Source: an optimization exercise on an open RTL-to-GDS flow (aim: small area, a short achievable clock period and few clock cycles). Production flows keep margins and buffers that such runs may drop.
Where RTL was checked, it was by simulation tests only, not by an equivalence proof against the original.
Some runs may be left out. An edit can pass the tests and still lose a function that they never use.
Function not checked in runs 5 to 11: the RTL went through the layout flow alone.

File: config.mk
export PLATFORM = sky130hd
export DESIGN_NAME = JAM
export DESIGN_NICKNAME = JAM
export VERILOG_FILES = /design/flow/design.v
export SDC_FILE = /design/flow/constraint.sdc
export NUM_CORES = 4
export LEC_CHECK = 0
export CAP_MARGIN = 20
export CORE_MARGIN = 2
export CORE_UTILIZATION = 40
export SLEW_MARGIN = 20
File: constraint.sdc
create_clock -name core_clock -period 6.0 [get_ports {CLK}]
set_input_delay 1.2000 -clock core_clock [delete_from_list [all_inputs] [get_ports {CLK}]]
set_output_delay 1.2000 -clock core_clock [all_outputs]
set_load 0.01 [all_outputs]
File: design.v
`timescale 1ns/10ps
module JAM (
    input CLK,
    input RST,
    output reg [2:0] W,
    output [2:0] J,
    input [6:0] Cost,
    output reg [3:0] MatchCount,
    output reg [9:0] MinCost,
    output reg Valid );
parameter STATE_IDLE = 2'd0;
parameter STATE_INPUT = 2'd1;
parameter STATE_OUT = 2'd2;
parameter STATE_ALG = 2'd3;
integer i;
reg [1:0]cur_state;
reg [1:0]nx_state;
reg [2:0]n[0:7];
reg [2:0]nx_n[0:7];
reg [2:0]change1;
reg [2:0]change2;
reg [2:0]count1;
reg [2:0]count2;
reg [3:0]delay;
reg [9:0]totalCost;
reg [2:0]flag;
reg stop_count1;
reg stop_w;
reg [2:0]cost_delay;
always@(posedge CLK or posedge RST)begin
    if(RST)begin
        cur_state <= STATE_IDLE;
    end
    else begin
        cur_state <= nx_state;
    end
end
always@( * )begin
    case(cur_state)
        STATE_IDLE: nx_state = STATE_INPUT;
        STATE_INPUT: begin
            if(cost_delay == 1)begin
                if(flag == 3'd7) nx_state = STATE_OUT;
                else if(delay > 1) nx_state = STATE_ALG;
                else nx_state = STATE_INPUT;
            end
            else begin
                nx_state = STATE_INPUT;
            end
        end
        STATE_OUT: nx_state = STATE_OUT;
        STATE_ALG: nx_state = STATE_INPUT;
    endcase
end
always@(posedge CLK or posedge RST)begin
    if(RST)begin
        for(i = 0 ; i < 8 ; i = i + 1) n[i] <= i;
    end
    else if(cur_state == STATE_INPUT && cost_delay == 1 && delay > 1)begin
        for(i = 0 ; i < 8 ; i = i + 1) n[i] <= nx_n[i];
    end
    else begin
        for(i = 0 ; i < 8 ; i = i + 1) n[i] <= n[i];
    end
end
always@(posedge CLK or posedge RST)begin
    if(RST)begin
        for(i = 0 ; i < 8 ; i = i + 1) nx_n[i] <= i;
    end
    else if(cur_state == STATE_INPUT && count2 == change1 && stop_count1)begin
        if(delay == 0)begin
            nx_n[change1] <= nx_n[change2];
            nx_n[change2] <= nx_n[change1];
        end
        else if(delay == 1)begin
            case(change1)
                5:begin
                    nx_n[6] <= nx_n[7];
                    nx_n[7] <= nx_n[6];
                end
                4:begin
                    nx_n[7] <= nx_n[5];
                    nx_n[5] <= nx_n[7];
                end
                3:begin
                    nx_n[7] <= nx_n[4];
                    nx_n[6] <= nx_n[5];
                    nx_n[5] <= nx_n[6];
                    nx_n[4] <= nx_n[7];
                end
                2:begin
                    nx_n[7] <= nx_n[3];
                    nx_n[6] <= nx_n[4];
                    nx_n[4] <= nx_n[6];
                    nx_n[3] <= nx_n[7];
                end
                1:begin
                    nx_n[7] <= nx_n[2];
                    nx_n[6] <= nx_n[3];
                    nx_n[5] <= nx_n[4];
                    nx_n[4] <= nx_n[5];
                    nx_n[3] <= nx_n[6];
                    nx_n[2] <= nx_n[7];
                end
                0:begin
                    nx_n[7] <= nx_n[1];
                    nx_n[6] <= nx_n[2];
                    nx_n[5] <= nx_n[3];
                    nx_n[3] <= nx_n[5];
                    nx_n[2] <= nx_n[6];
                    nx_n[1] <= nx_n[7];
                end
                default:begin
                    nx_n[0] <= nx_n[0];
                    nx_n[1] <= nx_n[1];
                    nx_n[2] <= nx_n[2];
                    nx_n[3] <= nx_n[3];
                    nx_n[4] <= nx_n[4];
                    nx_n[5] <= nx_n[5];
                    nx_n[6] <= nx_n[6];
                    nx_n[7] <= nx_n[7];
                end 
            endcase
        end
        else begin
            nx_n[0] <= nx_n[0];
            nx_n[1] <= nx_n[1];
            nx_n[2] <= nx_n[2];
            nx_n[3] <= nx_n[3];
            nx_n[4] <= nx_n[4];
            nx_n[5] <= nx_n[5];
            nx_n[6] <= nx_n[6];
            nx_n[7] <= nx_n[7];
        end
    end
end
always@(posedge CLK or posedge RST)begin
    if(RST)begin
        change1 <= 7;
    end
    else if(cur_state == STATE_INPUT)begin
        if(n[count1] > n[count1-1])begin
            change1 <= count1 - 1;
        end
        else begin
            change1 <= change1;
        end
    end
    else begin
        change1 <= 7;
    end
end
always@(posedge CLK or posedge RST)begin
    if(RST)begin
        change2 <= 7;
    end
    else if(cur_state == STATE_INPUT && stop_count1)begin
        if((n[count2] - n[change1]) > 0 && (n[count2] - n[change1]) < (n[count2] - n[change2]))begin
            change2 <= count2;
        end
        else begin
            change2 <= change2;
        end
    end
    else begin
        change2 <= 7;
    end
end
always@(posedge CLK or posedge RST)begin
    if(RST)begin
        count1 <= 7;
    end
    else if(cur_state == STATE_INPUT && !stop_count1)begin
        if(n[count1] > n[count1-1])begin
            count1 <= count1;
        end
        else begin
            count1 <= count1 - 1;
        end
    end
    else begin
        count1 <= 7;
    end
end
always@(posedge CLK or posedge RST)begin
    if(RST)begin
        stop_count1 <= 0;
    end
    else if(cur_state == STATE_INPUT)begin
        if(n[count1] > n[count1-1])begin
            stop_count1 <= 1;
        end
        else begin
            stop_count1 <= stop_count1;
        end
    end
    else begin
        stop_count1 <= 0;
    end
end
always@(posedge CLK or posedge RST)begin
    if(RST)begin
        count2 <= 7;
    end
    else if(cur_state == STATE_INPUT && stop_count1)begin
        if(count2 > change1)begin
            count2 <= count2 - 1;
        end
        else begin
            count2 <= count2;
        end
    end
    else begin
        count2 <= 7;
    end
end
always@(posedge CLK or posedge RST)begin
    if(RST)begin
        delay <= 0;
    end
    else if(cur_state == STATE_INPUT && count2 == change1 && stop_count1)begin
        delay <= delay + 1;
    end
    else begin
        delay <= 0;
    end
end
always@(posedge CLK or posedge RST)begin
    if(RST)begin
        W <= 0;
    end
    else if(cur_state == STATE_INPUT && !stop_w)begin
        if(W < 7)begin
            W <= W + 1;
        end
        else begin
            W <= W;
        end
    end
    else if(cur_state == STATE_ALG)begin
        W <= 1;
    end
    else begin
        W <= 0;
    end
end
always@(posedge CLK or posedge RST)begin
    if(RST)begin
        stop_w <= 0;
    end
    else if(cur_state == STATE_INPUT)begin
        if(W == 7)begin
            stop_w <= 1;
        end
        else begin
            stop_w <= stop_w;
        end
    end
    else begin
        stop_w <= 0;
    end
end
always@(posedge CLK or posedge RST)begin
    if(RST)begin
        cost_delay <= 0;
    end
    else if(cur_state == STATE_INPUT)begin
        if(stop_w)begin
            cost_delay <= cost_delay + 1;
        end
        else begin
            cost_delay <= cost_delay;
        end
    end
    else begin
        cost_delay <= 0;
    end
end
assign J = n[W];
always@(posedge CLK or posedge RST)begin
    if(RST)begin
        totalCost <= 0;
    end
    else if(cur_state == STATE_INPUT)begin
        if(cost_delay != 2 && W > 0)begin
            totalCost <= totalCost + Cost;
        end
        else begin
            totalCost <= totalCost;
        end
    end
    else begin
        totalCost <= 0;
    end
end
always@(posedge CLK or posedge RST)begin
    if(RST)begin
        MinCost <= 0;
    end
    else if(cur_state == STATE_INPUT && cost_delay == 1 && (delay > 1 || flag == 3'd7))begin
        if(MinCost == 0)begin
            MinCost <= totalCost;
        end
        else if(MinCost > totalCost)begin
            MinCost <= totalCost;
        end
        else begin
            MinCost <= MinCost;
        end
    end
    else begin
        MinCost <= MinCost;
    end
end
always@(posedge CLK or posedge RST)begin
    if(RST)begin
        MatchCount <= 0;
    end
    else if(cur_state == STATE_INPUT && cost_delay == 1 && (delay > 1 || flag == 3'd7))begin
        if(MinCost == totalCost)begin
            MatchCount <= MatchCount + 1;
        end
        else if(MinCost > totalCost || MinCost == 0)begin
            MatchCount <= 1;
        end
        else begin
            MatchCount <= MatchCount;
        end
    end
    else begin
        MatchCount <= MatchCount;
    end
end
always@(posedge CLK or posedge RST)begin
    if(RST)begin
        flag <= 0;
    end
    else if(cur_state == STATE_INPUT)begin
        if(0 < W && !stop_w)begin
            if((n[W-1] - 1) == n[W])begin
                flag <= flag + 1;
            end
            else begin
                flag <= flag;
            end
        end
        else begin
            flag <= flag;
        end
    end
    else begin
        flag <= 0;
    end
end
always@(posedge CLK or posedge RST)begin
    if(RST)begin
        Valid <= 0;
    end
    else if(cur_state == STATE_OUT)begin
        Valid <= 1;
    end
    else begin
        Valid <= 0;
    end
end
endmodule
File: run.sh
#!/bin/bash
# synth_recipe.tcl (not shown) runs the flow's synth.tcl, then flattens the netlist and writes it again
# the make line also repeats each setting of config.mk as NAME=value (left out here)
make -C /OpenROAD-flow-scripts/flow DESIGN_CONFIG=/design/flow/config.mk WORK_HOME=/design/flow/orfs CLKGATE_MAP_FILE= SYNTH_SCRIPT=/design/flow/synth_recipe.tcl finish
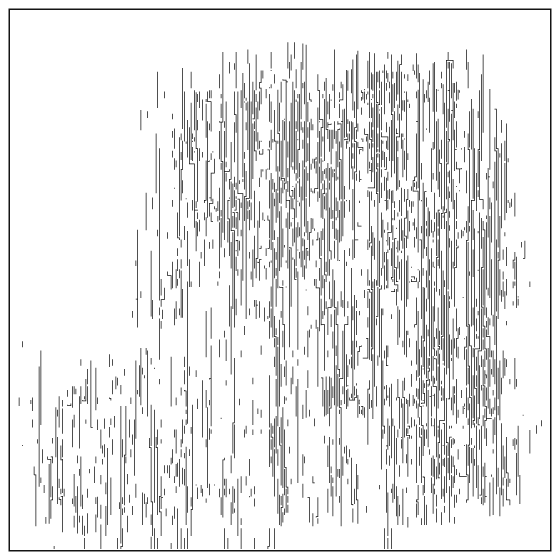
Figure 1: run 1, the metal 2 layer.
main direction: vertical
wire length on this layer: 10600 µm
nets with wire on the layer: 758

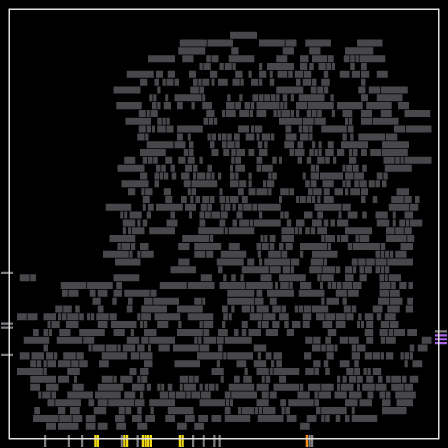
Figure 2: run 1, I/O pins on the die edge.
Pins as bars across the die edge, other pins in gray.
| port | color | pins | direction | edge |
|---|---|---|---|---|
| J | purple | 3 | output | right |
| MinCost | yellow | 10 | output | bottom |
| Valid | orange | 1 | output | bottom |
all pins by edge: 22 bottom, 4 left, 4 right
number of port buffers: 29
Vert. Die Dim: 149 µm
Die Width: 149 µm

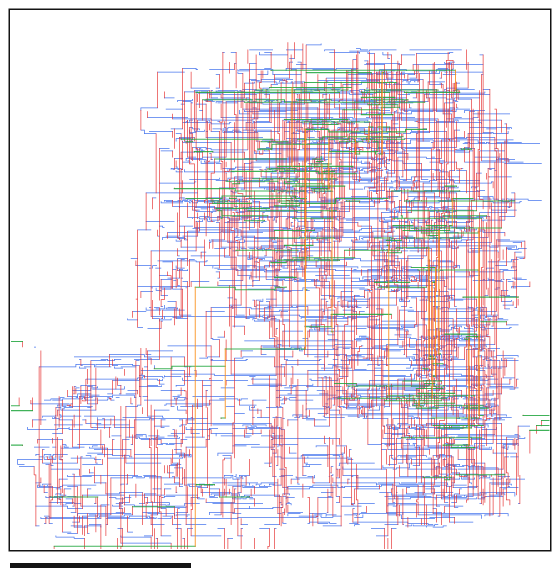
Figure 3: run 1, metal layers overlaid.
Bar = 50 µm.
| layer | color | wire length |
|---|---|---|
| metal 2 | red | 10600 µm |
| metal 4 | orange | 529 µm |
| metal 1 | blue | 10700 µm |
| metal 3 | green | 1870 µm |
GR Util All Layers: 0.221
drt wl/cell: 19.5 µm
DR vias: 7344
final wirelength: 23.7 mm

==> summary.md, run 1 <==
| Metric | Value |
|---|---|
| Hpwl dp | 16.8 mm |
| Final setup viols | 0 |
| Footprint of the multi-input gates | 0.00531 mm² |
| DP Worst Slack | 1.62 ns |
| Slew headroom | 0.258 |
| Starting Density | 0.411 |
| Diode count | 0 |
| Placed cell count | 1197 |
| Worst Hold Class | register to register |
| 1st-pass router iterations | 6 |
| Fin cells | 1213 |
| Bufs w/o clock | 40 |
| Ys async rst share | 1.00 |
| Fraction of area in multi-input gates | 0.581 |
| Top cell type's share of synthesized area | 0.197 |
| I/O pins | 30 |
| Worst Skew | 0.00743 ns |
| Post-layout net count | 1014 |
| R2R cell count | 11 |
| CP max FO | 35 |
| DR DRC count | 0 |
| Critical path's top delay family | compound AO/OA/AOI/OAI gates |
| Final slew viol count | 0 |
| Most frequent cells in the layout | nand2_1 (104), dfrtp_1 (66), ha_1 (64), inv_1 (57) |
| Non-clk invs | 58 |
| Hold Fails Final Rpt | 0 |
| Status | no timing/DRC/antenna violations |
| Multi-input combinational cell count | 727 |
| Vias in the first global route | 6931 |
| Post-CTS Setup Inserts | 0 |
| Largest cell class by area | multi-input combinational cells |
| Largest regs | n (24), nx_n (24) |
| Clock buf/inv share | 0.0322 |
| Worst-margin pin slew | 1.11 ns |
| Critical Path Slowest Stage Cell | dfstp_2 |
| Synthesized cell area | 0.00839 mm² |
| CTS Sinks | 102 |
| CP cell instances | inv_1, nand2_1, o22ai_1, a221o_1, o21ai_0, fa_1, ha_1, a21o_1, a211oi_1, mux2i_1, nand2_1 |
| Clock latency on the worst-skew pair | 0.36 ns |
| Final worst-path cycle share | 0.739 |
| Most common cell after layout, fill and taps aside | nand2_1 |
| Top_reg_cell synth | dfrtp_1 |
| Final Wtd Congestion | 0.895 |
| Number of synthesized flops with an enable pin | 0 |
| Syn nets | 1034 |
| CLK BUF | 10 |
| Worst setup SP type | register |
| Cell taking the most area after synthesis | dfrtp_1 |
| CP Class | register to register |
| CTS root buffer | clkbuf_16 |
| Seq/Total Area, Yosys | 0.309 |
| Core Region | 0.0204 mm² |
| Largest net degree at the start of global routing | 71 |
| CTS H-tree depth | 3 |
| Fraction of area in registers | 0.285 |
| Ys Warns | 3 |
| Tap cells | 270 |
| Initial DRC Count | 763 |
| Setup ws final | 1.56 ns |
| Levels on crit path | 11 |
| CTS tree | yes |
| Crit path required time | 6.28 ns |
| FMAX | 225 MHz |
| Tmin final | 4.44 ns |
| Hold_buf cts | 0 |
| Clock slew at reported path FFs | 0.08 ns |
Testbench counts for the RTL of run 1, summed over its fixed seeds: cycles 4,999,608.
==> run 1: final timing paths <==
check / from / end / slack [ns]
setup / recovery: change1[2]$_DFFE_PP1P_ / change2[1]$_DFFE_PP1P_ / 1.56
hold / removal: nx_n[4][2]$_DFFE_PP1P_ / nx_n[4][2]$_DFFE_PP1P_ / 0.52
setup reg to reg: change1[2]$_DFFE_PP1P_ / change2[1]$_DFFE_PP1P_ / 1.56
hold reg to reg: nx_n[4][2]$_DFFE_PP1P_ / nx_n[4][2]$_DFFE_PP1P_ / 0.52
max in group asynchronous: RST / n[3][1]$_DFFE_PP1P_ / 3.58
min in group asynchronous: RST / totalCost[4]$_DFFE_PP0P_ / 1.37
==> run 1: logic make-up after synthesis <==
family | after synthesis | share of synthesized area
AO/OA/AOI/OAI | 290 | 0.239
AND/OR/NAND/NOR | 259 | 0.147
buffers and inverters | 129 | 0.0584
flip-flops | 102 | 0.309
multiplexers | 88 | 0.118
adder cells (fa/ha/maj) | 67 | 0.103
XOR/XNOR | 23 | 0.0249
==> run 1: metal layers <==
layer / routed length, µm / track usage
met1: 10700 / 0.315
met2: 10600 / 0.340
met3: 1870 / 0.0462
met4: 529 / 0.0610
met5: 0 / 0
Figure 4. Sequential cells colored by netlist name (run 1).
Bar = 50 µm. Other sequential cells in the stronger gray, the rest of the logic in the fainter gray.
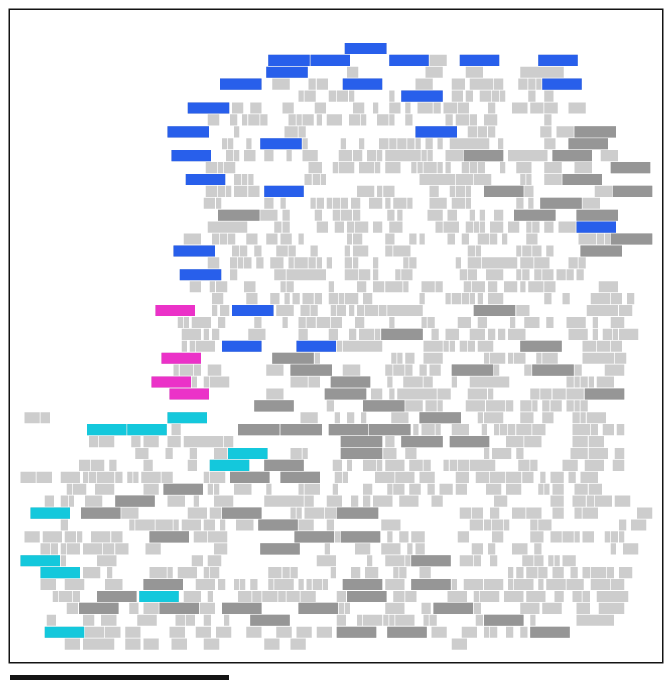

--- run 2 (changed files replaced; the others as in run 1) ---
==> design.v <==
`timescale 1ns/10ps
module JAM (
    input CLK,
    input RST,
    output reg [2:0] W,
    output reg [2:0] J,
    input [6:0] Cost,
    output reg [3:0] MatchCount,
    output reg [9:0] MinCost,
    output reg Valid );
localparam S_PRE1 = 2'd0;    
localparam S_PRE2 = 2'd1;    
localparam S_SRCH = 2'd2;
localparam S_DONE = 2'd3;
integer i;
reg [1:0] state;
reg [6:0] u  [0:7];
reg [6:0] v  [0:7];
reg [2:0] ra [0:7];          
reg       pend;              
reg       p1v;               
reg       p1ph;              
reg [2:0] p1w, p1j;
reg       p2v, p2ph;
reg [2:0] p2w, p2j;
reg [6:0] creg;              
reg [6:0] m;                 
reg [2:0] ma;                
reg [6:0] uw2;               
reg [9:0] P  [0:7];          
reg [2:0] js [0:6];          
reg [7:0] used;              
reg       cvld;              
reg       cdone;             
reg       ev;
reg [2:0] ed, ec;
reg [7:0] eu;
reg [9:0] eK;                
reg [7:0] eT;                
reg       eneg;              
reg [2:0] efc;               
function [3:0] nextfree;     
    input [7:0] usedm;
    input [2:0] s;
    input [2:0] off;
    input       all;
    reg   [7:0] rot;
    reg   [3:0] r;
    integer k;
    begin
        for (k = 0; k < 8; k = k + 1) rot[k] = usedm[(s + k) & 7];
        r = 4'd0;
        for (k = 7; k >= 0; k = k - 1)
            if (!rot[k] && (all || k > off)) r = {1'b1, s + k[2:0]};
        nextfree = r;
    end
endfunction
wire [9:0] Pw  = P[W];
wire [6:0] uW  = u[W];
wire [6:0] vJ  = v[J];
wire [9:0] K   = Pw - uW - vJ;
wire [10:0] T  = {1'b0, MinCost} - {1'b0, K};
wire [2:0] W1  = W + 3'd1;
wire [3:0] fc  = nextfree(used | (8'd1 << J), ra[W1], 3'd0, 1'b1);
wire [2:0] sA  = ra[W];
wire [3:0] nA  = nextfree(used, sA, J - sA, 1'b0);
wire [2:0] Wm  = W - 3'd1;
wire [2:0] jp  = (W == 3'd0) ? 3'd0 : js[Wm];
wire [2:0] sB  = ra[Wm];
wire [7:0] uB  = used & ~(8'd1 << jp);
wire [3:0] nB  = nextfree(uB, sB, jp - sB, 1'b0);
wire       le    = {1'b0, Cost} <= eT;
wire       lt    = {1'b0, Cost} <  eT;
wire       acc   = ev && !eneg && le;
wire       leaf  = (ed == 3'd7);
wire       redir = acc && !leaf;
wire [9:0] sum   = eK + Cost;
wire [6:0] diff  = creg - uw2;
wire [6:0] cand  = p2ph ? diff : creg;
wire       first = p2ph ? (p2w == 3'd0) : (p2j == 3'd0);
wire       take  = first || cand < m;
wire [6:0] nmin  = take ? cand : m;
wire [2:0] narg  = take ? p2j : ma;
wire       lastc = p2ph ? (p2w == 3'd7) : (p2j == 3'd7);
always @(posedge CLK or posedge RST) begin
    if (RST) begin
        state <= S_PRE1;
        W <= 3'd0;
        J <= 3'd0;
        Valid <= 1'b0;
        p1v <= 1'b0;
        p2v <= 1'b0;
        pend <= 1'b0;
        cvld <= 1'b0;
        cdone <= 1'b0;
    end else begin
        p1v <= (state == S_PRE1) || (state == S_PRE2 && !pend);
        p2v <= p1v;
        case (state)
        S_PRE1: begin
            {W, J} <= {W, J} + 6'd1;
            if (W == 3'd7 && J == 3'd7) state <= S_PRE2;
        end
        S_PRE2: begin
            if (!pend) begin
                {J, W} <= {J, W} + 6'd1;
                if (W == 3'd7 && J == 3'd7) pend <= 1'b1;
            end
            if (p2v && p2ph && p2w == 3'd7 && p2j == 3'd7) begin
                state <= S_SRCH;
                W <= 3'd0;
                J <= ra[0];
                cvld <= 1'b1;
                cdone <= 1'b0;
            end
        end
        S_SRCH: begin
            if (redir) begin
                W <= ed + 3'd1;
                J <= efc[2:0];
                cvld <= 1'b1;
                cdone <= 1'b0;
            end else if (cdone) begin
                state <= S_DONE;
                Valid <= 1'b1;
            end else if (nA[3]) begin
                J <= nA[2:0];
                cvld <= 1'b1;
            end else if (W == 3'd0) begin
                cdone <= 1'b1;
                cvld <= 1'b0;
            end else if (nB[3]) begin
                W <= Wm;
                J <= nB[2:0];
                cvld <= 1'b1;
            end else begin
                W <= Wm;
                J <= jp;
                cvld <= 1'b0;
            end
        end
        default: ;
        endcase
    end
end
always @(posedge CLK) begin
    p1ph <= (state == S_PRE2);
    p1w <= W;
    p1j <= J;
    p2ph <= p1ph;
    p2w <= p1w;
    p2j <= p1j;
    creg <= Cost;
    uw2 <= u[p1w];
    if (p2v) begin
        m <= nmin;
        ma <= narg;
        if (lastc) begin
            if (!p2ph) begin
                u[p2w] <= nmin;
                ra[p2w] <= narg;
                P[0] <= (p2w == 3'd0) ? {3'd0, nmin} : P[0] + nmin;
            end else begin
                v[p2j] <= nmin;
                P[0] <= P[0] + nmin;
            end
        end
    end
    ev <= cvld && state == S_SRCH && !redir;
    ed <= W;
    ec <= J;
    eu <= used;
    eK <= K;
    eneg <= T[10];
    eT <= (T[9:8] != 2'd0) ? 8'hff : T[7:0];
    efc <= fc[2:0];
    if (state == S_PRE1 || state == S_PRE2) begin
        MinCost <= 10'h3ff;
        used <= 8'd0;
    end else begin
        if (acc && leaf) begin
            if (lt) begin
                MinCost <= sum;
                MatchCount <= 4'd1;
            end else begin
                MatchCount <= MatchCount + 4'd1;
            end
        end
        if (redir) begin
            js[ed] <= ec;
            P[ed + 3'd1] <= sum;
            used <= eu | (8'd1 << ec);
        end else if (!cdone && !nA[3] && W != 3'd0) begin
            used <= uB;
        end
    end
end
endmodule
==> config.mk <==
export PLATFORM = sky130hd
export DESIGN_NAME = JAM
export DESIGN_NICKNAME = JAM
export VERILOG_FILES = /design/flow/design.v
export SDC_FILE = /design/flow/constraint.sdc
export NUM_CORES = 4
export LEC_CHECK = 0
export ABC_CLOCK_PERIOD_IN_PS = 3000
export CAP_MARGIN = 20
export CORE_MARGIN = 2
export CORE_UTILIZATION = 40
export SETUP_SLACK_MARGIN = 2.5
export SLEW_MARGIN = 20
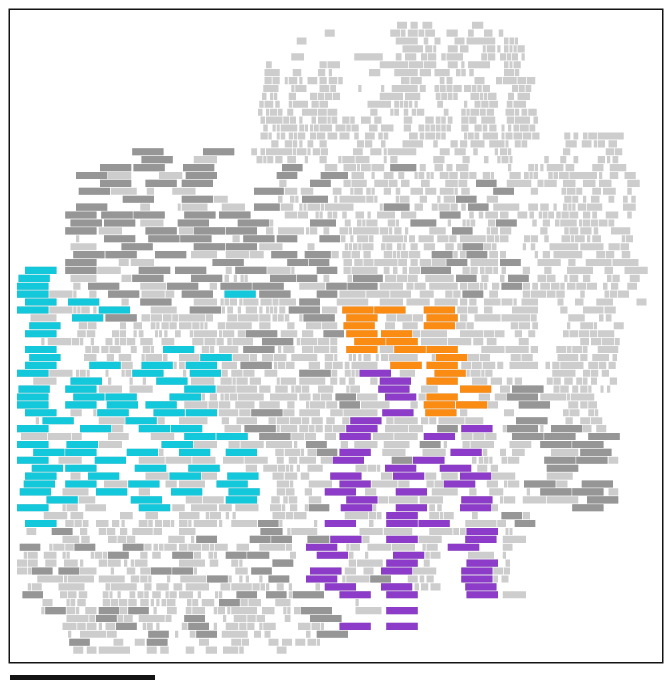
Figure 5: run 2, sequential cells colored by netlist name.
Bar = 50 µm. Other sequential cells in the stronger gray, the rest of the logic in the fainter gray.
| name in the netlist | color | flops |
|---|---|---|
| u | purple | 56 |
| P | cyan | 80 |
| ra | orange | 24 |
not colored: 182
FF/Latch Area: 0.00945 mm²
Layout Utilization: 0.525
fraction of area in registers: 0.376

==> summary.md, run 2 <==
| Metric | Value |
|---|---|
| Footprint of the multi-input gates | 0.0109 mm² |
| Busiest grt layer | met2 |
| Drt wl/cell | 22.7 µm |
| Core Region | 0.0478 mm² |
| Synthesized cell area | 0.0194 mm² |
| Seq/Total Area, Yosys | 0.486 |
| Routed metal-1 wirelength | 24.2 mm |
| I/O pins | 30 |
| Clock slew at reported path FFs | 0.06 ns |
| FF-to-FF End | P[0][9]$_DFFE_PP_ |
| CLK BUF | 53 |
| Compound-gate portion of the synthesized area | 0.135 |
| Hold_buf cts | 0 |
| Non-clk invs | 90 |
| Crit. Startpoint | creg[0]$_DFF_P_ |
| DR WL met2 | 27.6 mm |
| CP max FO | 3 |
| Cell taking the most area after synthesis | edfxtp_1 |
| Most common cell after layout, fill and taps aside | edfxtp_1 |
| Slew headroom | 0.405 |
| Final Wtd Congestion | 0.895 |
| Worst Hold Class | register to register |
| Largest family of logic cells by synthesized area | multiplexers |
| Largest cell class by area | multi-input combinational cells |
| Number of port buffers | 29 |
| Bufs w/o clock | 231 |
| Synth Area in Adders | 0.0631 |
| Final worst-path cycle share | 0.847 |
| Top cell type's share of synthesized area | 0.389 |
| Hold Fails Final Rpt | 0 |
| Vias in the first global route | 14330 |
| CTS tree | yes |
| Critical Path Slowest Stage Cell | fa_2 |
| Largest net degree at the start of global routing | 41 |
| Reg-to-Reg Start | creg[0]$_DFF_P_ |
| Mux cell area share after synthesis | 0.140 |
| Vert. Die Dim | 224 µm |
| Final slew viol count | 0 |
| Synth Area in Simple Gates | 0.112 |
| Number of synthesized flops with an enable pin | 251 |
| DR WL met3 | 3.15 mm |
| Post-layout net count | 1941 |
| GR Util All Layers | 0.220 |
| Fin cells | 2486 |
| CTS H-tree depth | 2 |
| Reg2reg setup slack | 0.92 ns |
| Met1 GRT Util | 0.297 |
| Synth Area in XOR/XNOR | 0.0246 |
| Setup ws final | 0.917 ns |
| Worst Skew | 0.0312 ns |
| DR DRC count | 0 |
| Met3 usage | 0.0273 |
| Hpwl dp | 37.1 mm |
| R2R cell count | 27 |
| Status | no timing/DRC/antenna violations |
| Final setup viols | 0 |
| Worst-margin pin slew | 0.889 ns |
| Ys Warns | 1 |
| Diode count | 1 |
| CTS root buffer | clkbuf_16 |
| Top_reg_cell synth | edfxtp_1 |
| Syn nets | 1749 |
| CTS Sinks | 342 |
| Placed cell count | 2249 |
| CP Class | register to register |
| Crit path required time | 6.28 ns |
| Tap cells | 615 |
| Multi-input combinational cell count | 1140 |
Testbench counts for the RTL of run 2, summed over its fixed seeds: cycles 8,372.
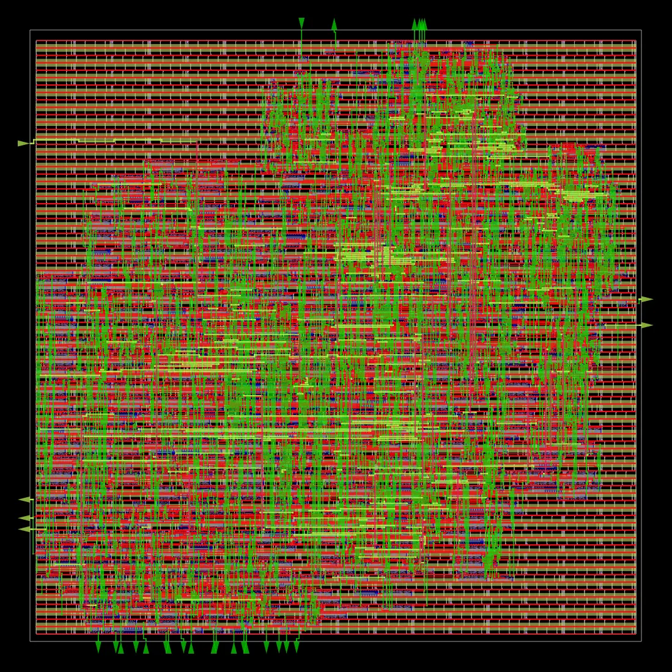
Figure 6: run 2, signal routing as the flow saved it.
Top Metal Used: met4
DR vias: 14598

run 2: changes by cell type in the layout (fill, tap and decap cells not counted), moves of 22 or more:
cell / change
a21oi_2: +24
mux2_2: -25
buf_4: +110
dfrtp_1: -57
clkbuf_16: +31
mux2i_1: +34
dfxtp_1: +74
edfxtp_1: +251
mux4_2: +59
dfstp_2: -36
buf_6: +48
ha_4: +22
nor2_1: +37
run 2: worst min-delay path by stage:
stage | startpoint | end | slack, ns | cells past startpoint
final | p1ph$_DFF_P_ | p2ph$_DFF_P_ | 0.32 | 0
after global routing | p1ph$_DFF_P_ | p2ph$_DFF_P_ | 0.34 | 0
after CTS | p1ph$_DFF_P_ | p2ph$_DFF_P_ | 0.34 | 0
after detailed placement | p1ph$_DFF_P_ | p2ph$_DFF_P_ | 0.32 | 0
after global placement | p1ph$_DFF_P_ | p2ph$_DFF_P_ | 0.32 | 0
after floorplan | p1ph$_DFF_P_ | p2ph$_DFF_P_ | 0.31 | 0
run 2: what timing repair did:
item                                   4_1_cts  5_1_grt
gates resized for setup                    193      110
setup endpoints to repair                  307      250
setup buffers                              117       35
endpoints found under the hold margin        0        0
gates cloned                                13        4
pin swaps                                  122       77
Figure 7. The metal 2 layer (run 2).
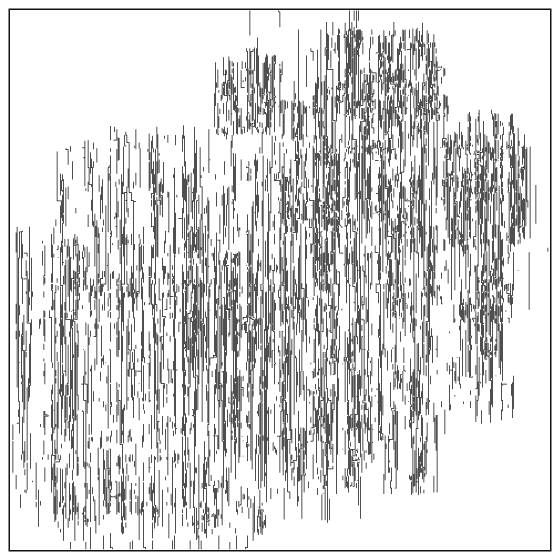

==> inputs of run 3 (changes only) <==
==> config.mk (replaced) <==
export PLATFORM = sky130hd
export DESIGN_NAME = JAM
export DESIGN_NICKNAME = JAM
export VERILOG_FILES = /design/flow/design.v
export SDC_FILE = /design/flow/constraint.sdc
export NUM_CORES = 4
export LEC_CHECK = 0
export CAP_MARGIN = 20
export CORE_MARGIN = 2
export CORE_UTILIZATION = 40
export SETUP_SLACK_MARGIN = 2.0
export SLEW_MARGIN = 20
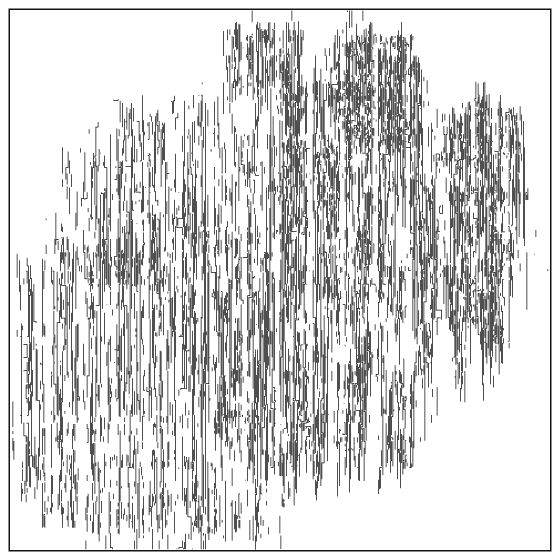
Figure 8: run 3, the metal 2 layer.
longest straight run: 116 µm
nets with wire on the layer: 1735
share of all routed wire: 50%
final wirelength: 55.7 mm
met2 usage: 0.382
DR vias: 14661

==> summary.md, run 3 <==
| Metric | Value |
|---|---|
| FMAX | 202 MHz |
| Crit path required time | 6.36 ns |
| Top_reg_cell synth | edfxtp_1 |
| Starting Density | 0.405 |
| Seq/Total Area, Yosys | 0.486 |
| Drt wl/cell | 22.4 µm |
| Clock slew at reported path FFs | 0.06 ns |
| Most area-consuming cells after synthesis | edfxtp_1 (39%), dfxtp_1 (7.9%), mux4_2 (7.3%) |
| Clock latency on the worst-skew pair | 0.53 ns |
| Reg-to-Reg Start | creg[0]$_DFF_P_ |
| HP Start | p1ph$_DFF_P_ |
| Worst Hold Class | register to register |
| Layout Utilization | 0.522 |
| Placed cell count | 2257 |
| Final slew viol count | 0 |
| Tmin final | 4.95 ns |
| Met3 usage | 0.0240 |
| Most common cell after layout, fill and taps aside | edfxtp_1 |
| Top-count cell post-synth | edfxtp_1 |
| Busiest grt layer | met2 |
| Routed metal-1 wirelength | 23.4 mm |
| RSZ-0062 raised after global routing | true |
| I/O pins | 30 |
| Worst-margin pin slew | 0.895 ns |
| CTS tree | yes |
| Worst Setup EP | P[0][4]$_DFFE_PP_ |
| DR WL met2 | 27.8 mm |
| Number of port buffers | 29 |
| Worst setup SP type | register |
| Slew headroom | 0.399 |
| Worst path max stage delay | 0.41 ns |
| Crit. Startpoint | creg[0]$_DFF_P_ |
| Post-synth cell types | 104 |
| Worst Hold End | p2ph$_DFF_P_ |
| Number of synthesized flops with an enable pin | 251 |
| Syn_area_per_cell | 11.8 µm² |
| Vias per cell | 5.90 |
| Cell taking the most area after synthesis | edfxtp_1 |
| Reg2reg setup slack | 1.05 ns |
| Worst Path Arrival | 5.31 ns |
| Cells after Synth | 1650 |
| Setup ws final | 1.05 ns |
| Worst Skew | 0.0166 ns |
| Initial DRC Count | 1548 |
| Fin cells | 2487 |
| DP Worst Slack | 0.690 ns |
| First-pass GRT wire length | 85.6 mm |
| Vias in the first global route | 14685 |
| Ys async rst share | 0.0409 |
| Top cell type's share of synthesized area | 0.389 |
| CTS root buffer | clkbuf_16 |
| Final worst-path cycle share | 0.825 |
| Hold Fails Final Rpt | 0 |
| Most frequent cells in the layout | edfxtp_1 (251), buf_4 (152), nand2_1 (99), nor2_1 (82), dfxtp_1 (75) |
| Ys Warns | 1 |
| Post-layout net count | 1942 |
| Share of layout cells above drive strength 1 | 0.343 |
| Diode count | 0 |
| Largest regs | P (80), u (56), v (56) |
| CP max FO | 5 |
| CTS Sinks | 342 |
| Status | no timing/DRC/antenna violations |
| CP Class | register to register |
| Final setup viols | 0 |
| Syn nets | 1749 |
| R2R cell count | 30 |
| Largest net degree at the start of global routing | 36 |
| Critical Path Slowest Stage Cell | fa_2 |
| Hpwl dp | 36.7 mm |
| CTS H-tree depth | 2 |
| Hold path cells | 0 |
| Met1 GRT Util | 0.289 |
| GR Util All Layers | 0.219 |
| Synthesized cell area | 0.0194 mm² |
| Top Metal Used | met4 |
| Initial antenna violation count | 0 |
| DR WL met3 | 2.95 mm |
| FF-to-FF End | P[0][4]$_DFFE_PP_ |
| Final Wtd Congestion | 0.902 |
| Core Region | 0.0478 mm² |
| DR DRC count | 0 |
| 1st-pass router iterations | 8 |
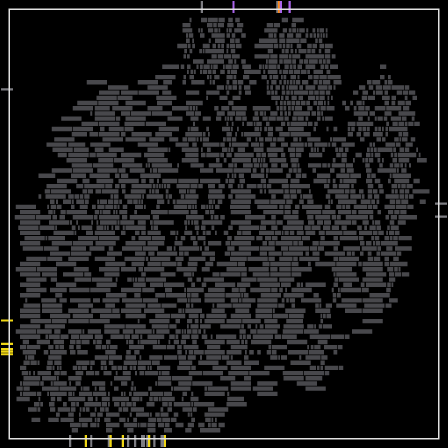
Figure 9: run 3, I/O pins on the die edge.
Pins as bars across the die edge, other pins in gray.
| port | color | pins | direction | edge |
|---|---|---|---|---|
| J | purple | 3 | output | top |
| MinCost | yellow | 10 | output | 5 bottom, 5 left |
| Valid | orange | 1 | output | top |
Die Width: 224 µm
Vert. Die Dim: 224 µm

## run 3: what timing repair did
item / 4_1_cts / 5_1_grt
hold buffers: 0 / 0
pin swaps: 96 / 93
buffers inserted: 125 / 31
setup endpoints to repair: 134 / 120
resized for setup: 173 / 108
cloned: 3 / 3
## run 3: cell type report
| class | count | area [µm²] |
|---|---|---|
| clock buffers | 47 | 1060 |
| clock inverters | 21 | 240 |
| fillers | 4024 | 22900 |
| inverters | 90 | 382 |
| multi-input cells | 1136 | 10800 |
| flip-flops and latches | 342 | 9450 |
| well taps | 615 | 769 |
| repair buffers | 236 | 2300 |
## run 3: critical path: cells and delay by family, from the launching register on
family                     cells  cell delay, ns
AOI/OAI and AO/OA             10            1.47
adders and majority gates      4            1.18
buffers and inverters         11            0.93
DFF                            1            0.33
muxes                          1            0.30
and+or+nand+nor                4            0.57
## run 3: kinds of logic after synthesis
logic type | count (synthesis) | share of synthesized area
XOR/XNOR | 51 | 0.0246
AO/OA/AOI/OAI | 379 | 0.135
multiplexers | 185 | 0.140
flip-flops | 342 | 0.486
buffers and inverters | 173 | 0.0385
AND/OR/NAND/NOR | 430 | 0.112
adder cells (fa/ha/maj) | 90 | 0.0631
Figure 10. Signal routing as the flow saved it (run 3).
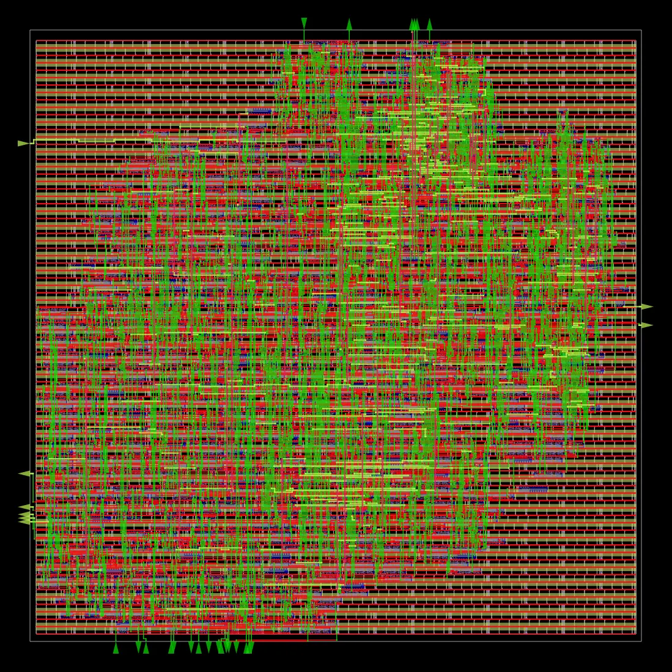

==> inputs of run 4 (changes only) <==
--- a/config.mk
+++ b/config.mk
@@ -8,5 +8,4 @@
 export CAP_MARGIN = 20
 export CORE_MARGIN = 2
 export CORE_UTILIZATION = 40
-export SETUP_SLACK_MARGIN = 2.0
 export SLEW_MARGIN = 20
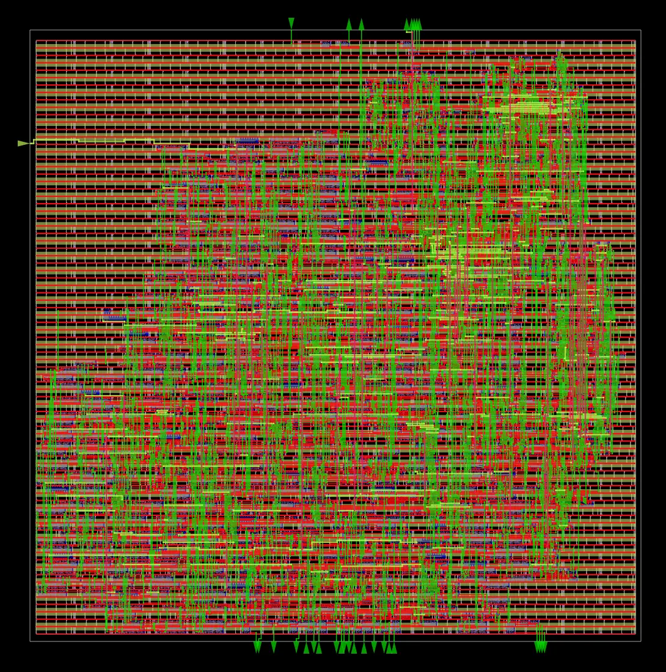
Figure 11: run 4, signal routing as the flow saved it.
final wirelength: 52.8 mm
routed metal-1 wirelength: 22.2 mm
DR WL met2: 25.6 mm
GR Util All Layers: 0.210

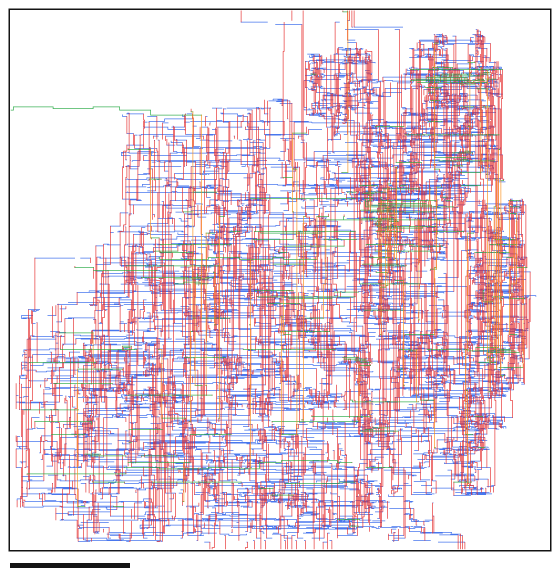
Figure 12: run 4, metal layers overlaid.
Bar = 50 µm.
| layer | color | wire length |
|---|---|---|
| metal 4 | orange | 2410 µm |
| metal 2 | red | 25.6 mm |
| metal 1 | blue | 22.2 mm |
| metal 3 | green | 2610 µm |

==> summary.md, run 4 <==
| Metric | Value |
|---|---|
| Levels on crit path | 27 |
| Max_cap viols | 0 |
| First-pass GRT wire length | 80.4 mm |
| DP Worst Slack | 0.471 ns |
| Vias in the first global route | 13662 |
| Largest family of logic cells by synthesized area | multiplexers |
| Compound-gate portion of the synthesized area | 0.135 |
| Drt wl/cell | 22.6 µm |
| Clock latency on the worst-skew pair | 0.55 ns |
| Crit path required time | 6.30 ns |
| Diode count | 0 |
| Post-CTS Setup Inserts | 0 |
| Clock slew at reported path FFs | 0.06 ns |
| Hold path cells | 0 |
| Share of layout cells above drive strength 1 | 0.153 |
| CTS Sinks | 342 |
| Largest regs | P (80), u (56), v (56) |
| RSZ-0062 raised after global routing | false |
| Seq/Total Area, Yosys | 0.486 |
| Cells after Synth | 1650 |
| Hold_ws | 0.355 ns |
| Cell taking the most area after synthesis | edfxtp_1 |
| Post-layout net count | 1798 |
| Top cell type's share of synthesized area | 0.389 |
| Core Rows | 80 |
| Number of port buffers | 29 |
| CTS tree | yes |
| FF-to-FF End | P[0][8]$_DFFE_PP_ |
| Worst Skew | 0.0218 ns |
| R2R cell count | 27 |
| Worst path max stage delay | 0.53 ns |
| Ys async rst share | 0.0409 |
| Final worst-path cycle share | 0.920 |
| Most common cell after layout, fill and taps aside | edfxtp_1 |
| Most area-consuming cells after synthesis | edfxtp_1 (39%), dfxtp_1 (7.9%), mux4_2 (7.3%) |
| Layout Utilization | 0.454 |
| DR vias | 13768 |
| Number of synthesized flops with an enable pin | 251 |
| Die Width | 224 µm |
| Final slew viol count | 0 |
| Critical Path Slowest Stage Cell | mux2_2 |
| Post-synth cell types | 104 |
| Mux cell area share after synthesis | 0.140 |
| Synth Area in Adders | 0.0631 |
| Ys Warns | 1 |
| Status | no timing/DRC/antenna violations |
| HP Start | p1ph$_DFF_P_ |
| Slew headroom | 0.288 |
| Max reg flops | 80 |
| Synth Area in Simple Gates | 0.112 |
| Largest net degree at the start of global routing | 58 |
| Critical path's top delay family | compound AO/OA/AOI/OAI gates |
| Top-count cell post-synth | edfxtp_1 |
| Post-cts sizing count | 0 |
| Worst setup SP type | register |
| Final setup viols | 0 |
| CTS H-tree depth | 2 |
| Worst Path Arrival | 5.82 ns |
| Most frequent cells in the layout | edfxtp_1 (251), nand2_1 (110), nor2_1 (97), inv_1 (85), mux2i_1 (85) |
| Crit. Startpoint | creg[0]$_DFF_P_ |
| Worst Hold Class | register to register |
| Hold Fails Final Rpt | 0 |
| Syn nets | 1749 |
| Setup ws final | 0.480 ns |
| Core Region | 0.0478 mm² |
| CP Class | register to register |
| Syn_area_per_cell | 11.8 µm² |
| Worst-margin pin slew | 1.06 ns |
| Worst Hold End | p2ph$_DFF_P_ |
| Vert. Die Dim | 224 µm |
| Final Wtd Congestion | 0.943 |
| Hold_buf cts | 0 |
| DR DRC count | 0 |
| CTS root buffer | clkbuf_16 |
| Initial DRC Count | 1139 |
| FMAX | 181 MHz |
| 1st-pass router iterations | 5 |
| Synthesized cell area | 0.0194 mm² |
| Hpwl dp | 38.1 mm |
| Worst Setup EP | P[0][8]$_DFFE_PP_ |
| CP max FO | 19 |
| CP bufs+invs | 3 |
| Top_reg_cell synth | edfxtp_1 |
| Reg2reg setup slack | 0.48 ns |
| Initial antenna violation count | 0 |
| Starting Density | 0.405 |
| I/O pins | 30 |
| Reg-to-Reg Start | creg[0]$_DFF_P_ |
| Tmin final | 5.52 ns |
| Synth Area in XOR/XNOR | 0.0246 |
| Vias per cell | 5.88 |
[run 4: cell counts after synthesis]
Identical to the previous run, type by type.
[run 4: per-layer routing]
| layer | up-vias | GRT usage | share of wire |
|---|---|---|---|
| li1 | 6370 | - | - |
| met4 | 0 | 0.0991 | 0.046 |
| met3 | 123 | 0.0303 | 0.049 |
| met2 | 427 | 0.353 | 0.48 |
| met1 | 6848 | 0.267 | 0.42 |
| met5 | - | 0 | 0 |
[run 4: stage by stage]
step / instance area [µm²] / instances
6_report: 21700 / 2342
5_1_grt: 21700 / 2342
4_1_cts: 21700 / 2342
3_5_place_dp: 20500 / 2274
3_3_place_gp: 20500 / 2274
2_1_floorplan: 19400 / 1650
[run 4: area by class of cell]
cell class | count | area, µm²
clock inverters | 22 | 166
flip-flops and latches | 342 | 9440
multi-input cells | 1135 | 9240
well taps | 615 | 769
inverters | 90 | 338
clock buffers | 46 | 981
fillers | 4343 | 26100
repair buffers | 92 | 776
Figure 13. The metal 2 layer (run 4).
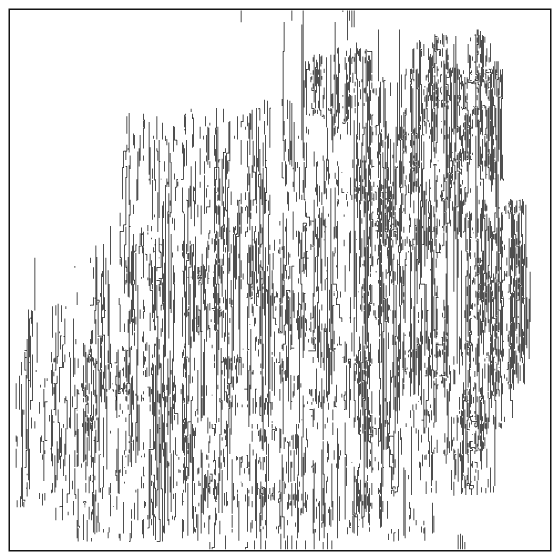

==> run 5: a larger rewrite; changed files in full <==
==> design.v <==
`timescale 1ns/10ps
module JAM (
    input CLK,
    input RST,
    output reg [2:0] W,
    output reg [2:0] J,
    input [6:0] Cost,
    output reg [3:0] MatchCount,
    output reg [9:0] MinCost,
    output reg Valid );
localparam S_PRE1 = 2'd0;    
localparam S_PRE2 = 2'd1;    
localparam S_SRCH = 2'd2;
localparam S_DONE = 2'd3;
integer i;
reg [1:0] state;
reg [6:0] u  [0:7];
reg [6:0] v  [0:7];
reg [2:0] ra [0:7];          
reg       pend;              
reg       p1v, p2v, p3v;
reg       p1ph, p2ph, p3ph;  
reg [2:0] p1w, p1j, p2w, p2j, p3w, p3j;
reg [6:0] creg;
reg [6:0] uw2;               
reg [6:0] dreg;              
reg [6:0] m;                 
reg [2:0] ma;                
reg       addv, addlast;
reg [6:0] addend;
reg [9:0] base;
reg       x0go;
reg [9:0] X  [0:7];          
reg [2:0] js [0:6];          
reg [7:0] used;              
reg       cvld;              
reg       cdone;             
reg       ev;
reg [2:0] ed, ec;
reg [7:0] eu;
reg [9:0] eK;                
reg [7:0] eT;                
reg       eneg;              
reg [2:0] efc;               
function [7:0] gtm;          
    input [2:0] a;
    gtm = 8'hfe << a;
endfunction
function [7:0] ltm;          
    input [2:0] a;
    ltm = ~(8'hff << a);
endfunction
function [2:0] pe;           
    input [7:0] x;
    integer k;
    begin
        pe = 3'd0;
        for (k = 7; k >= 0; k = k - 1)
            if (x[k]) pe = k[2:0];
    end
endfunction
function [3:0] cnext;        
    input [7:0] mk;
    input [2:0] a;
    reg   [7:0] hi;
    begin
        hi = mk & gtm(a);
        cnext = {|mk, pe((|hi) ? hi : mk)};
    end
endfunction
function [7:0] between;
    input [2:0] a;
    input [2:0] s;
    between = (a < s) ? (gtm(a) & ltm(s)) : (gtm(a) | ltm(s));
endfunction
wire [2:0]  W1  = W + 3'd1;
wire [9:0]  xw  = X[W];
wire [6:0]  vj  = v[J];
wire [6:0]  u1  = (W == 3'd7) ? 7'd0 : u[W1];
wire [11:0] ta  = {2'b00, MinCost};
wire [11:0] tb  = {2'b11, ~xw};
wire [11:0] tc  = {5'd0, vj};
wire [11:0] ts  = ta ^ tb ^ tc;
wire [11:0] tcy = (ta & tb) | (ta & tc) | (tb & tc);
wire [11:0] T   = ts + {tcy[10:0], 1'b1};
wire [9:0]  ka  = xw;
wire [9:0]  kb  = {3'b111, ~vj};
wire [9:0]  kc  = {3'b111, ~u1};
wire [9:0]  ks  = ka ^ kb ^ kc;
wire [9:0]  kcy = (ka & kb) | (ka & kc) | (kb & kc);
wire [9:0]  K   = ks + {kcy[8:0], 1'b1} + 10'd1;
wire [7:0]  uc  = used | (8'd1 << J);
wire [7:0]  fhi = ~uc & ~ltm(ra[W1]);
wire [2:0]  fc  = pe((|fhi) ? fhi : ~uc);
wire [3:0] nA  = cnext(~used & between(J, ra[W]), J);
wire [2:0] Wm  = W - 3'd1;
wire [2:0] jp  = (W == 3'd0) ? 3'd0 : js[Wm];
wire [7:0] uB  = used & ~(8'd1 << jp);
wire [3:0] nB  = cnext(~uB & between(jp, ra[Wm]), jp);
wire       le    = {1'b0, Cost} <= eT;
wire       lt    = {1'b0, Cost} <  eT;
wire       acc   = ev && !eneg && le;
wire       leaf  = (ed == 3'd7);
wire       redir = acc && !leaf;
wire [9:0] sum   = eK + Cost;
wire       first = p3ph ? (p3w == 3'd0) : (p3j == 3'd0);
wire       take  = first || dreg < m;
wire [6:0] nmin  = take ? dreg : m;
wire [2:0] narg  = take ? p3j : ma;
wire       lastc = p3ph ? (p3w == 3'd7) : (p3j == 3'd7);
always @(posedge CLK or posedge RST) begin
    if (RST) begin
        state <= S_PRE1;
        W <= 3'd0;
        J <= 3'd0;
        Valid <= 1'b0;
        pend <= 1'b0;
        p1v <= 1'b0;
        p2v <= 1'b0;
        p3v <= 1'b0;
        addv <= 1'b0;
        x0go <= 1'b0;
        cvld <= 1'b0;
        cdone <= 1'b0;
    end else begin
        p1v <= (state == S_PRE1) || (state == S_PRE2 && !pend);
        p2v <= p1v;
        p3v <= p2v;
        addv <= p3v && lastc;
        x0go <= addv && addlast;
        case (state)
        S_PRE1: begin
            {W, J} <= {W, J} + 6'd1;
            if (W == 3'd7 && J == 3'd7) state <= S_PRE2;
        end
        S_PRE2: begin
            if (!pend) begin
                {J, W} <= {J, W} + 6'd1;
                if (W == 3'd7 && J == 3'd7) pend <= 1'b1;
            end
            if (x0go) begin
                state <= S_SRCH;
                W <= 3'd0;
                J <= ra[0];
                cvld <= 1'b1;
                cdone <= 1'b0;
            end
        end
        S_SRCH: begin
            if (redir) begin
                W <= ed + 3'd1;
                J <= efc;
                cvld <= 1'b1;
                cdone <= 1'b0;
            end else if (cdone) begin
                state <= S_DONE;
                Valid <= 1'b1;
            end else if (nA[3]) begin
                J <= nA[2:0];
                cvld <= 1'b1;
            end else if (W == 3'd0) begin
                cdone <= 1'b1;
                cvld <= 1'b0;
            end else if (nB[3]) begin
                W <= Wm;
                J <= nB[2:0];
                cvld <= 1'b1;
            end else begin
                W <= Wm;
                J <= jp;
                cvld <= 1'b0;
            end
        end
        default: ;
        endcase
    end
end
always @(posedge CLK) begin
    p1ph <= (state == S_PRE2);
    p1w <= W;
    p1j <= J;
    p2ph <= p1ph;
    p2w <= p1w;
    p2j <= p1j;
    p3ph <= p2ph;
    p3w <= p2w;
    p3j <= p2j;
    creg <= Cost;
    uw2 <= u[p1w];
    dreg <= p2ph ? creg - uw2 : creg;
    if (p3v) begin
        m <= nmin;
        ma <= narg;
        if (lastc) begin
            if (!p3ph) begin
                u[p3w] <= nmin;
                ra[p3w] <= narg;
            end else begin
                v[p3j] <= nmin;
            end
        end
    end
    addend <= nmin;
    addlast <= p3ph && p3j == 3'd7;
    if (state == S_PRE1 && p3v && p3w == 3'd0 && p3j == 3'd0)
        base <= 10'd0;
    else if (addv)
        base <= base + addend;
    if (x0go)
        X[0] <= base - u[0];
    ev <= cvld && state == S_SRCH && !redir;
    ed <= W;
    ec <= J;
    eu <= used;
    eK <= K;
    eneg <= T[11];
    eT <= (T[10:8] != 3'd0) ? 8'hff : T[7:0];
    efc <= fc;
    if (state == S_PRE1 || state == S_PRE2) begin
        MinCost <= 10'h3ff;
        used <= 8'd0;
    end else if (state == S_SRCH) begin
        if (acc && leaf) begin
            if (lt) begin
                MinCost <= sum;
                MatchCount <= 4'd1;
            end else begin
                MatchCount <= MatchCount + 4'd1;
            end
        end
        if (redir) begin
            js[ed] <= ec;
            X[ed + 3'd1] <= sum;
            used <= eu | (8'd1 << ec);
        end else if (!cdone && !nA[3] && W != 3'd0) begin
            used <= uB;
        end
    end
end
endmodule
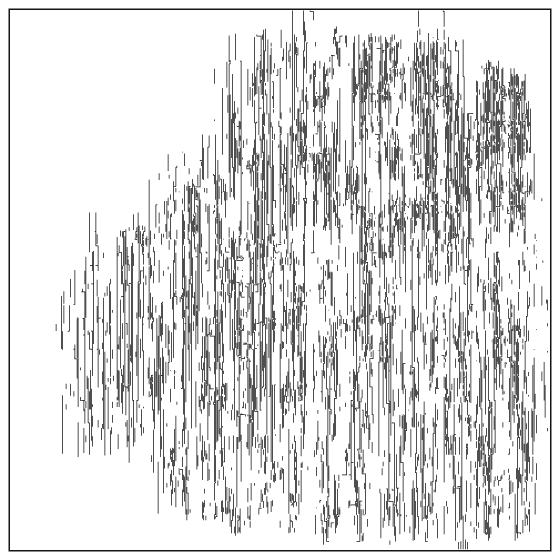
Figure 14: run 5, the metal 2 layer.
share of all routed wire: 46%
main direction: vertical

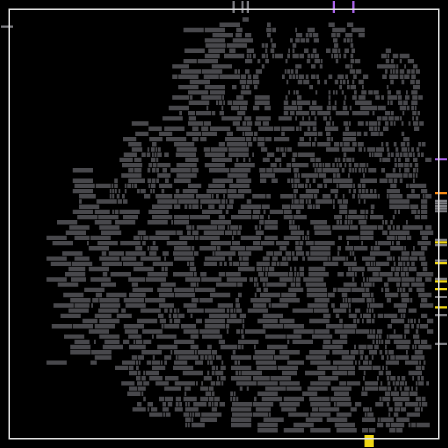
Figure 15: run 5, I/O pins on the die edge.
Pins as bars across the die edge, other pins in gray.
| port | color | pins | direction | edge |
|---|---|---|---|---|
| MinCost | yellow | 10 | output | 5 right, 5 bottom |
| Valid | orange | 1 | output | right |
| J | purple | 3 | output | 2 top, 1 right |
Die Width: 224 µm
Vert. Die Dim: 224 µm

==> summary.md, run 5 <==
| Metric | Value |
|---|---|
| DP Worst Slack | 0.781 ns |
| Multi-input combinational cell count | 1018 |
| CTS Sinks | 377 |
| Most common cell after layout, fill and taps aside | edfxtp_1 |
| Largest net degree at the start of global routing | 77 |
| Max_cap viols | 0 |
| DR WL met3 | 2.92 mm |
| Crit path required time | 6.42 ns |
| Drt wl/cell | 21.8 µm |
| Bufs w/o clock | 69 |
| Post-route cell area | 0.0218 mm² |
| 1st-pass router iterations | 5 |
| Hold_ws | 0.325 ns |
| Initial DRC Count | 966 |
| Worst-margin pin slew | 1.10 ns |
| Signal buf overhead | 0.0276 |
| Share of layout cells above drive strength 1 | 0.142 |
| Post-cts sizing count | 0 |
| DR vias | 12831 |
| Most frequent cells in the layout | edfxtp_1 (251), inv_1 (115), dfxtp_1 (109), nor2_1 (108), nand2_1 (98) |
| Clock slew at reported path FFs | 0.06 ns |
| DR WL met2 | 22.8 mm |
| Synth Area in XOR/XNOR | 0.0226 |
| Fin cells | 2269 |
| Footprint of the multi-input gates | 0.00846 mm² |
| Max reg flops | 80 |
| Diode count | 0 |
| Starting Density | 0.405 |
| Ys Warns | 1 |
| Layout sequential cell count | 377 |
| Final Wtd Congestion | 0.890 |
| Routed metal-1 wirelength | 22.6 mm |
| Top cell type's share of synthesized area | 0.389 |
| I/O pins | 30 |
| Setup ws final | 0.926 ns |
| Most area-consuming cells after synthesis | edfxtp_1 (39%), dfxtp_1 (11%), mux4_2 (7.8%) |
| First-pass GRT wire length | 75.3 mm |
| Largest regs | X (80), u (56), v (56) |
| Syn_area_per_cell | 12.3 µm² |
| Synthesized cell area | 0.0194 mm² |
| Fraction of area in registers | 0.465 |
| Mux cell area share after synthesis | 0.133 |
| CP cell instances | mux4_2, mux2i_1, fa_1, inv_1, ha_1, o21ai_0, a21boi_0, o21ai_0, a21boi_0, o21ai_0, a21boi_0, o21ai_0, a21oi_1, o221ai_1 |
| Placed cell count | 2196 |
| Final wirelength | 49.4 mm |
| RSZ-0062 raised after global routing | false |
| Layout Utilization | 0.457 |
| DR DRC count | 0 |
| Status | no timing/DRC/antenna violations |
| Fill cells | 4277 |
| Final setup viols | 0 |
| Busiest grt layer | met2 |
| Compound-gate portion of the synthesized area | 0.111 |
| Met2 usage | 0.316 |
| Cells after Synth | 1576 |
| Largest family of logic cells by synthesized area | multiplexers |
| Met1 GRT Util | 0.275 |
| Vias in the first global route | 12737 |
| Fraction of area in multi-input gates | 0.388 |
| Top_reg_cell synth | edfxtp_1 |
| Post-synth cell types | 88 |
| CP max FO | 8 |
run 5: changes by cell type after synthesis, sizes merged, moves of 12 or more:
| cell | previous run | this run |
|---|---|---|
| mux2i | 86 | 69 |
| nand2 | 110 | 98 |
| dfxtp | 77 | 109 |
| inv | 87 | 116 |
| nand3 | 38 | 24 |
| o21ai | 84 | 66 |
| a21boi | 3 | 16 |
run 5: worst paths after layout:
check | from | depth (start not counted) | end | slack [ns]
max | J[0]$_DFFE_PP0P_ | 14 | eT[7]$_SDFF_PP1_ | 0.93
min | p2j[0]$_DFF_P_ | 0 | p3j[0]$_DFF_P_ | 0.33
max reg2reg | J[0]$_DFFE_PP0P_ | 14 | eT[7]$_SDFF_PP1_ | 0.93
min reg2reg | p2j[0]$_DFF_P_ | 0 | p3j[0]$_DFF_P_ | 0.33
max in group asynchronous | RST | 2 | W[0]$_DFFE_PP0P_ | 4.34
min in group asynchronous | RST | 2 | Valid$_DFFE_PP0P_ | 1.08
run 5: critical path: cells and delay by family (launching register included):
kind	cells	cell delay (ns)
AOI/OAI and AO/OA	9	2.12
muxes	2	1.19
DFF	1	0.85
adders and majority gates	2	0.69
buffers and inverters	1	0.07
Figure 16. Sequential cells colored by netlist name (run 5).
Bar = 50 µm. Other sequential cells in the stronger gray, the rest of the logic in the fainter gray.
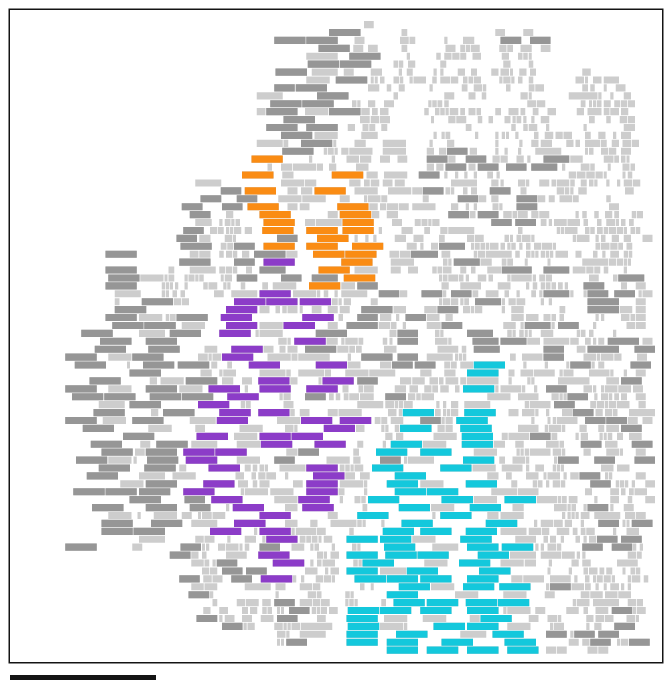

==> inputs of run 6 (changes only) <==
--- a/config.mk
+++ b/config.mk
@@ -5,7 +5,9 @@
 export SDC_FILE = /design/flow/constraint.sdc
 export NUM_CORES = 4
 export LEC_CHECK = 0
+export ABC_CLOCK_PERIOD_IN_PS = 3500
 export CAP_MARGIN = 20
 export CORE_MARGIN = 2
 export CORE_UTILIZATION = 40
+export SETUP_SLACK_MARGIN = 2.5
 export SLEW_MARGIN = 20
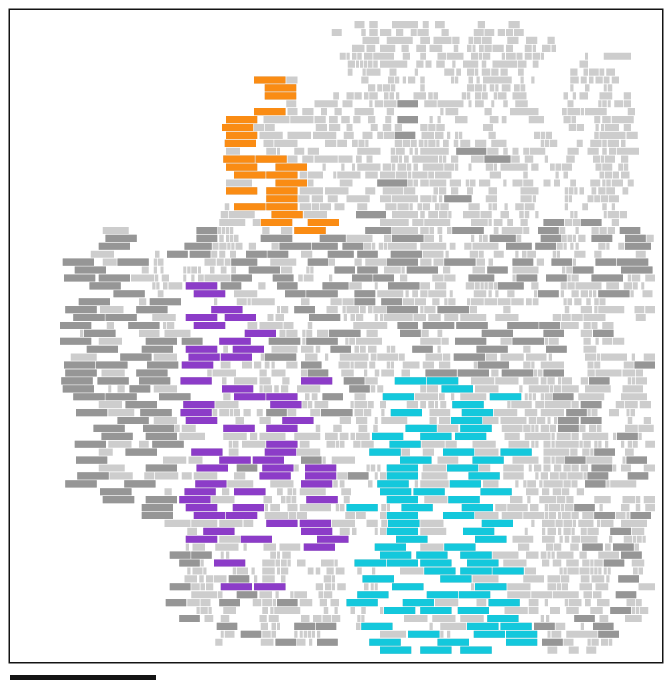
Figure 17: run 6, sequential cells colored by netlist name.
Bar = 50 µm. Other sequential cells in the stronger gray, the rest of the logic in the fainter gray.
| name in the netlist | color | flops |
|---|---|---|
| X | cyan | 80 |
| u | purple | 56 |
| ra | orange | 24 |
not colored: 217

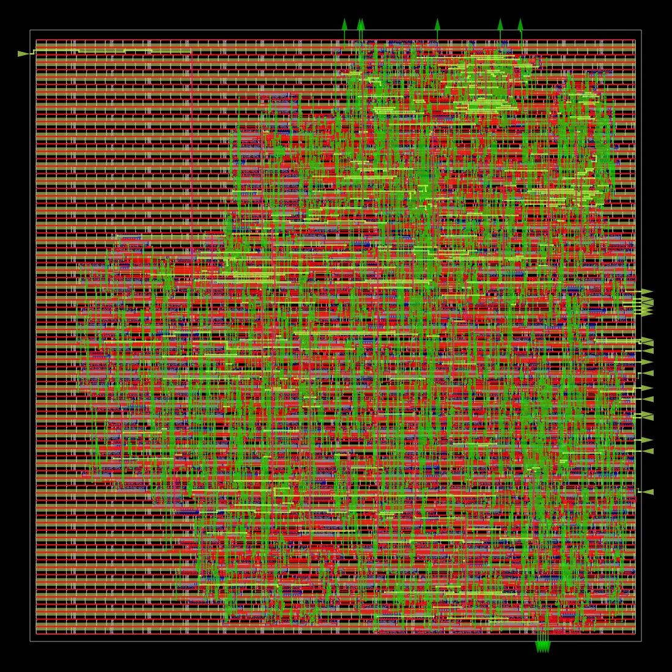
Figure 18: run 6, signal routing as the flow saved it.
drt wl/cell: 22.4 µm
DR vias: 13542

==> summary.md, run 6 <==
| Metric | Value |
|---|---|
| Number of synthesized flops with an enable pin | 251 |
| Worst Skew | 0.0135 ns |
| Hold Fails Final Rpt | 0 |
| Tap cells | 615 |
| Top Metal Used | met4 |
| Worst setup SP type | register |
| Post-route cell area | 0.0241 mm² |
| Tmin final | 4.23 ns |
| Ys Warns | 1 |
| Met1 GRT Util | 0.294 |
| Largest cell class by area | sequential cells |
| Non-clk invs | 117 |
| Fin cells | 2390 |
| CP cell instances | clkinv_8, ha_4, mux4_2, and3_4, a31o_4, ha_4, inv_2, a31oi_4, or4b_4, a22oi_2, o2111ai_4, o211a_1, a211o_1, o311ai_4 |
| Crit path required time | 6.41 ns |
| Seq/Total Area, Yosys | 0.524 |
| First-pass GRT wire length | 81.1 mm |
| CP Class | register to register |
| Core Rows | 80 |
| DR WL met3 | 2.95 mm |
| Syn nets | 1688 |
| Hold path cells | 0 |
| CP max FO | 6 |
| DR DRC count | 0 |
| Hold_ws | 0.327 ns |
| Largest net degree at the start of global routing | 35 |
| Post-layout net count | 1853 |
| Clock latency on the worst-skew pair | 0.56 ns |
| Bufs w/o clock | 185 |
| Max reg flops | 80 |
| Diode count | 1 |
| Starting Density | 0.405 |
| DP Worst Slack | 0.647 ns |
| Largest regs | X (80), u (56), v (56) |
| I/O pins | 30 |
| CTS H-tree depth | 2 |
| Final worst-path cycle share | 0.706 |
| Critical path's top delay family | compound AO/OA/AOI/OAI gates |
| Post-synth cell types | 88 |
| Most frequent cells in the layout | edfxtp_1 (251), buf_4 (111), dfxtp_1 (109), inv_1 (102), nor2_1 (92) |
| CLK BUF | 62 |
| FF/Latch Area | 0.0102 mm² |
| Fraction of area in multi-input gates | 0.394 |
| Footprint of the multi-input gates | 0.00951 mm² |
| Initial antenna violation count | 1 |
| Worst path max stage delay | 0.59 ns |
| Critical Path Slowest Stage Cell | or4b_4 |
| CP bufs+invs | 2 |
| Hold_buf cts | 0 |
| CTS tree | yes |
| Multi-input combinational cell count | 1019 |
| Worst-margin pin slew | 0.981 ns |
| Top cell type's share of synthesized area | 0.389 |
| Fill cells | 4027 |
| Met2 usage | 0.343 |
| Number of port buffers | 29 |
| GR Util All Layers | 0.212 |
| Layout sequential cell count | 377 |
| Hpwl dp | 35.6 mm |
| CTS Sinks | 377 |
| Busiest grt layer | met2 |
| Clock slew at reported path FFs | 0.06 ns |
| Placed cell count | 2184 |
| Status | no timing/DRC/antenna violations |
| Layout Utilization | 0.505 |
| Syn_area_per_cell | 12.3 µm² |
| Slew headroom | 0.327 |
| Max_cap viols | 0 |
| Clock buf/inv share | 0.0553 |
| Final setup viols | 0 |
| DP Area | 0.0207 mm² |
| FMAX | 236 MHz |
| Initial DRC Count | 1152 |
| Share of layout cells above drive strength 1 | 0.287 |
| Top_reg_cell synth | edfxtp_1 |
## run 6: cell counts after synthesis
Identical to the previous run, type by type.
## run 6: logic make-up after synthesis
kind of cell             Yosys count  share of synthesized area
flip-flops                       377                      0.524
multiplexers                     170                      0.133
AND/OR/NAND/NOR                  377                     0.0939
AO/OA/AOI/OAI                    318                      0.111
XOR/XNOR                          49                     0.0226
buffers and inverters            181                     0.0394
adder cells (fa/ha/maj)          104                     0.0753
## run 6: path summary, 6_finish.rpt
check / startpoint / endpoint / slack (ns)
worst max register to register: W[0]$_DFFE_PP0P_ / J[0]$_DFFE_PP0P_ / 1.77
max in group asynchronous: RST / J[1]$_DFFE_PP0P_ / 4.23
worst min register to register: p1ph$_DFF_P_ / p2ph$_DFF_P_ / 0.33
worst min-delay path: p1ph$_DFF_P_ / p2ph$_DFF_P_ / 0.33
worst max-delay path: W[0]$_DFFE_PP0P_ / J[0]$_DFFE_PP0P_ / 1.77
min in group asynchronous: RST / Valid$_DFFE_PP0P_ / 1.14
## run 6: what timing repair did
action                                  4_1_cts  5_1_grt
setup buffers                                92       30
endpoints found under the setup margin      175      112
gates resized for setup                     134      100
pin swaps                                    41       66
cloned                                        6        1
Figure 19. I/O pins on the die edge (run 6).
Pins as bars across the die edge, other pins in gray.
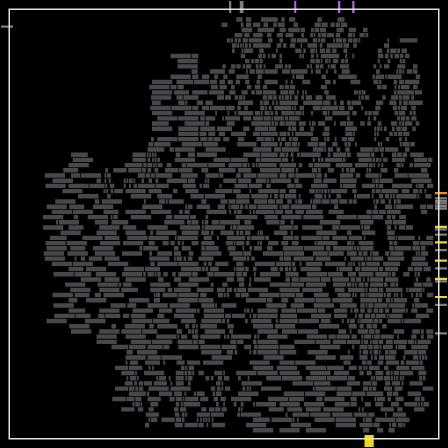

==> inputs of run 7 (changes only) <==
==> config.mk (replaced) <==
export PLATFORM = sky130hd
export DESIGN_NAME = JAM
export DESIGN_NICKNAME = JAM
export VERILOG_FILES = /design/flow/design.v
export SDC_FILE = /design/flow/constraint.sdc
export NUM_CORES = 4
export LEC_CHECK = 0
export ABC_CLOCK_PERIOD_IN_PS = 2500
export CAP_MARGIN = 20
export CORE_MARGIN = 2
export CORE_UTILIZATION = 40
export SETUP_SLACK_MARGIN = 3.5
export SLEW_MARGIN = 20
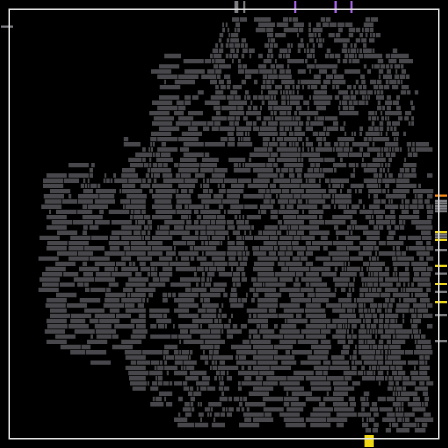
Figure 20: run 7, I/O pins on the die edge.
Pins as bars across the die edge, other pins in gray.
| port | color | pins | direction | edge |
|---|---|---|---|---|
| J | purple | 3 | output | top |
| MinCost | yellow | 10 | output | 5 right, 5 bottom |
| Valid | orange | 1 | output | right |
all pins by edge: 18 right, 6 top, 5 bottom, 1 left

==> summary.md, run 7 <==
| Metric | Value |
|---|---|
| Status | no timing/DRC/antenna violations |
| Worst Path Arrival | 4.62 ns |
| Top cell type's share of synthesized area | 0.389 |
| DR WL met3 | 4.99 mm |
| CTS H-tree depth | 2 |
| Number of synthesized flops with an enable pin | 251 |
| Largest cell class by area | multi-input combinational cells |
| Cell taking the most area after synthesis | edfxtp_1 |
| Yosys reg bits | 377 |
| Reg2reg setup slack | 1.82 ns |
| Number of port buffers | 29 |
| Layout sequential cell count | 377 |
| Final slew viol count | 0 |
| Hold Fails Final Rpt | 0 |
| Met2 usage | 0.364 |
| Core Region | 0.0477 mm² |
| Signal buf overhead | 0.111 |
| Fraction of area in multi-input gates | 0.398 |
| Final Wtd Congestion | 0.937 |
| CLK BUF | 54 |
| Post-synth cell types | 88 |
| Compound-gate portion of the synthesized area | 0.111 |
| Tmin final | 4.18 ns |
| CP max FO | 6 |
| Largest net degree at the start of global routing | 35 |
| CP Class | register to register |
| CTS root buffer | clkbuf_16 |
| DR WL met2 | 27.7 mm |
| Syn_area_per_cell | 12.3 µm² |
| CTS tree | yes |
| FMAX | 239 MHz |
| Diode count | 0 |
| GR Util All Layers | 0.233 |
| Fill cells | 3826 |
| Met1 GRT Util | 0.314 |
| Busiest grt layer | met2 |
| Final setup viols | 0 |
| Clock buf/inv share | 0.0523 |
| Footprint of the multi-input gates | 0.0104 mm² |
| Most frequent cells in the layout | edfxtp_1 (251), buf_4 (150), dfxtp_1 (107), inv_1 (95), nand2_1 (87) |
| Met3 usage | 0.0584 |
| Most common cell after layout, fill and taps aside | edfxtp_1 |
| Seq/Total Area, Yosys | 0.524 |
| Vias in the first global route | 14279 |
| Largest regs | X (80), u (56), v (56) |
| Post-layout net count | 1970 |
| Clock slew at reported path FFs | 0.06 ns |
| Top Metal Used | met4 |
| Starting Density | 0.405 |
| Synthesized cell area | 0.0194 mm² |
| Initial antenna violation count | 0 |
| I/O pins | 30 |
| Crit path required time | 6.44 ns |
| Initial DRC Count | 1469 |
| Max reg flops | 80 |
| Worst Hold Class | register to register |
| Multi-input combinational cell count | 1047 |
| CP bufs+invs | 8 |
| CP cell instances | buf_6, buf_6, inv_6, ha_4, buf_8, inv_8, mux4_2, inv_2, ha_4, inv_4, a31oi_4, buf_6, o31ai_4, o21ai_2, a21bo_2, a2111o_1, nor2_4, a311oi_2, a221o_1 |
| Fin cells | 2505 |
| Final worst-path cycle share | 0.696 |
| Placed cell count | 2186 |
| Ys Warns | 1 |
| Hpwl dp | 36.2 mm |
| Non-clk invs | 117 |
| Ys async rst share | 0.0451 |
| Vias per cell | 5.80 |
| Tap cells | 615 |
| Largest family of logic cells by synthesized area | multiplexers |
| Worst Skew | 0.0241 ns |
| Routed metal-1 wirelength | 25.3 mm |
| DR vias | 14531 |
| Die Width | 224 µm |
| Bufs w/o clock | 274 |
| Syn nets | 1688 |
| Core Rows | 80 |
| Most area-consuming cells after synthesis | edfxtp_1 (39%), dfxtp_1 (11%), mux4_2 (7.8%) |
| 1st-pass router iterations | 5 |
| Worst-margin pin slew | 1.06 ns |
| Top-count cell post-synth | edfxtp_1 |
| Drt wl/cell | 24.0 µm |
| Synth Area in XOR/XNOR | 0.0226 |
| Hold_ws | 0.322 ns |
| Clock latency on the worst-skew pair | 0.57 ns |
| Cells after Synth | 1576 |
| Critical path's top delay family | compound AO/OA/AOI/OAI gates |
| Synth Area in Simple Gates | 0.0939 |
| Slew headroom | 0.285 |
| DR DRC count | 0 |
| Vert. Die Dim | 224 µm |
| Max_cap viols | 0 |
| CTS Sinks | 377 |
| Share of layout cells above drive strength 1 | 0.366 |
| Critical Path Slowest Stage Cell | mux4_2 |
| Final wirelength | 60.1 mm |
| Worst path max stage delay | 0.57 ns |
| RSZ-0062 raised after global routing | true |
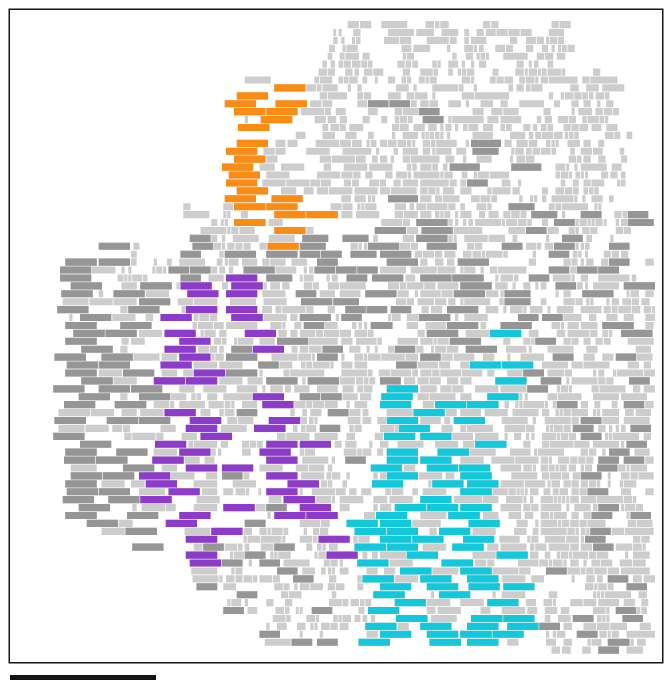
Figure 21: run 7, sequential cells colored by netlist name.
Bar = 50 µm. Other sequential cells in the stronger gray, the rest of the logic in the fainter gray.
| name in the netlist | color | flops |
|---|---|---|
| ra | orange | 24 |
| u | purple | 56 |
| X | cyan | 80 |
Layout Utilization: 0.545
FF/Latch Area: 0.0102 mm²

==> run 7: cell counts after synthesis <==
No cell type changed its count.
==> run 7: timing repair <==
item                                   CTS  global route
setup buffers                          160            45
setup endpoints to repair              401           399
resized for setup                      317           113
gates cloned                            31             8
pin swaps                               98           100
endpoints found under the hold margin    0             0
==> run 7: path summary, 6_finish.rpt <==
path                                             end  depth (start not counted)              from
worst max-delay path                J[2]$_DFFE_PP0P_                         19  W[1]$_DFFE_PP0P_
worst min-delay path                    p2ph$_DFF_P_                          0      p1ph$_DFF_P_
worst max register to register      J[2]$_DFFE_PP0P_                         19  W[1]$_DFFE_PP0P_
worst min register to register          p2ph$_DFF_P_                          0      p1ph$_DFF_P_
max in group asynchronous           W[2]$_DFFE_PP0P_                          2               RST
min in group asynchronous       state[1]$_DFFE_PP0P_                          2               RST
==> run 7: stage by stage <==
step	instance area (µm²)	worst slack, ns
3_3_place_gp	20900	0.938
6_report	26000	1.82
4_1_cts	25100	1.88
2_1_floorplan	20100	1.53
5_1_grt	26000	1.75
3_5_place_dp	20900	0.890
Figure 22. The metal 2 layer (run 7).
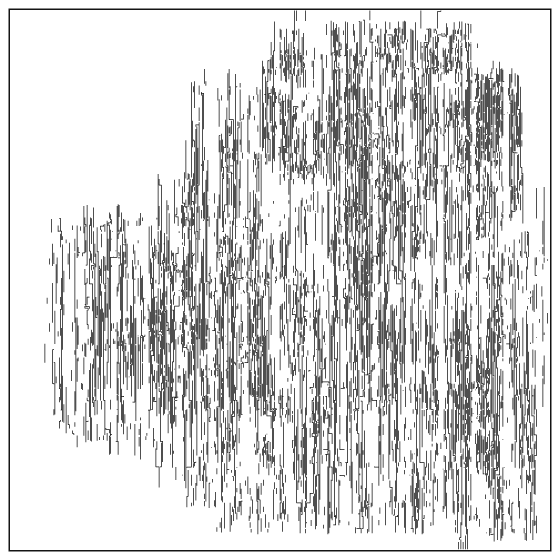

==> inputs of run 8 (changes only) <==
--- a/design.v
+++ b/design.v
@@ -42,6 +42,44 @@
 reg [7:0] eT;                
 reg       eneg;              
 reg [2:0] efc;               
+function [12:0] add12;
+    input [11:0] a;
+    input [11:0] b;
+    input        cin;
+    reg   [11:0] g, p, gg, pp, gn, pn;
+    reg   [12:0] c;
+    integer i, l;
+    begin
+        g = a & b;
+        p = a ^ b;
+        gg = g;
+        pp = p;
+        for (l = 1; l < 12; l = l * 2) begin
+            gn = gg;
+            pn = pp;
+            for (i = l; i < 12; i = i + 1) begin
+                gn[i] = gg[i] | (pp[i] & gg[i - l]);
+                pn[i] = pp[i] & pp[i - l];
+            end
+            gg = gn;
+            pp = pn;
+        end
+        c[0] = cin;
+        for (i = 0; i < 12; i = i + 1) c[i + 1] = gg[i] | (pp[i] & cin);
+        add12 = {c[12], p ^ c[11:0]};
+    end
+endfunction
+function [9:0] sel10;
+    input [79:0] x;
+    input [2:0]  k;
+    input [2:0]  o;
+    integer n;
+    begin
+        sel10 = 10'd0;
+        for (n = 0; n < 8; n = n + 1)
+            if (k == n) sel10 = x[((n + o) & 7) * 10 +: 10];
+    end
+endfunction
 function [7:0] gtm;          
     input [2:0] a;
     gtm = 8'hfe << a;
@@ -73,36 +111,54 @@
     input [2:0] s;
     between = (a < s) ? (gtm(a) & ltm(s)) : (gtm(a) | ltm(s));
 endfunction
+wire [79:0] raf, uf, vf, Xf, jsf;
+genvar gi;
+generate
+    for (gi = 0; gi < 8; gi = gi + 1) begin : g_flat
+        assign raf[gi*10 +: 10] = {7'd0, ra[gi]};
+        assign uf[gi*10 +: 10]  = {3'd0, u[gi]};
+        assign vf[gi*10 +: 10]  = {3'd0, v[gi]};
+        assign Xf[gi*10 +: 10]  = X[gi];
+        assign jsf[gi*10 +: 10] = (gi == 7) ? 10'd0 : {7'd0, js[gi]};
+    end
+endgenerate
 wire [2:0]  W1  = W + 3'd1;
-wire [9:0]  xw  = X[W];
-wire [6:0]  vj  = v[J];
-wire [6:0]  u1  = (W == 3'd7) ? 7'd0 : u[W1];
+wire [9:0]  xw  = sel10(Xf, W, 3'd0);
+wire [6:0]  vj  = sel10(vf, J, 3'd0);
+wire [6:0]  u1  = (W == 3'd7) ? 7'd0 : sel10(uf, W, 3'd1);
+wire [2:0]  ra1 = sel10(raf, W, 3'd1);
 wire [11:0] ta  = {2'b00, MinCost};
 wire [11:0] tb  = {2'b11, ~xw};
 wire [11:0] tc  = {5'd0, vj};
 wire [11:0] ts  = ta ^ tb ^ tc;
 wire [11:0] tcy = (ta & tb) | (ta & tc) | (tb & tc);
-wire [11:0] T   = ts + {tcy[10:0], 1'b1};
+wire [12:0] Ts  = add12(ts, {tcy[10:0], 1'b0}, 1'b1);
+wire [11:0] T   = Ts[11:0];
 wire [9:0]  ka  = xw;
 wire [9:0]  kb  = {3'b111, ~vj};
 wire [9:0]  kc  = {3'b111, ~u1};
 wire [9:0]  ks  = ka ^ kb ^ kc;
 wire [9:0]  kcy = (ka & kb) | (ka & kc) | (kb & kc);
-wire [9:0]  K   = ks + {kcy[8:0], 1'b1} + 10'd1;
+wire [12:0] Ks  = add12({2'b00, ks}, {1'b0, kcy, 1'b1}, 1'b1);
+wire [9:0]  K   = Ks[9:0];
 wire [7:0]  uc  = used | (8'd1 << J);
-wire [7:0]  fhi = ~uc & ~ltm(ra[W1]);
+wire [7:0]  fhi = ~uc & ~ltm(ra1);
 wire [2:0]  fc  = pe((|fhi) ? fhi : ~uc);
-wire [3:0] nA  = cnext(~used & between(J, ra[W]), J);
+wire [2:0] raw = sel10(raf, W, 3'd0);
+wire [3:0] nA  = cnext(~used & between(J, raw), J);
 wire [2:0] Wm  = W - 3'd1;
-wire [2:0] jp  = (W == 3'd0) ? 3'd0 : js[Wm];
+wire [2:0] jp  = sel10(jsf, W, 3'd7);
+wire [2:0] ram = sel10(raf, W, 3'd7);
 wire [7:0] uB  = used & ~(8'd1 << jp);
-wire [3:0] nB  = cnext(~uB & between(jp, ra[Wm]), jp);
-wire       le    = {1'b0, Cost} <= eT;
-wire       lt    = {1'b0, Cost} <  eT;
+wire [3:0] nB  = cnext(~uB & between(jp, ram), jp);
+wire [12:0] cmpd = add12({4'd0, eT}, {5'h1f, ~Cost}, 1'b1);    
+wire       le    = !cmpd[11];
+wire       lt    = !cmpd[11] && (cmpd[10:0] != 11'd0);
 wire       acc   = ev && !eneg && le;
 wire       leaf  = (ed == 3'd7);
 wire       redir = acc && !leaf;
-wire [9:0] sum   = eK + Cost;
+wire [12:0] sums = add12({2'b00, eK}, {5'd0, Cost}, 1'b0);
+wire [9:0] sum   = sums[9:0];
 wire       first = p3ph ? (p3w == 3'd0) : (p3j == 3'd0);
 wire       take  = first || dreg < m;
 wire [6:0] nmin  = take ? dreg : m;
==> config.mk (replaced) <==
export PLATFORM = sky130hd
export DESIGN_NAME = JAM
export DESIGN_NICKNAME = JAM
export VERILOG_FILES = /design/flow/design.v
export SDC_FILE = /design/flow/constraint.sdc
export NUM_CORES = 4
export LEC_CHECK = 0
export ABC_CLOCK_PERIOD_IN_PS = 3000
export CAP_MARGIN = 20
export CORE_MARGIN = 2
export CORE_UTILIZATION = 40
export SETUP_SLACK_MARGIN = 3.0
export SLEW_MARGIN = 20
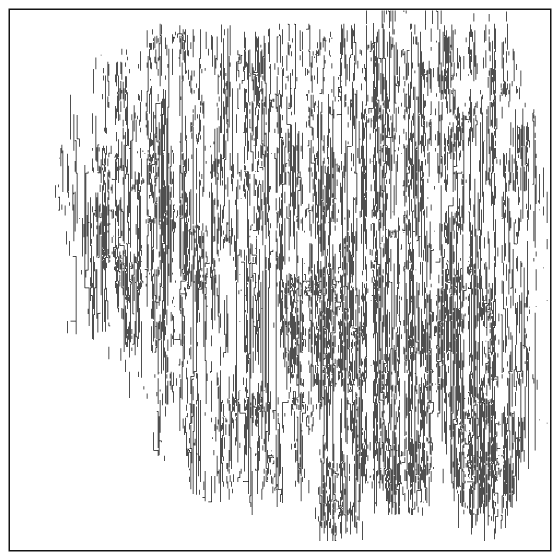
Figure 23: run 8, the metal 2 layer.
longest straight run: 83.6 µm
main direction: vertical
nets with wire on the layer: 1898

==> summary.md, run 8 <==
| Metric | Value |
|---|---|
| DR vias | 16491 |
| Top cell type's share of synthesized area | 0.378 |
| Largest net degree at the start of global routing | 38 |
| Vias in the first global route | 15718 |
| Reg-to-Reg Start | W[0]$_DFFE_PP0P_ |
| Most area-consuming cells after synthesis | edfxtp_1 (38%), dfxtp_1 (11%), ha_1 (5.5%) |
| Final worst-path cycle share | 0.797 |
| CTS tree | yes |
| Syn nets | 2038 |
| Initial antenna violation count | 3 |
| Number of synthesized flops with an enable pin | 251 |
| Hpwl dp | 41.5 mm |
| Most common cell after layout, fill and taps aside | edfxtp_1 |
| Post-route cell area | 0.0260 mm² |
| Hold Fails Final Rpt | 0 |
| Tmin final | 4.78 ns |
| Largest regs | X (80), u (56), v (56) |
| Core Region | 0.0491 mm² |
| Worst Path Arrival | 5.29 ns |
| CTS root buffer | clkbuf_16 |
| Reg2reg setup slack | 1.22 ns |
| Placed cell count | 2559 |
| Crit path required time | 6.51 ns |
| FMAX | 209 MHz |
| Diode count | 0 |
| 1st-pass router iterations | 6 |
| GR Util All Layers | 0.241 |
| Compound-gate portion of the synthesized area | 0.197 |
| First-pass GRT wire length | 94.5 mm |
| Worst Hold End | p3w[0]$_DFF_P_ |
| RSZ-0062 raised after global routing | true |
| Hold path cells | 0 |
| Synth Area in Adders | 0.0751 |
| HP Start | p2w[0]$_DFF_P_ |
| Starting Density | 0.407 |
| Ys Warns | 1 |
| Final wirelength | 64.0 mm |
| Crit. End Element | register |
| Top_reg_cell synth | edfxtp_1 |
| Share of layout cells above drive strength 1 | 0.281 |
| Worst path max stage delay | 0.47 ns |
| Status | no timing/DRC/antenna violations |
| Final Wtd Congestion | 0.951 |
| Critical Path Slowest Stage Cell | fa_1 |
| Num CTS Buffers | 41 |
| Largest family of logic cells by synthesized area | compound AO/OA/AOI/OAI gates |
| Yosys reg bits | 377 |
| CP bufs+invs | 3 |
| Top-count cell post-synth | edfxtp_1 |
| FF-to-FF End | eT[3]$_SDFF_PP1_ |
| Core Rows | 81 |
| Mux cell area share after synthesis | 0.0209 |
| R2R cell count | 28 |
| Fill cells | 4265 |
| Setup ws final | 1.22 ns |
| Critical path's top delay family | compound AO/OA/AOI/OAI gates |
| Slew headroom | 0.282 |
| Most frequent cells in the layout | edfxtp_1 (251), buf_4 (154), nand2_1 (140), nor2_1 (131), a21oi_1 (127) |
| Worst Setup EP | eT[3]$_SDFF_PP1_ |
| CP Class | register to register |
| Post-synth cell types | 97 |
| CTS H-tree depth | 2 |
| Synth Area in XOR/XNOR | 0.0167 |
| Seq/Total Area, Yosys | 0.508 |
| Vert. Die Dim | 227 µm |
| Max reg flops | 80 |
| Post-layout net count | 2232 |
| Layout Utilization | 0.529 |
| Cells after Synth | 1922 |
| Worst Hold Class | register to register |
| Vias per cell | 5.86 |
| Number of port buffers | 29 |
| Final setup viols | 0 |
| Worst Skew | 0.0417 ns |
| DP Area | 0.0215 mm² |
| I/O pins | 30 |
| Synthesized cell area | 0.0200 mm² |
| Antenna-violating nets left | 0 |
| Drt wl/cell | 22.7 µm |
| Fin cells | 2813 |
| DP Worst Slack | 0.501 ns |
| Hold_ws | 0.326 ns |
| Crit. Startpoint | W[0]$_DFFE_PP0P_ |
| Clock latency on the worst-skew pair | 0.58 ns |
| Hold_buf cts | 0 |
| Synth Area in Simple Gates | 0.138 |
| Initial DRC Count | 1689 |
| CTS Sinks | 377 |
| Syn_area_per_cell | 10.4 µm² |
| Max_cap viols | 0 |
| DR DRC count | 0 |
| Levels on crit path | 28 |
| Die Width | 227 µm |
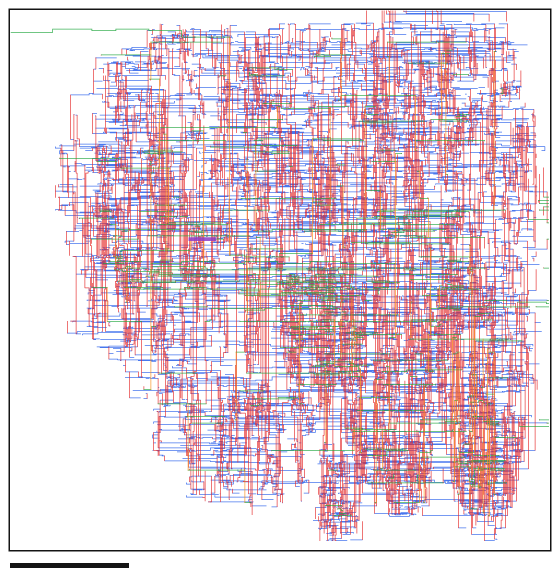
Figure 24: run 8, metal layers overlaid.
Bar = 50 µm.
| layer | color | wire length |
|---|---|---|
| metal 1 | blue | 27.2 mm |
| metal 5 | purple | 10.1 µm |
| metal 4 | orange | 2210 µm |
| metal 2 | red | 30.0 mm |
| metal 3 | green | 4490 µm |

-- run 8: cell count changes in the layout (fill, tap and decap cells not counted), sizes merged, moves of 24 or more --
cell | previous run | this run
a22oi | 5 | 29
nor2 | 110 | 165
nand2 | 98 | 156
mux2i | 69 | 17
mux4 | 67 | 4
a21oi | 75 | 158
o21ai | 66 | 127
a211oi | 10 | 56
buf | 253 | 220
mux2 | 58 | 14
-- run 8: cell type report --
| cell class | instances | area [µm²] | share of cell area |
|---|---|---|---|
| clock inverter | 19 | 200 | 0.00771 |
| tap | 664 | 831 | 0.0320 |
| clock buffer | 57 | 1170 | 0.0450 |
| multi-input combinational | 1339 | 10700 | 0.412 |
| timing repair buffer | 248 | 2460 | 0.0950 |
| sequential | 377 | 10200 | 0.391 |
| inverter | 109 | 454 | 0.0175 |
-- run 8: per-layer routing --
metal / GRT usage / up-vias / part of all wire
met2: 0.391 / 689 / 0.47
met3: 0.0407 / 148 / 0.070
met4: 0.0913 / 2 / 0.034
met1: 0.324 / 8166 / 0.43
li1: - / 7486 / -
met5: 0 / - / 0.00016
Figure 25. Signal routing as the flow saved it (run 8).
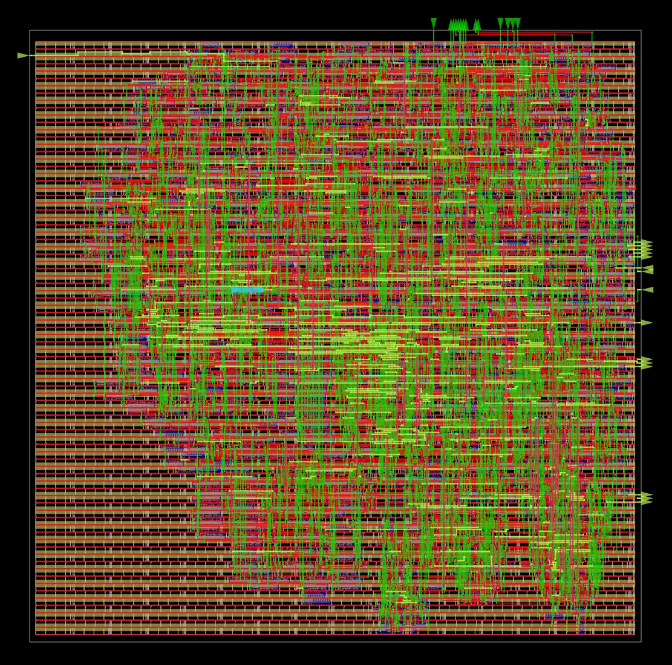

==> inputs of run 9 (changes only) <==
==> config.mk (replaced) <==
export PLATFORM = sky130hd
export DESIGN_NAME = JAM
export DESIGN_NICKNAME = JAM
export VERILOG_FILES = /design/flow/design.v
export SDC_FILE = /design/flow/constraint.sdc
export NUM_CORES = 4
export LEC_CHECK = 0
export ABC_CLOCK_PERIOD_IN_PS = 3500
export CAP_MARGIN = 20
export CORE_MARGIN = 2
export CORE_UTILIZATION = 40
export SETUP_SLACK_MARGIN = 2.5
export SLEW_MARGIN = 20
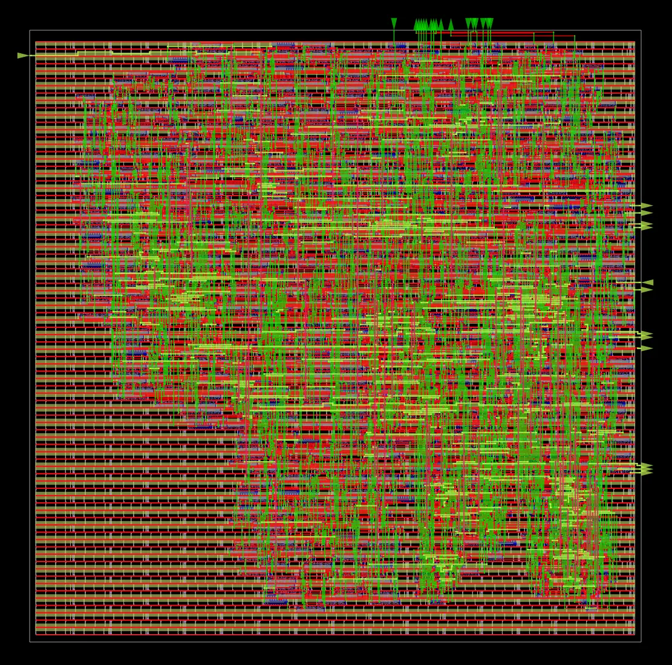
Figure 26: run 9, signal routing as the flow saved it.
DR WL met2: 27.3 mm
DR vias: 15968

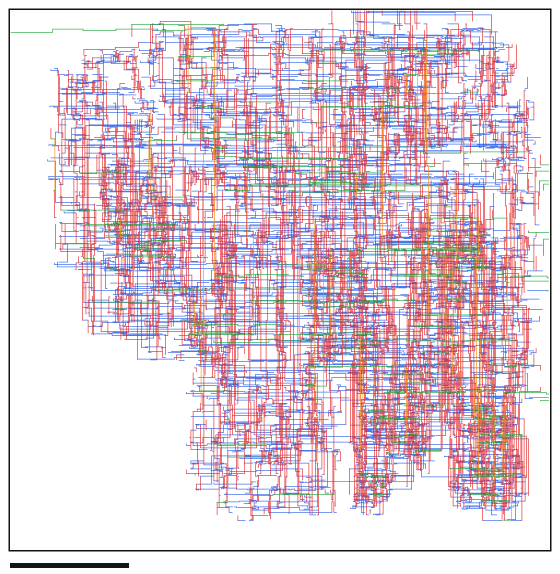
Figure 27: run 9, metal layers overlaid.
Bar = 50 µm.
| layer | color | wire length |
|---|---|---|
| metal 1 | blue | 26.0 mm |
| metal 3 | green | 4420 µm |
| metal 4 | orange | 2340 µm |
| metal 2 | red | 27.3 mm |

==> summary.md, run 9 <==
| Metric | Value |
|---|---|
| CP max FO | 7 |
| CTS root buffer | clkbuf_16 |
| Largest regs | X (80), u (56), v (56) |
| Status | no timing/DRC/antenna violations |
| Vias per cell | 5.82 |
| Synth Area in Simple Gates | 0.138 |
| Ys Warns | 1 |
| Met1 GRT Util | 0.316 |
| FMAX | 212 MHz |
| Synth Area in Adders | 0.0751 |
| Mux cell area share after synthesis | 0.0209 |
| Top-count cell post-synth | edfxtp_1 |
| CP Class | register to register |
| CTS H-tree depth | 2 |
| Yosys reg bits | 377 |
| Seq/Total Area, Yosys | 0.508 |
| R2R cell count | 24 |
| Post-layout net count | 2165 |
| Final worst-path cycle share | 0.786 |
| Final wirelength | 60.1 mm |
| Final Wtd Congestion | 0.939 |
| Post-cts sizing count | 168 |
| CP cell instances | inv_4, ha_4, nor2b_4, buf_6, buf_6, buf_12, a22oi_2, a211oi_2, a21oi_1, a211oi_1, a21oi_1, nand2_1, o211ai_1, fa_1, ha_4, o21a_1, o21a_1, o21a_1, o21a_1, o21a_1, o21a_1, nor2_2, nand2_1, xnor2_1 |
| HP Start | p2w[0]$_DFF_P_ |
| Syn_area_per_cell | 10.4 µm² |
| Share of layout cells above drive strength 1 | 0.225 |
| 1st-pass router iterations | 5 |
| Initial antenna violation count | 0 |
| Tmin final | 4.72 ns |
| Worst-margin pin slew | 1.10 ns |
| Clock latency on the worst-skew pair | 0.58 ns |
| Die Width | 227 µm |
| Diode count | 0 |
| Worst setup SP type | register |
| Synthesized cell area | 0.0200 mm² |
| Most frequent cells in the layout | edfxtp_1 (251), nor2_1 (153), nand2_1 (148), a21oi_1 (138), buf_4 (120) |
| Most common cell after layout, fill and taps aside | edfxtp_1 |
| Reg-to-Reg Start | W[1]$_DFFE_PP0P_ |
| Worst Path Arrival | 5.17 ns |
| DP Area | 0.0214 mm² |
| Max reg flops | 80 |
| Reg2reg setup slack | 1.28 ns |
| Hold_ws | 0.326 ns |
| Critical Path Slowest Stage Cell | fa_1 |
| Most area-consuming cells after synthesis | edfxtp_1 (38%), dfxtp_1 (11%), ha_1 (5.5%) |
| Hpwl dp | 41.4 mm |
| Cell taking the most area after synthesis | edfxtp_1 |
| Clock slew at reported path FFs | 0.06 ns |
| Top cell type's share of synthesized area | 0.378 |
| First-pass GRT wire length | 91.7 mm |
| Met3 usage | 0.0435 |
| Hold Fails Final Rpt | 0 |
| Num CTS Buffers | 42 |
| Final slew viol count | 0 |
| I/O pins | 30 |
| Crit path required time | 6.46 ns |
| Worst Hold End | p3w[0]$_DFF_P_ |
| FF-to-FF End | eK[9]$_DFF_P_ |
| Worst Hold Class | register to register |
| Initial DRC Count | 1550 |
| RSZ-0062 raised after global routing | true |
| Slew headroom | 0.262 |
| CTS Sinks | 377 |
| Crit. Startpoint | W[1]$_DFFE_PP0P_ |
| Number of port buffers | 29 |
| DR DRC count | 0 |
| Post-synth cell types | 97 |
| Largest family of logic cells by synthesized area | compound AO/OA/AOI/OAI gates |
| Antenna-violating nets left | 0 |
| CP bufs+invs | 4 |
| Critical path's most frequent cell | o21a_1 |
| Drt wl/cell | 21.9 µm |
| GR Util All Layers | 0.233 |
| Hold path cells | 0 |
| Ys async rst share | 0.0451 |
| Hold_buf cts | 0 |
| Worst Skew | 0.0163 ns |
| Compound-gate portion of the synthesized area | 0.197 |
| Post-CTS Setup Inserts | 81 |
| Syn nets | 2038 |
| Busiest grt layer | met2 |
| Final setup viols | 0 |
| Cells after Synth | 1922 |
| Number of synthesized flops with an enable pin | 251 |
| Worst path max stage delay | 0.67 ns |
| Core Rows | 81 |
| Synth Area in XOR/XNOR | 0.0167 |
| Crit. End Element | register |
| Top_reg_cell synth | edfxtp_1 |
## run 9: through the flow
stage               cells  worst slack, ns
global placement     2562            0.607
CTS                  2726             1.42
floorplan            1922            0.997
finish               2746             1.28
global route         2746            0.988
detailed placement   2564            0.588
## run 9: metal layers
metal,wire (µm),part of all wire,vias up
met5,0,0,-
met3,4420,0.073,162
met2,27300,0.45,702
li1,-,-,7356
met1,26000,0.43,7748
met4,2340,0.039,0
## run 9: final cells by class
class | count | area [µm²] | share of cell area
inverters | 109 | 450 | 0.0183
repair buffers | 185 | 1720 | 0.0696
multi-input cells | 1334 | 10100 | 0.411
well taps | 664 | 831 | 0.0337
clock buffers | 50 | 1110 | 0.0450
clock inverters | 27 | 275 | 0.0112
flip-flops and latches | 377 | 10200 | 0.412
Figure 28. The metal 2 layer (run 9).
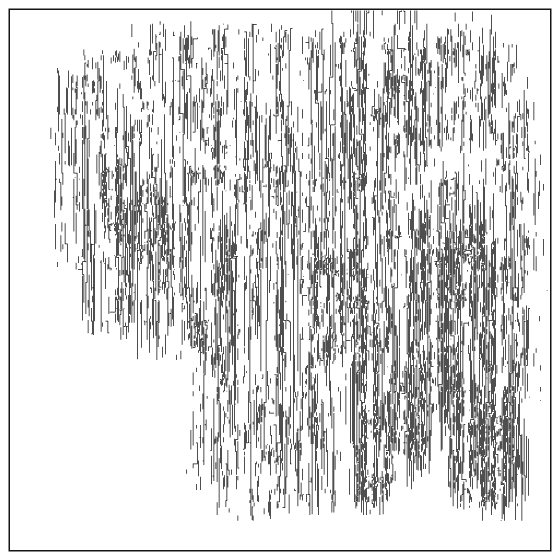

==> inputs of run 10 (changes only) <==
--- a/design.v
+++ b/design.v
@@ -77,7 +77,7 @@
     begin
         sel10 = 10'd0;
         for (n = 0; n < 8; n = n + 1)
-            if (k == n) sel10 = x[((n + o) & 7) * 10 +: 10];
+            sel10 = sel10 | ({10{k == n}} & x[((n + o) & 7) * 10 +: 10]);
     end
 endfunction
 function [7:0] gtm;          
@@ -141,10 +141,19 @@
 wire [9:0]  kcy = (ka & kb) | (ka & kc) | (kb & kc);
 wire [12:0] Ks  = add12({2'b00, ks}, {1'b0, kcy, 1'b1}, 1'b1);
 wire [9:0]  K   = Ks[9:0];
+wire [6:0]  uw  = sel10(uf, W, 3'd0);
+wire [9:0]  fa_ = xw;
+wire [9:0]  fb_ = {3'b000, uw};
+wire [9:0]  fcc = {3'b111, ~u1};
+wire [9:0]  fs_ = fa_ ^ fb_ ^ fcc;
+wire [9:0]  fcy = (fa_ & fb_) | (fa_ & fcc) | (fb_ & fcc);
+wire [12:0] Kfs = add12({2'b00, fs_}, {1'b0, fcy, 1'b1}, 1'b0);
+wire [9:0]  Kf  = Kfs[9:0];
 wire [7:0]  uc  = used | (8'd1 << J);
 wire [7:0]  fhi = ~uc & ~ltm(ra1);
 wire [2:0]  fc  = pe((|fhi) ? fhi : ~uc);
 wire [2:0] raw = sel10(raf, W, 3'd0);
+wire       cfree = cvld && J == raw && W != 3'd7;
 wire [3:0] nA  = cnext(~used & between(J, raw), J);
 wire [2:0] Wm  = W - 3'd1;
 wire [2:0] jp  = sel10(jsf, W, 3'd7);
@@ -208,6 +217,10 @@
                 J <= efc;
                 cvld <= 1'b1;
                 cdone <= 1'b0;
+            end else if (cfree) begin
+                W <= W1;
+                J <= fc;
+                cvld <= 1'b1;
             end else if (cdone) begin
                 state <= S_DONE;
                 Valid <= 1'b1;
@@ -264,7 +277,7 @@
         base <= base + addend;
     if (x0go)
         X[0] <= base - u[0];
-    ev <= cvld && state == S_SRCH && !redir;
+    ev <= cvld && state == S_SRCH && !redir && !cfree;
     ed <= W;
     ec <= J;
     eu <= used;
@@ -288,6 +301,10 @@
             js[ed] <= ec;
             X[ed + 3'd1] <= sum;
             used <= eu | (8'd1 << ec);
+        end else if (cfree) begin
+            js[W] <= J;
+            X[W1] <= Kf;
+            used <= uc;
         end else if (!cdone && !nA[3] && W != 3'd0) begin
             used <= uB;
         end
--- a/config.mk
+++ b/config.mk
@@ -5,7 +5,7 @@
 export SDC_FILE = /design/flow/constraint.sdc
 export NUM_CORES = 4
 export LEC_CHECK = 0
-export ABC_CLOCK_PERIOD_IN_PS = 3500
+export ABC_CLOCK_PERIOD_IN_PS = 1000
 export CAP_MARGIN = 20
 export CORE_MARGIN = 2
 export CORE_UTILIZATION = 40
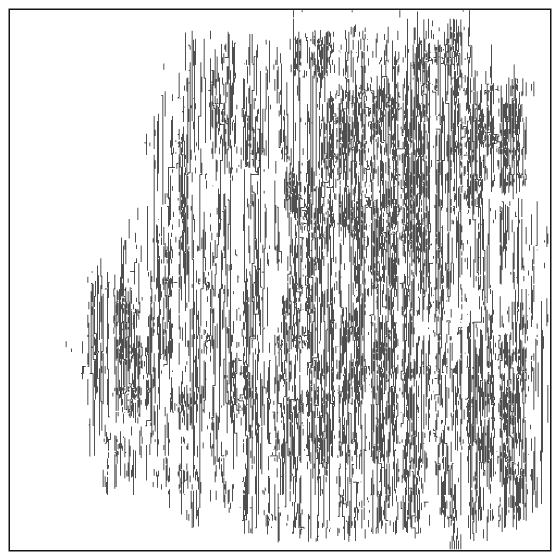
Figure 29: run 10, the metal 2 layer.
main direction: vertical
longest straight run: 101 µm
share of all routed wire: 45%
wire length on this layer: 31.0 mm
final wirelength: 68.2 mm
DR vias: 16752
met2 usage: 0.401

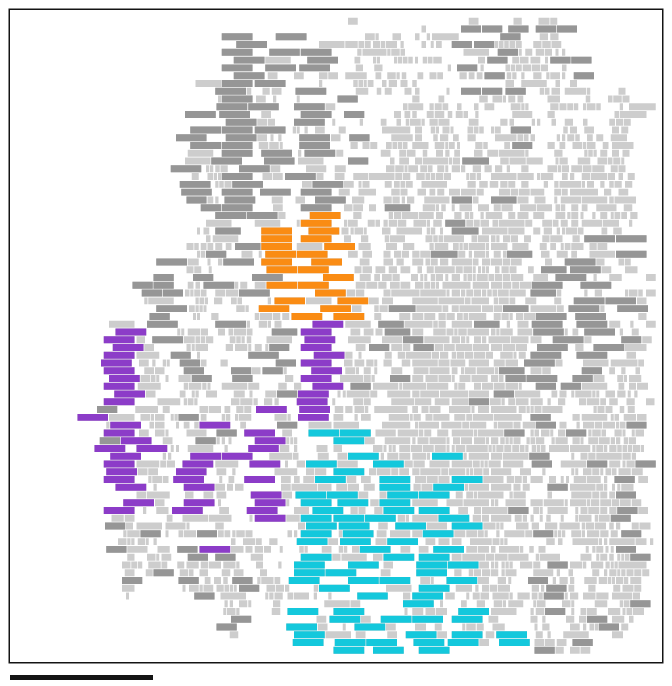
Figure 30: run 10, sequential cells colored by netlist name.
Bar = 50 µm. Other sequential cells in the stronger gray, the rest of the logic in the fainter gray.
| name in the netlist | color | flops |
|---|---|---|
| X | cyan | 80 |
| ra | orange | 24 |
| u | purple | 56 |
not colored: 217
Layout Utilization: 0.531
fraction of area in registers: 0.382

==> summary.md, run 10 <==
| Metric | Value |
|---|---|
| Status | no timing/DRC/antenna violations |
| Worst-margin pin slew | 1.09 ns |
| Final worst-path cycle share | 0.827 |
| I/O pins | 30 |
| Clock slew at reported path FFs | 0.07 ns |
| CTS root buffer | clkbuf_16 |
| Vert. Die Dim | 228 µm |
| Routed metal-1 wirelength | 27.0 mm |
| CP max FO | 4 |
| Number of synthesized flops with an enable pin | 251 |
| Largest cell class by area | multi-input combinational cells |
| Placed cell count | 2462 |
| Post-synth cell types | 94 |
| Final slew viol count | 0 |
| Diode count | 0 |
| DP Area | 0.0216 mm² |
| DR DRC count | 0 |
| Crit path required time | 6.50 ns |
| CTS H-tree depth | 2 |
| Seq/Total Area, Yosys | 0.504 |
| CLK BUF | 55 |
| FF/Latch Area | 0.0101 mm² |
| Number of port buffers | 29 |
| Met1 GRT Util | 0.327 |
| Footprint of the multi-input gates | 0.0106 mm² |
| Most frequent cells in the layout | edfxtp_1 (251), buf_4 (181), nand2_1 (133), inv_1 (118), dfxtp_1 (109) |
| Top cell type's share of synthesized area | 0.374 |
| Fill cells | 4120 |
| Core Region | 0.0500 mm² |
| Antenna-violating nets left | 0 |
| Signal buf overhead | 0.117 |
| Reg2reg setup slack | 1.04 ns |
| Clock buf/inv share | 0.0483 |
| Initial DRC Count | 1995 |
| FMAX | 201 MHz |
| Max_cap viols | 0 |
| Met3 usage | 0.0511 |
| Top-count cell post-synth | edfxtp_1 |
| Hold path cells | 0 |
| Final Wtd Congestion | 0.924 |
| Die Width | 228 µm |
| Drt wl/cell | 24.5 µm |
| Worst Skew | 0.0308 ns |
| Fin cells | 2784 |
| Most common cell after layout, fill and taps aside | edfxtp_1 |
| CP Class | register to register |
| Reg-to-Reg Start | W[1]$_DFFE_PP0P_ |
| DR WL met2 | 31.0 mm |
| Non-clk invs | 142 |
| Worst setup SP type | register |
| Worst Path Arrival | 5.46 ns |
| FF-to-FF End | eT[3]$_SDFF_PP1_ |
| Top_reg_cell synth | edfxtp_1 |
| HP Start | p2w[1]$_DFF_P_ |
| Hold_ws | 0.325 ns |
| Cell taking the most area after synthesis | edfxtp_1 |
| Most area-consuming cells after synthesis | edfxtp_1 (37%), dfxtp_1 (11%), ha_1 (6.0%) |
| DR WL met3 | 6.71 mm |
| Bufs w/o clock | 310 |
| Worst Hold End | p3w[1]$_DFF_P_ |
| Hold_buf cts | 0 |
| Yosys reg bits | 377 |
| Cells after Synth | 1819 |
| Post-cts sizing count | 202 |
| Worst path max stage delay | 0.52 ns |
| Hpwl dp | 42.1 mm |
| CTS tree | yes |
| Slew headroom | 0.271 |
| Core Rows | 82 |
| GR Util All Layers | 0.250 |
| Initial antenna violation count | 0 |
| DP Worst Slack | 0.458 ns |
| Num CTS Buffers | 40 |
| Final setup viols | 0 |
| Share of layout cells above drive strength 1 | 0.299 |
| Vias per cell | 6.02 |
| Syn_area_per_cell | 11.1 µm² |
| Multi-input combinational cell count | 1209 |
| Syn nets | 1952 |
| Ys Warns | 1 |
| Ys async rst share | 0.0451 |
| Clock latency on the worst-skew pair | 0.58 ns |
| Post-CTS Setup Inserts | 176 |
[run 10: cell types whose count changed in the layout (fill, tap and decap cells not counted), moves of 14 or more]
cell,before,now
nand2b_1,37,23
a21oi_1,138,62
inv_1,94,118
nand2_1,148,133
buf_4,120,181
nor2b_1,36,19
buf_6,22,64
nor2_4,9,23
nor2_1,153,98
a222oi_1,0,85
o21ai_0,81,40
a211oi_1,47,12
[run 10: cell families (layout without fill, tap and decap cells)]
family                     Yosys count  count (layout)  synth area share
AOI/OAI and AO/OA                  513             513             0.193
xor gates and xnor gates            45              45            0.0196
adders and majority gates          126             126            0.0886
buffers and inverters              237             526            0.0479
DFF                                377             377             0.504
muxes                               58              58            0.0385
and+or+nand+nor                    463             467             0.109
[run 10: worst max-delay path, delay by kind of cell, from the launching register on]
kind,cells,cell delay [ns]
AO/OA/AOI/OAI,4,0.95
AND/OR/NAND/NOR,3,0.26
buffers and inverters,18,2.05
adder cells (fa/ha/maj),3,0.97
flip-flops,1,0.48
multiplexers,1,0.19
==> inputs of run 11 (changes only) <==
--- a/config.mk
+++ b/config.mk
@@ -5,7 +5,7 @@
 export SDC_FILE = /design/flow/constraint.sdc
 export NUM_CORES = 4
 export LEC_CHECK = 0
-export ABC_CLOCK_PERIOD_IN_PS = 1000
+export ABC_CLOCK_PERIOD_IN_PS = 3500
 export CAP_MARGIN = 20
 export CORE_MARGIN = 2
 export CORE_UTILIZATION = 40
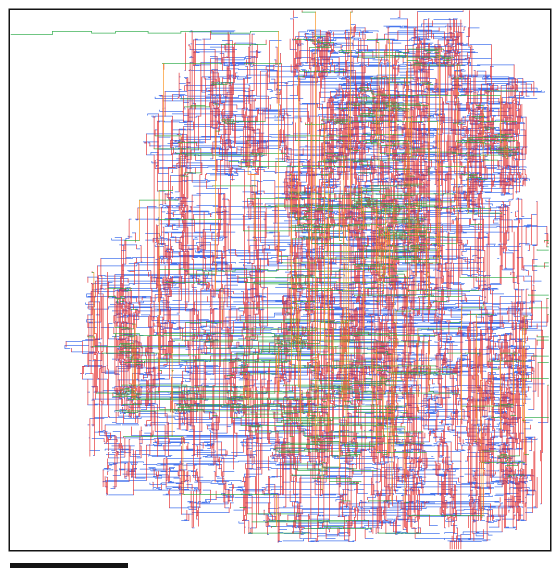
Figure 31: run 11, metal layers overlaid.
Bar = 50 µm.
| layer | color | wire length |
|---|---|---|
| metal 2 | red | 31.0 mm |
| metal 4 | orange | 3510 µm |
| metal 3 | green | 6710 µm |
| metal 1 | blue | 27.0 mm |
drt wl/cell: 24.5 µm
GR Util All Layers: 0.250

==> summary.md, run 11 <==
| Metric | Value |
|---|---|
| Status | no timing/DRC/antenna violations |
| Worst Path Arrival | 5.46 ns |
| Synthesized cell area | 0.0201 mm² |
| I/O pins | 30 |
| Final setup viols | 0 |
| Number of synthesized flops with an enable pin | 251 |
| Worst setup SP type | register |
| Worst Hold Class | register to register |
| Slew headroom | 0.271 |
| DR DRC count | 0 |
| Bufs w/o clock | 310 |
| Vias per cell | 6.02 |
| Number of port buffers | 29 |
| Hold_buf cts | 0 |
| Synth Area in Simple Gates | 0.109 |
| Max_cap viols | 0 |
| Initial antenna violation count | 0 |
| Largest cell class by area | multi-input combinational cells |
| CTS Sinks | 377 |
| Fraction of area in registers | 0.382 |
| CTS tree | yes |
| Fill cells | 4120 |
| RSZ-0062 raised after global routing | true |
| CP max FO | 4 |
| Worst path max stage delay | 0.52 ns |
| Ys async rst share | 0.0451 |
| Final worst-path cycle share | 0.827 |
| Vias in the first global route | 16456 |
| Post-route cell area | 0.0265 mm² |
| Post-layout net count | 2213 |
| Top cell type's share of synthesized area | 0.374 |
| Clock slew at reported path FFs | 0.07 ns |
| Setup ws final | 1.04 ns |
| Footprint of the multi-input gates | 0.0106 mm² |
| Top-count cell post-synth | edfxtp_1 |
| Worst Skew | 0.0308 ns |
| Top_reg_cell synth | edfxtp_1 |
| Post-synth top cells | edfxtp_1 (251), nand2_1 (148), inv_1 (138), nor2_1 (126), dfxtp_1 (109) |
| Met3 usage | 0.0511 |
| Tmin final | 4.96 ns |
| First-pass GRT wire length | 100 mm |
| Largest family of logic cells by synthesized area | compound AO/OA/AOI/OAI gates |
| Largest regs | X (80), u (56), v (56) |
| Clock buf/inv share | 0.0483 |
| Synth Area in Adders | 0.0886 |
| Most frequent cells in the layout | edfxtp_1 (251), buf_4 (181), nand2_1 (133), inv_1 (118), dfxtp_1 (109) |
| Met1 GRT Util | 0.327 |
| DP Area | 0.0216 mm² |
| Crit. End Element | register |
| FMAX | 201 MHz |
| Most common cell after layout, fill and taps aside | edfxtp_1 |
| Hold_ws | 0.325 ns |
| Clock latency on the worst-skew pair | 0.58 ns |
| Fraction of area in multi-input gates | 0.399 |
| Placed cell count | 2462 |
| Die Width | 228 µm |
| Ys Warns | 1 |
| Vert. Die Dim | 228 µm |
| Syn nets | 1952 |
| CTS root buffer | clkbuf_16 |
| CTS H-tree depth | 2 |
| Synth Area in XOR/XNOR | 0.0196 |
| Num CTS Buffers | 40 |
| Worst-margin pin slew | 1.09 ns |
| Seq/Total Area, Yosys | 0.504 |
| Initial DRC Count | 1995 |
| Antenna-violating nets left | 0 |
| Tap cells | 672 |
| Critical Path Slowest Stage Cell | fa_1 |
| Top Metal Used | met4 |
| Critical path's most frequent cell | buf_4 |
| Diode count | 0 |
| Core Rows | 82 |
| Core Region | 0.0500 mm² |
| Share of layout cells above drive strength 1 | 0.299 |
| Cell taking the most area after synthesis | edfxtp_1 |
| Aggregate global routing overflow | 0 |
| CP bufs+invs | 18 |
| CP Class | register to register |
| DP Worst Slack | 0.458 ns |
| Compound-gate portion of the synthesized area | 0.193 |
| Mux cell area share after synthesis | 0.0385 |
| DR vias | 16752 |
| CLK BUF | 55 |
| Multi-input combinational cell count | 1209 |
| Signal buf overhead | 0.117 |
| Most area-consuming cells after synthesis | edfxtp_1 (37%), dfxtp_1 (11%), ha_1 (6.0%) |
| Layout Utilization | 0.531 |
| Met2 usage | 0.401 |
| Syn_area_per_cell | 11.1 µm² |
| Busiest grt layer | met2 |
| Starting Density | 0.403 |
| Cells after Synth | 1819 |
| Largest net degree at the start of global routing | 38 |
| Layout sequential cell count | 377 |
| Crit path required time | 6.50 ns |
| FF/Latch Area | 0.0101 mm² |
| Fin cells | 2784 |
| Critical path's top delay family | buffers and inverters |
| Max reg flops | 80 |
| Post-synth cell types | 94 |
| Hpwl dp | 42.1 mm |
| Yosys reg bits | 377 |
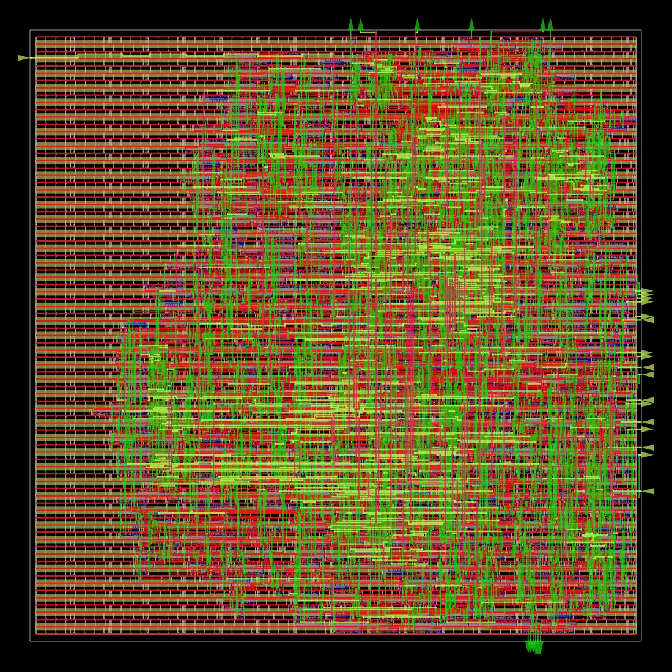
Figure 32: run 11, signal routing as the flow saved it.
DR WL met2: 31.0 mm
DR WL met3: 6.71 mm
routed metal-1 wirelength: 27.0 mm

-- run 11: cell counts after synthesis --
Identical to the previous run, type by type.
-- run 11: final timing paths --
kind | endpoint | from | slack (ns) | depth (start not counted)
setup reg to reg | eT[3]$_SDFF_PP1_ | W[1]$_DFFE_PP0P_ | 1.04 | 29
setup / recovery | eT[3]$_SDFF_PP1_ | W[1]$_DFFE_PP0P_ | 1.04 | 29
hold / removal | p3w[1]$_DFF_P_ | p2w[1]$_DFF_P_ | 0.32 | 0
hold reg to reg | p3w[1]$_DFF_P_ | p2w[1]$_DFF_P_ | 0.32 | 0
min in group asynchronous | p2v$_DFF_PP0_ | RST | 1.19 | 2
max in group asynchronous | J[1]$_DFFE_PP0P_ | RST | 4.14 | 2
-- run 11: what timing repair did --
item | 4_1_cts | 5_1_grt
gates cloned | 7 | 1
endpoints found under the setup margin | 255 | 250
pin swaps | 140 | 108
resized for setup | 202 | 124
buffers inserted | 176 | 64

==> gallery <==
Metal layers overlaid.
Bar = 50 µm.
panel A
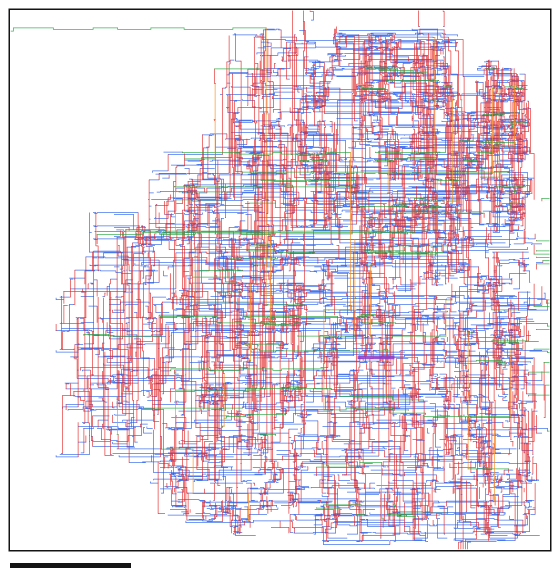
panel B
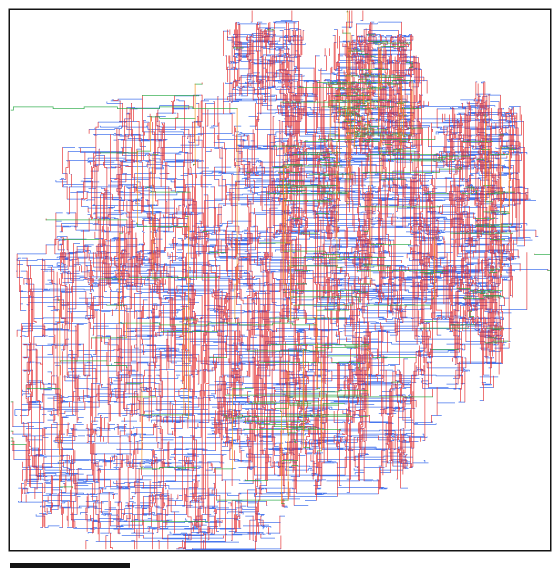
panel C
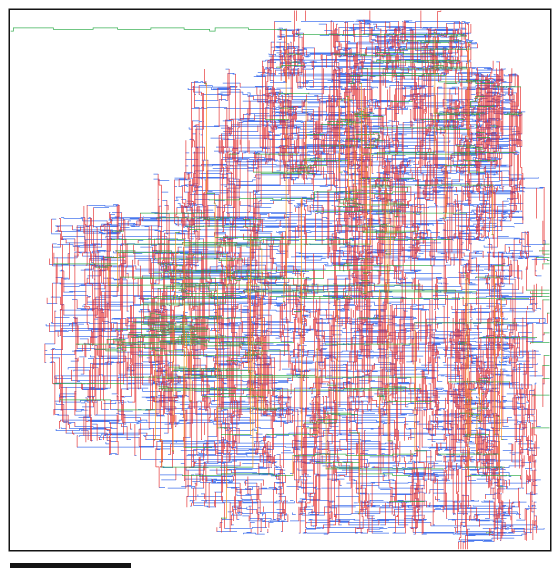
run 7: panel C
run 3: panel B
run 5: panel A

Key to panel C:
| layer | color | wire length |
|---|---|---|
| metal 3 | green | 4990 µm |
| metal 1 | blue | 25.3 mm |
| metal 4 | orange | 2160 µm |
| metal 2 | red | 27.7 mm |

## static timing again, ports no longer ideal
In the flow no input, the clock included, has a driving cell. The finished layouts below were timed again as built, in two steps.
Step 1 assumes that a clkbuf_16 drives the clock port and a buf_2 every other input.
Step 2 also shifts input and output timing later by t, the mid clock arrival at the registers, as if the neighbouring blocks saw the same clock.
Three values: ideal, step 1, step 2; two values: the first two.
| run | t, ns | setup WS [ns] | hold slack, ns | latest minus earliest clock arrival (ns) | worst register clock-pin slew, ns |
|---|---|---|---|---|---|
| run 1 | 0.402 | 1.564 / 1.564 / 1.564 | 0.519 / 0.519 / 0.519 | 0.009 / 0.008 | 0.08 / 0.08 |
| run 2 | 0.589 | 0.917 / 0.917 / 0.917 | 0.321 / 0.321 / 0.321 | 0.032 / 0.031 | 0.07 / 0.07 |
| run 3 | 0.577 | 1.051 / 1.051 / 1.051 | 0.318 / 0.318 / 0.318 | 0.018 / 0.019 | 0.07 / 0.07 |
| run 4 | 0.593 | 0.480 / 0.480 / 0.480 | 0.355 / 0.355 / 0.355 | 0.023 / 0.023 | 0.06 / 0.06 |
| run 5 | 0.629 | 0.926 / 0.926 / 0.751 | 0.325 / 0.325 / 0.325 | 0.021 / 0.021 | 0.06 / 0.06 |
| run 6 | 0.609 | 1.765 / 1.765 / 1.765 | 0.327 / 0.327 / 0.327 | 0.014 / 0.014 | 0.06 / 0.06 |
| run 7 | 0.619 | 1.824 / 1.824 / 1.824 | 0.322 / 0.322 / 0.322 | 0.024 / 0.025 | 0.07 / 0.07 |
| run 8 | 0.619 | 1.216 / 1.216 / 1.216 | 0.326 / 0.326 / 0.326 | 0.046 / 0.045 | 0.07 / 0.07 |
| run 9 | 0.629 | 1.283 / 1.283 / 1.283 | 0.326 / 0.326 / 0.326 | 0.017 / 0.017 | 0.07 / 0.07 |
| run 10 | 0.621 | 1.036 / 1.036 / 1.036 | 0.325 / 0.325 / 0.325 | 0.031 / 0.032 | 0.07 / 0.07 |
| run 11 | 0.621 | 1.036 / 1.036 / 1.036 | 0.325 / 0.325 / 0.325 | 0.031 / 0.032 | 0.07 / 0.07 |
After both steps setup and hold are still met in every run listed. The setup slack of run 5, which loses most, moves by 0.000 ns with the drivers and by -0.175 ns with both steps.
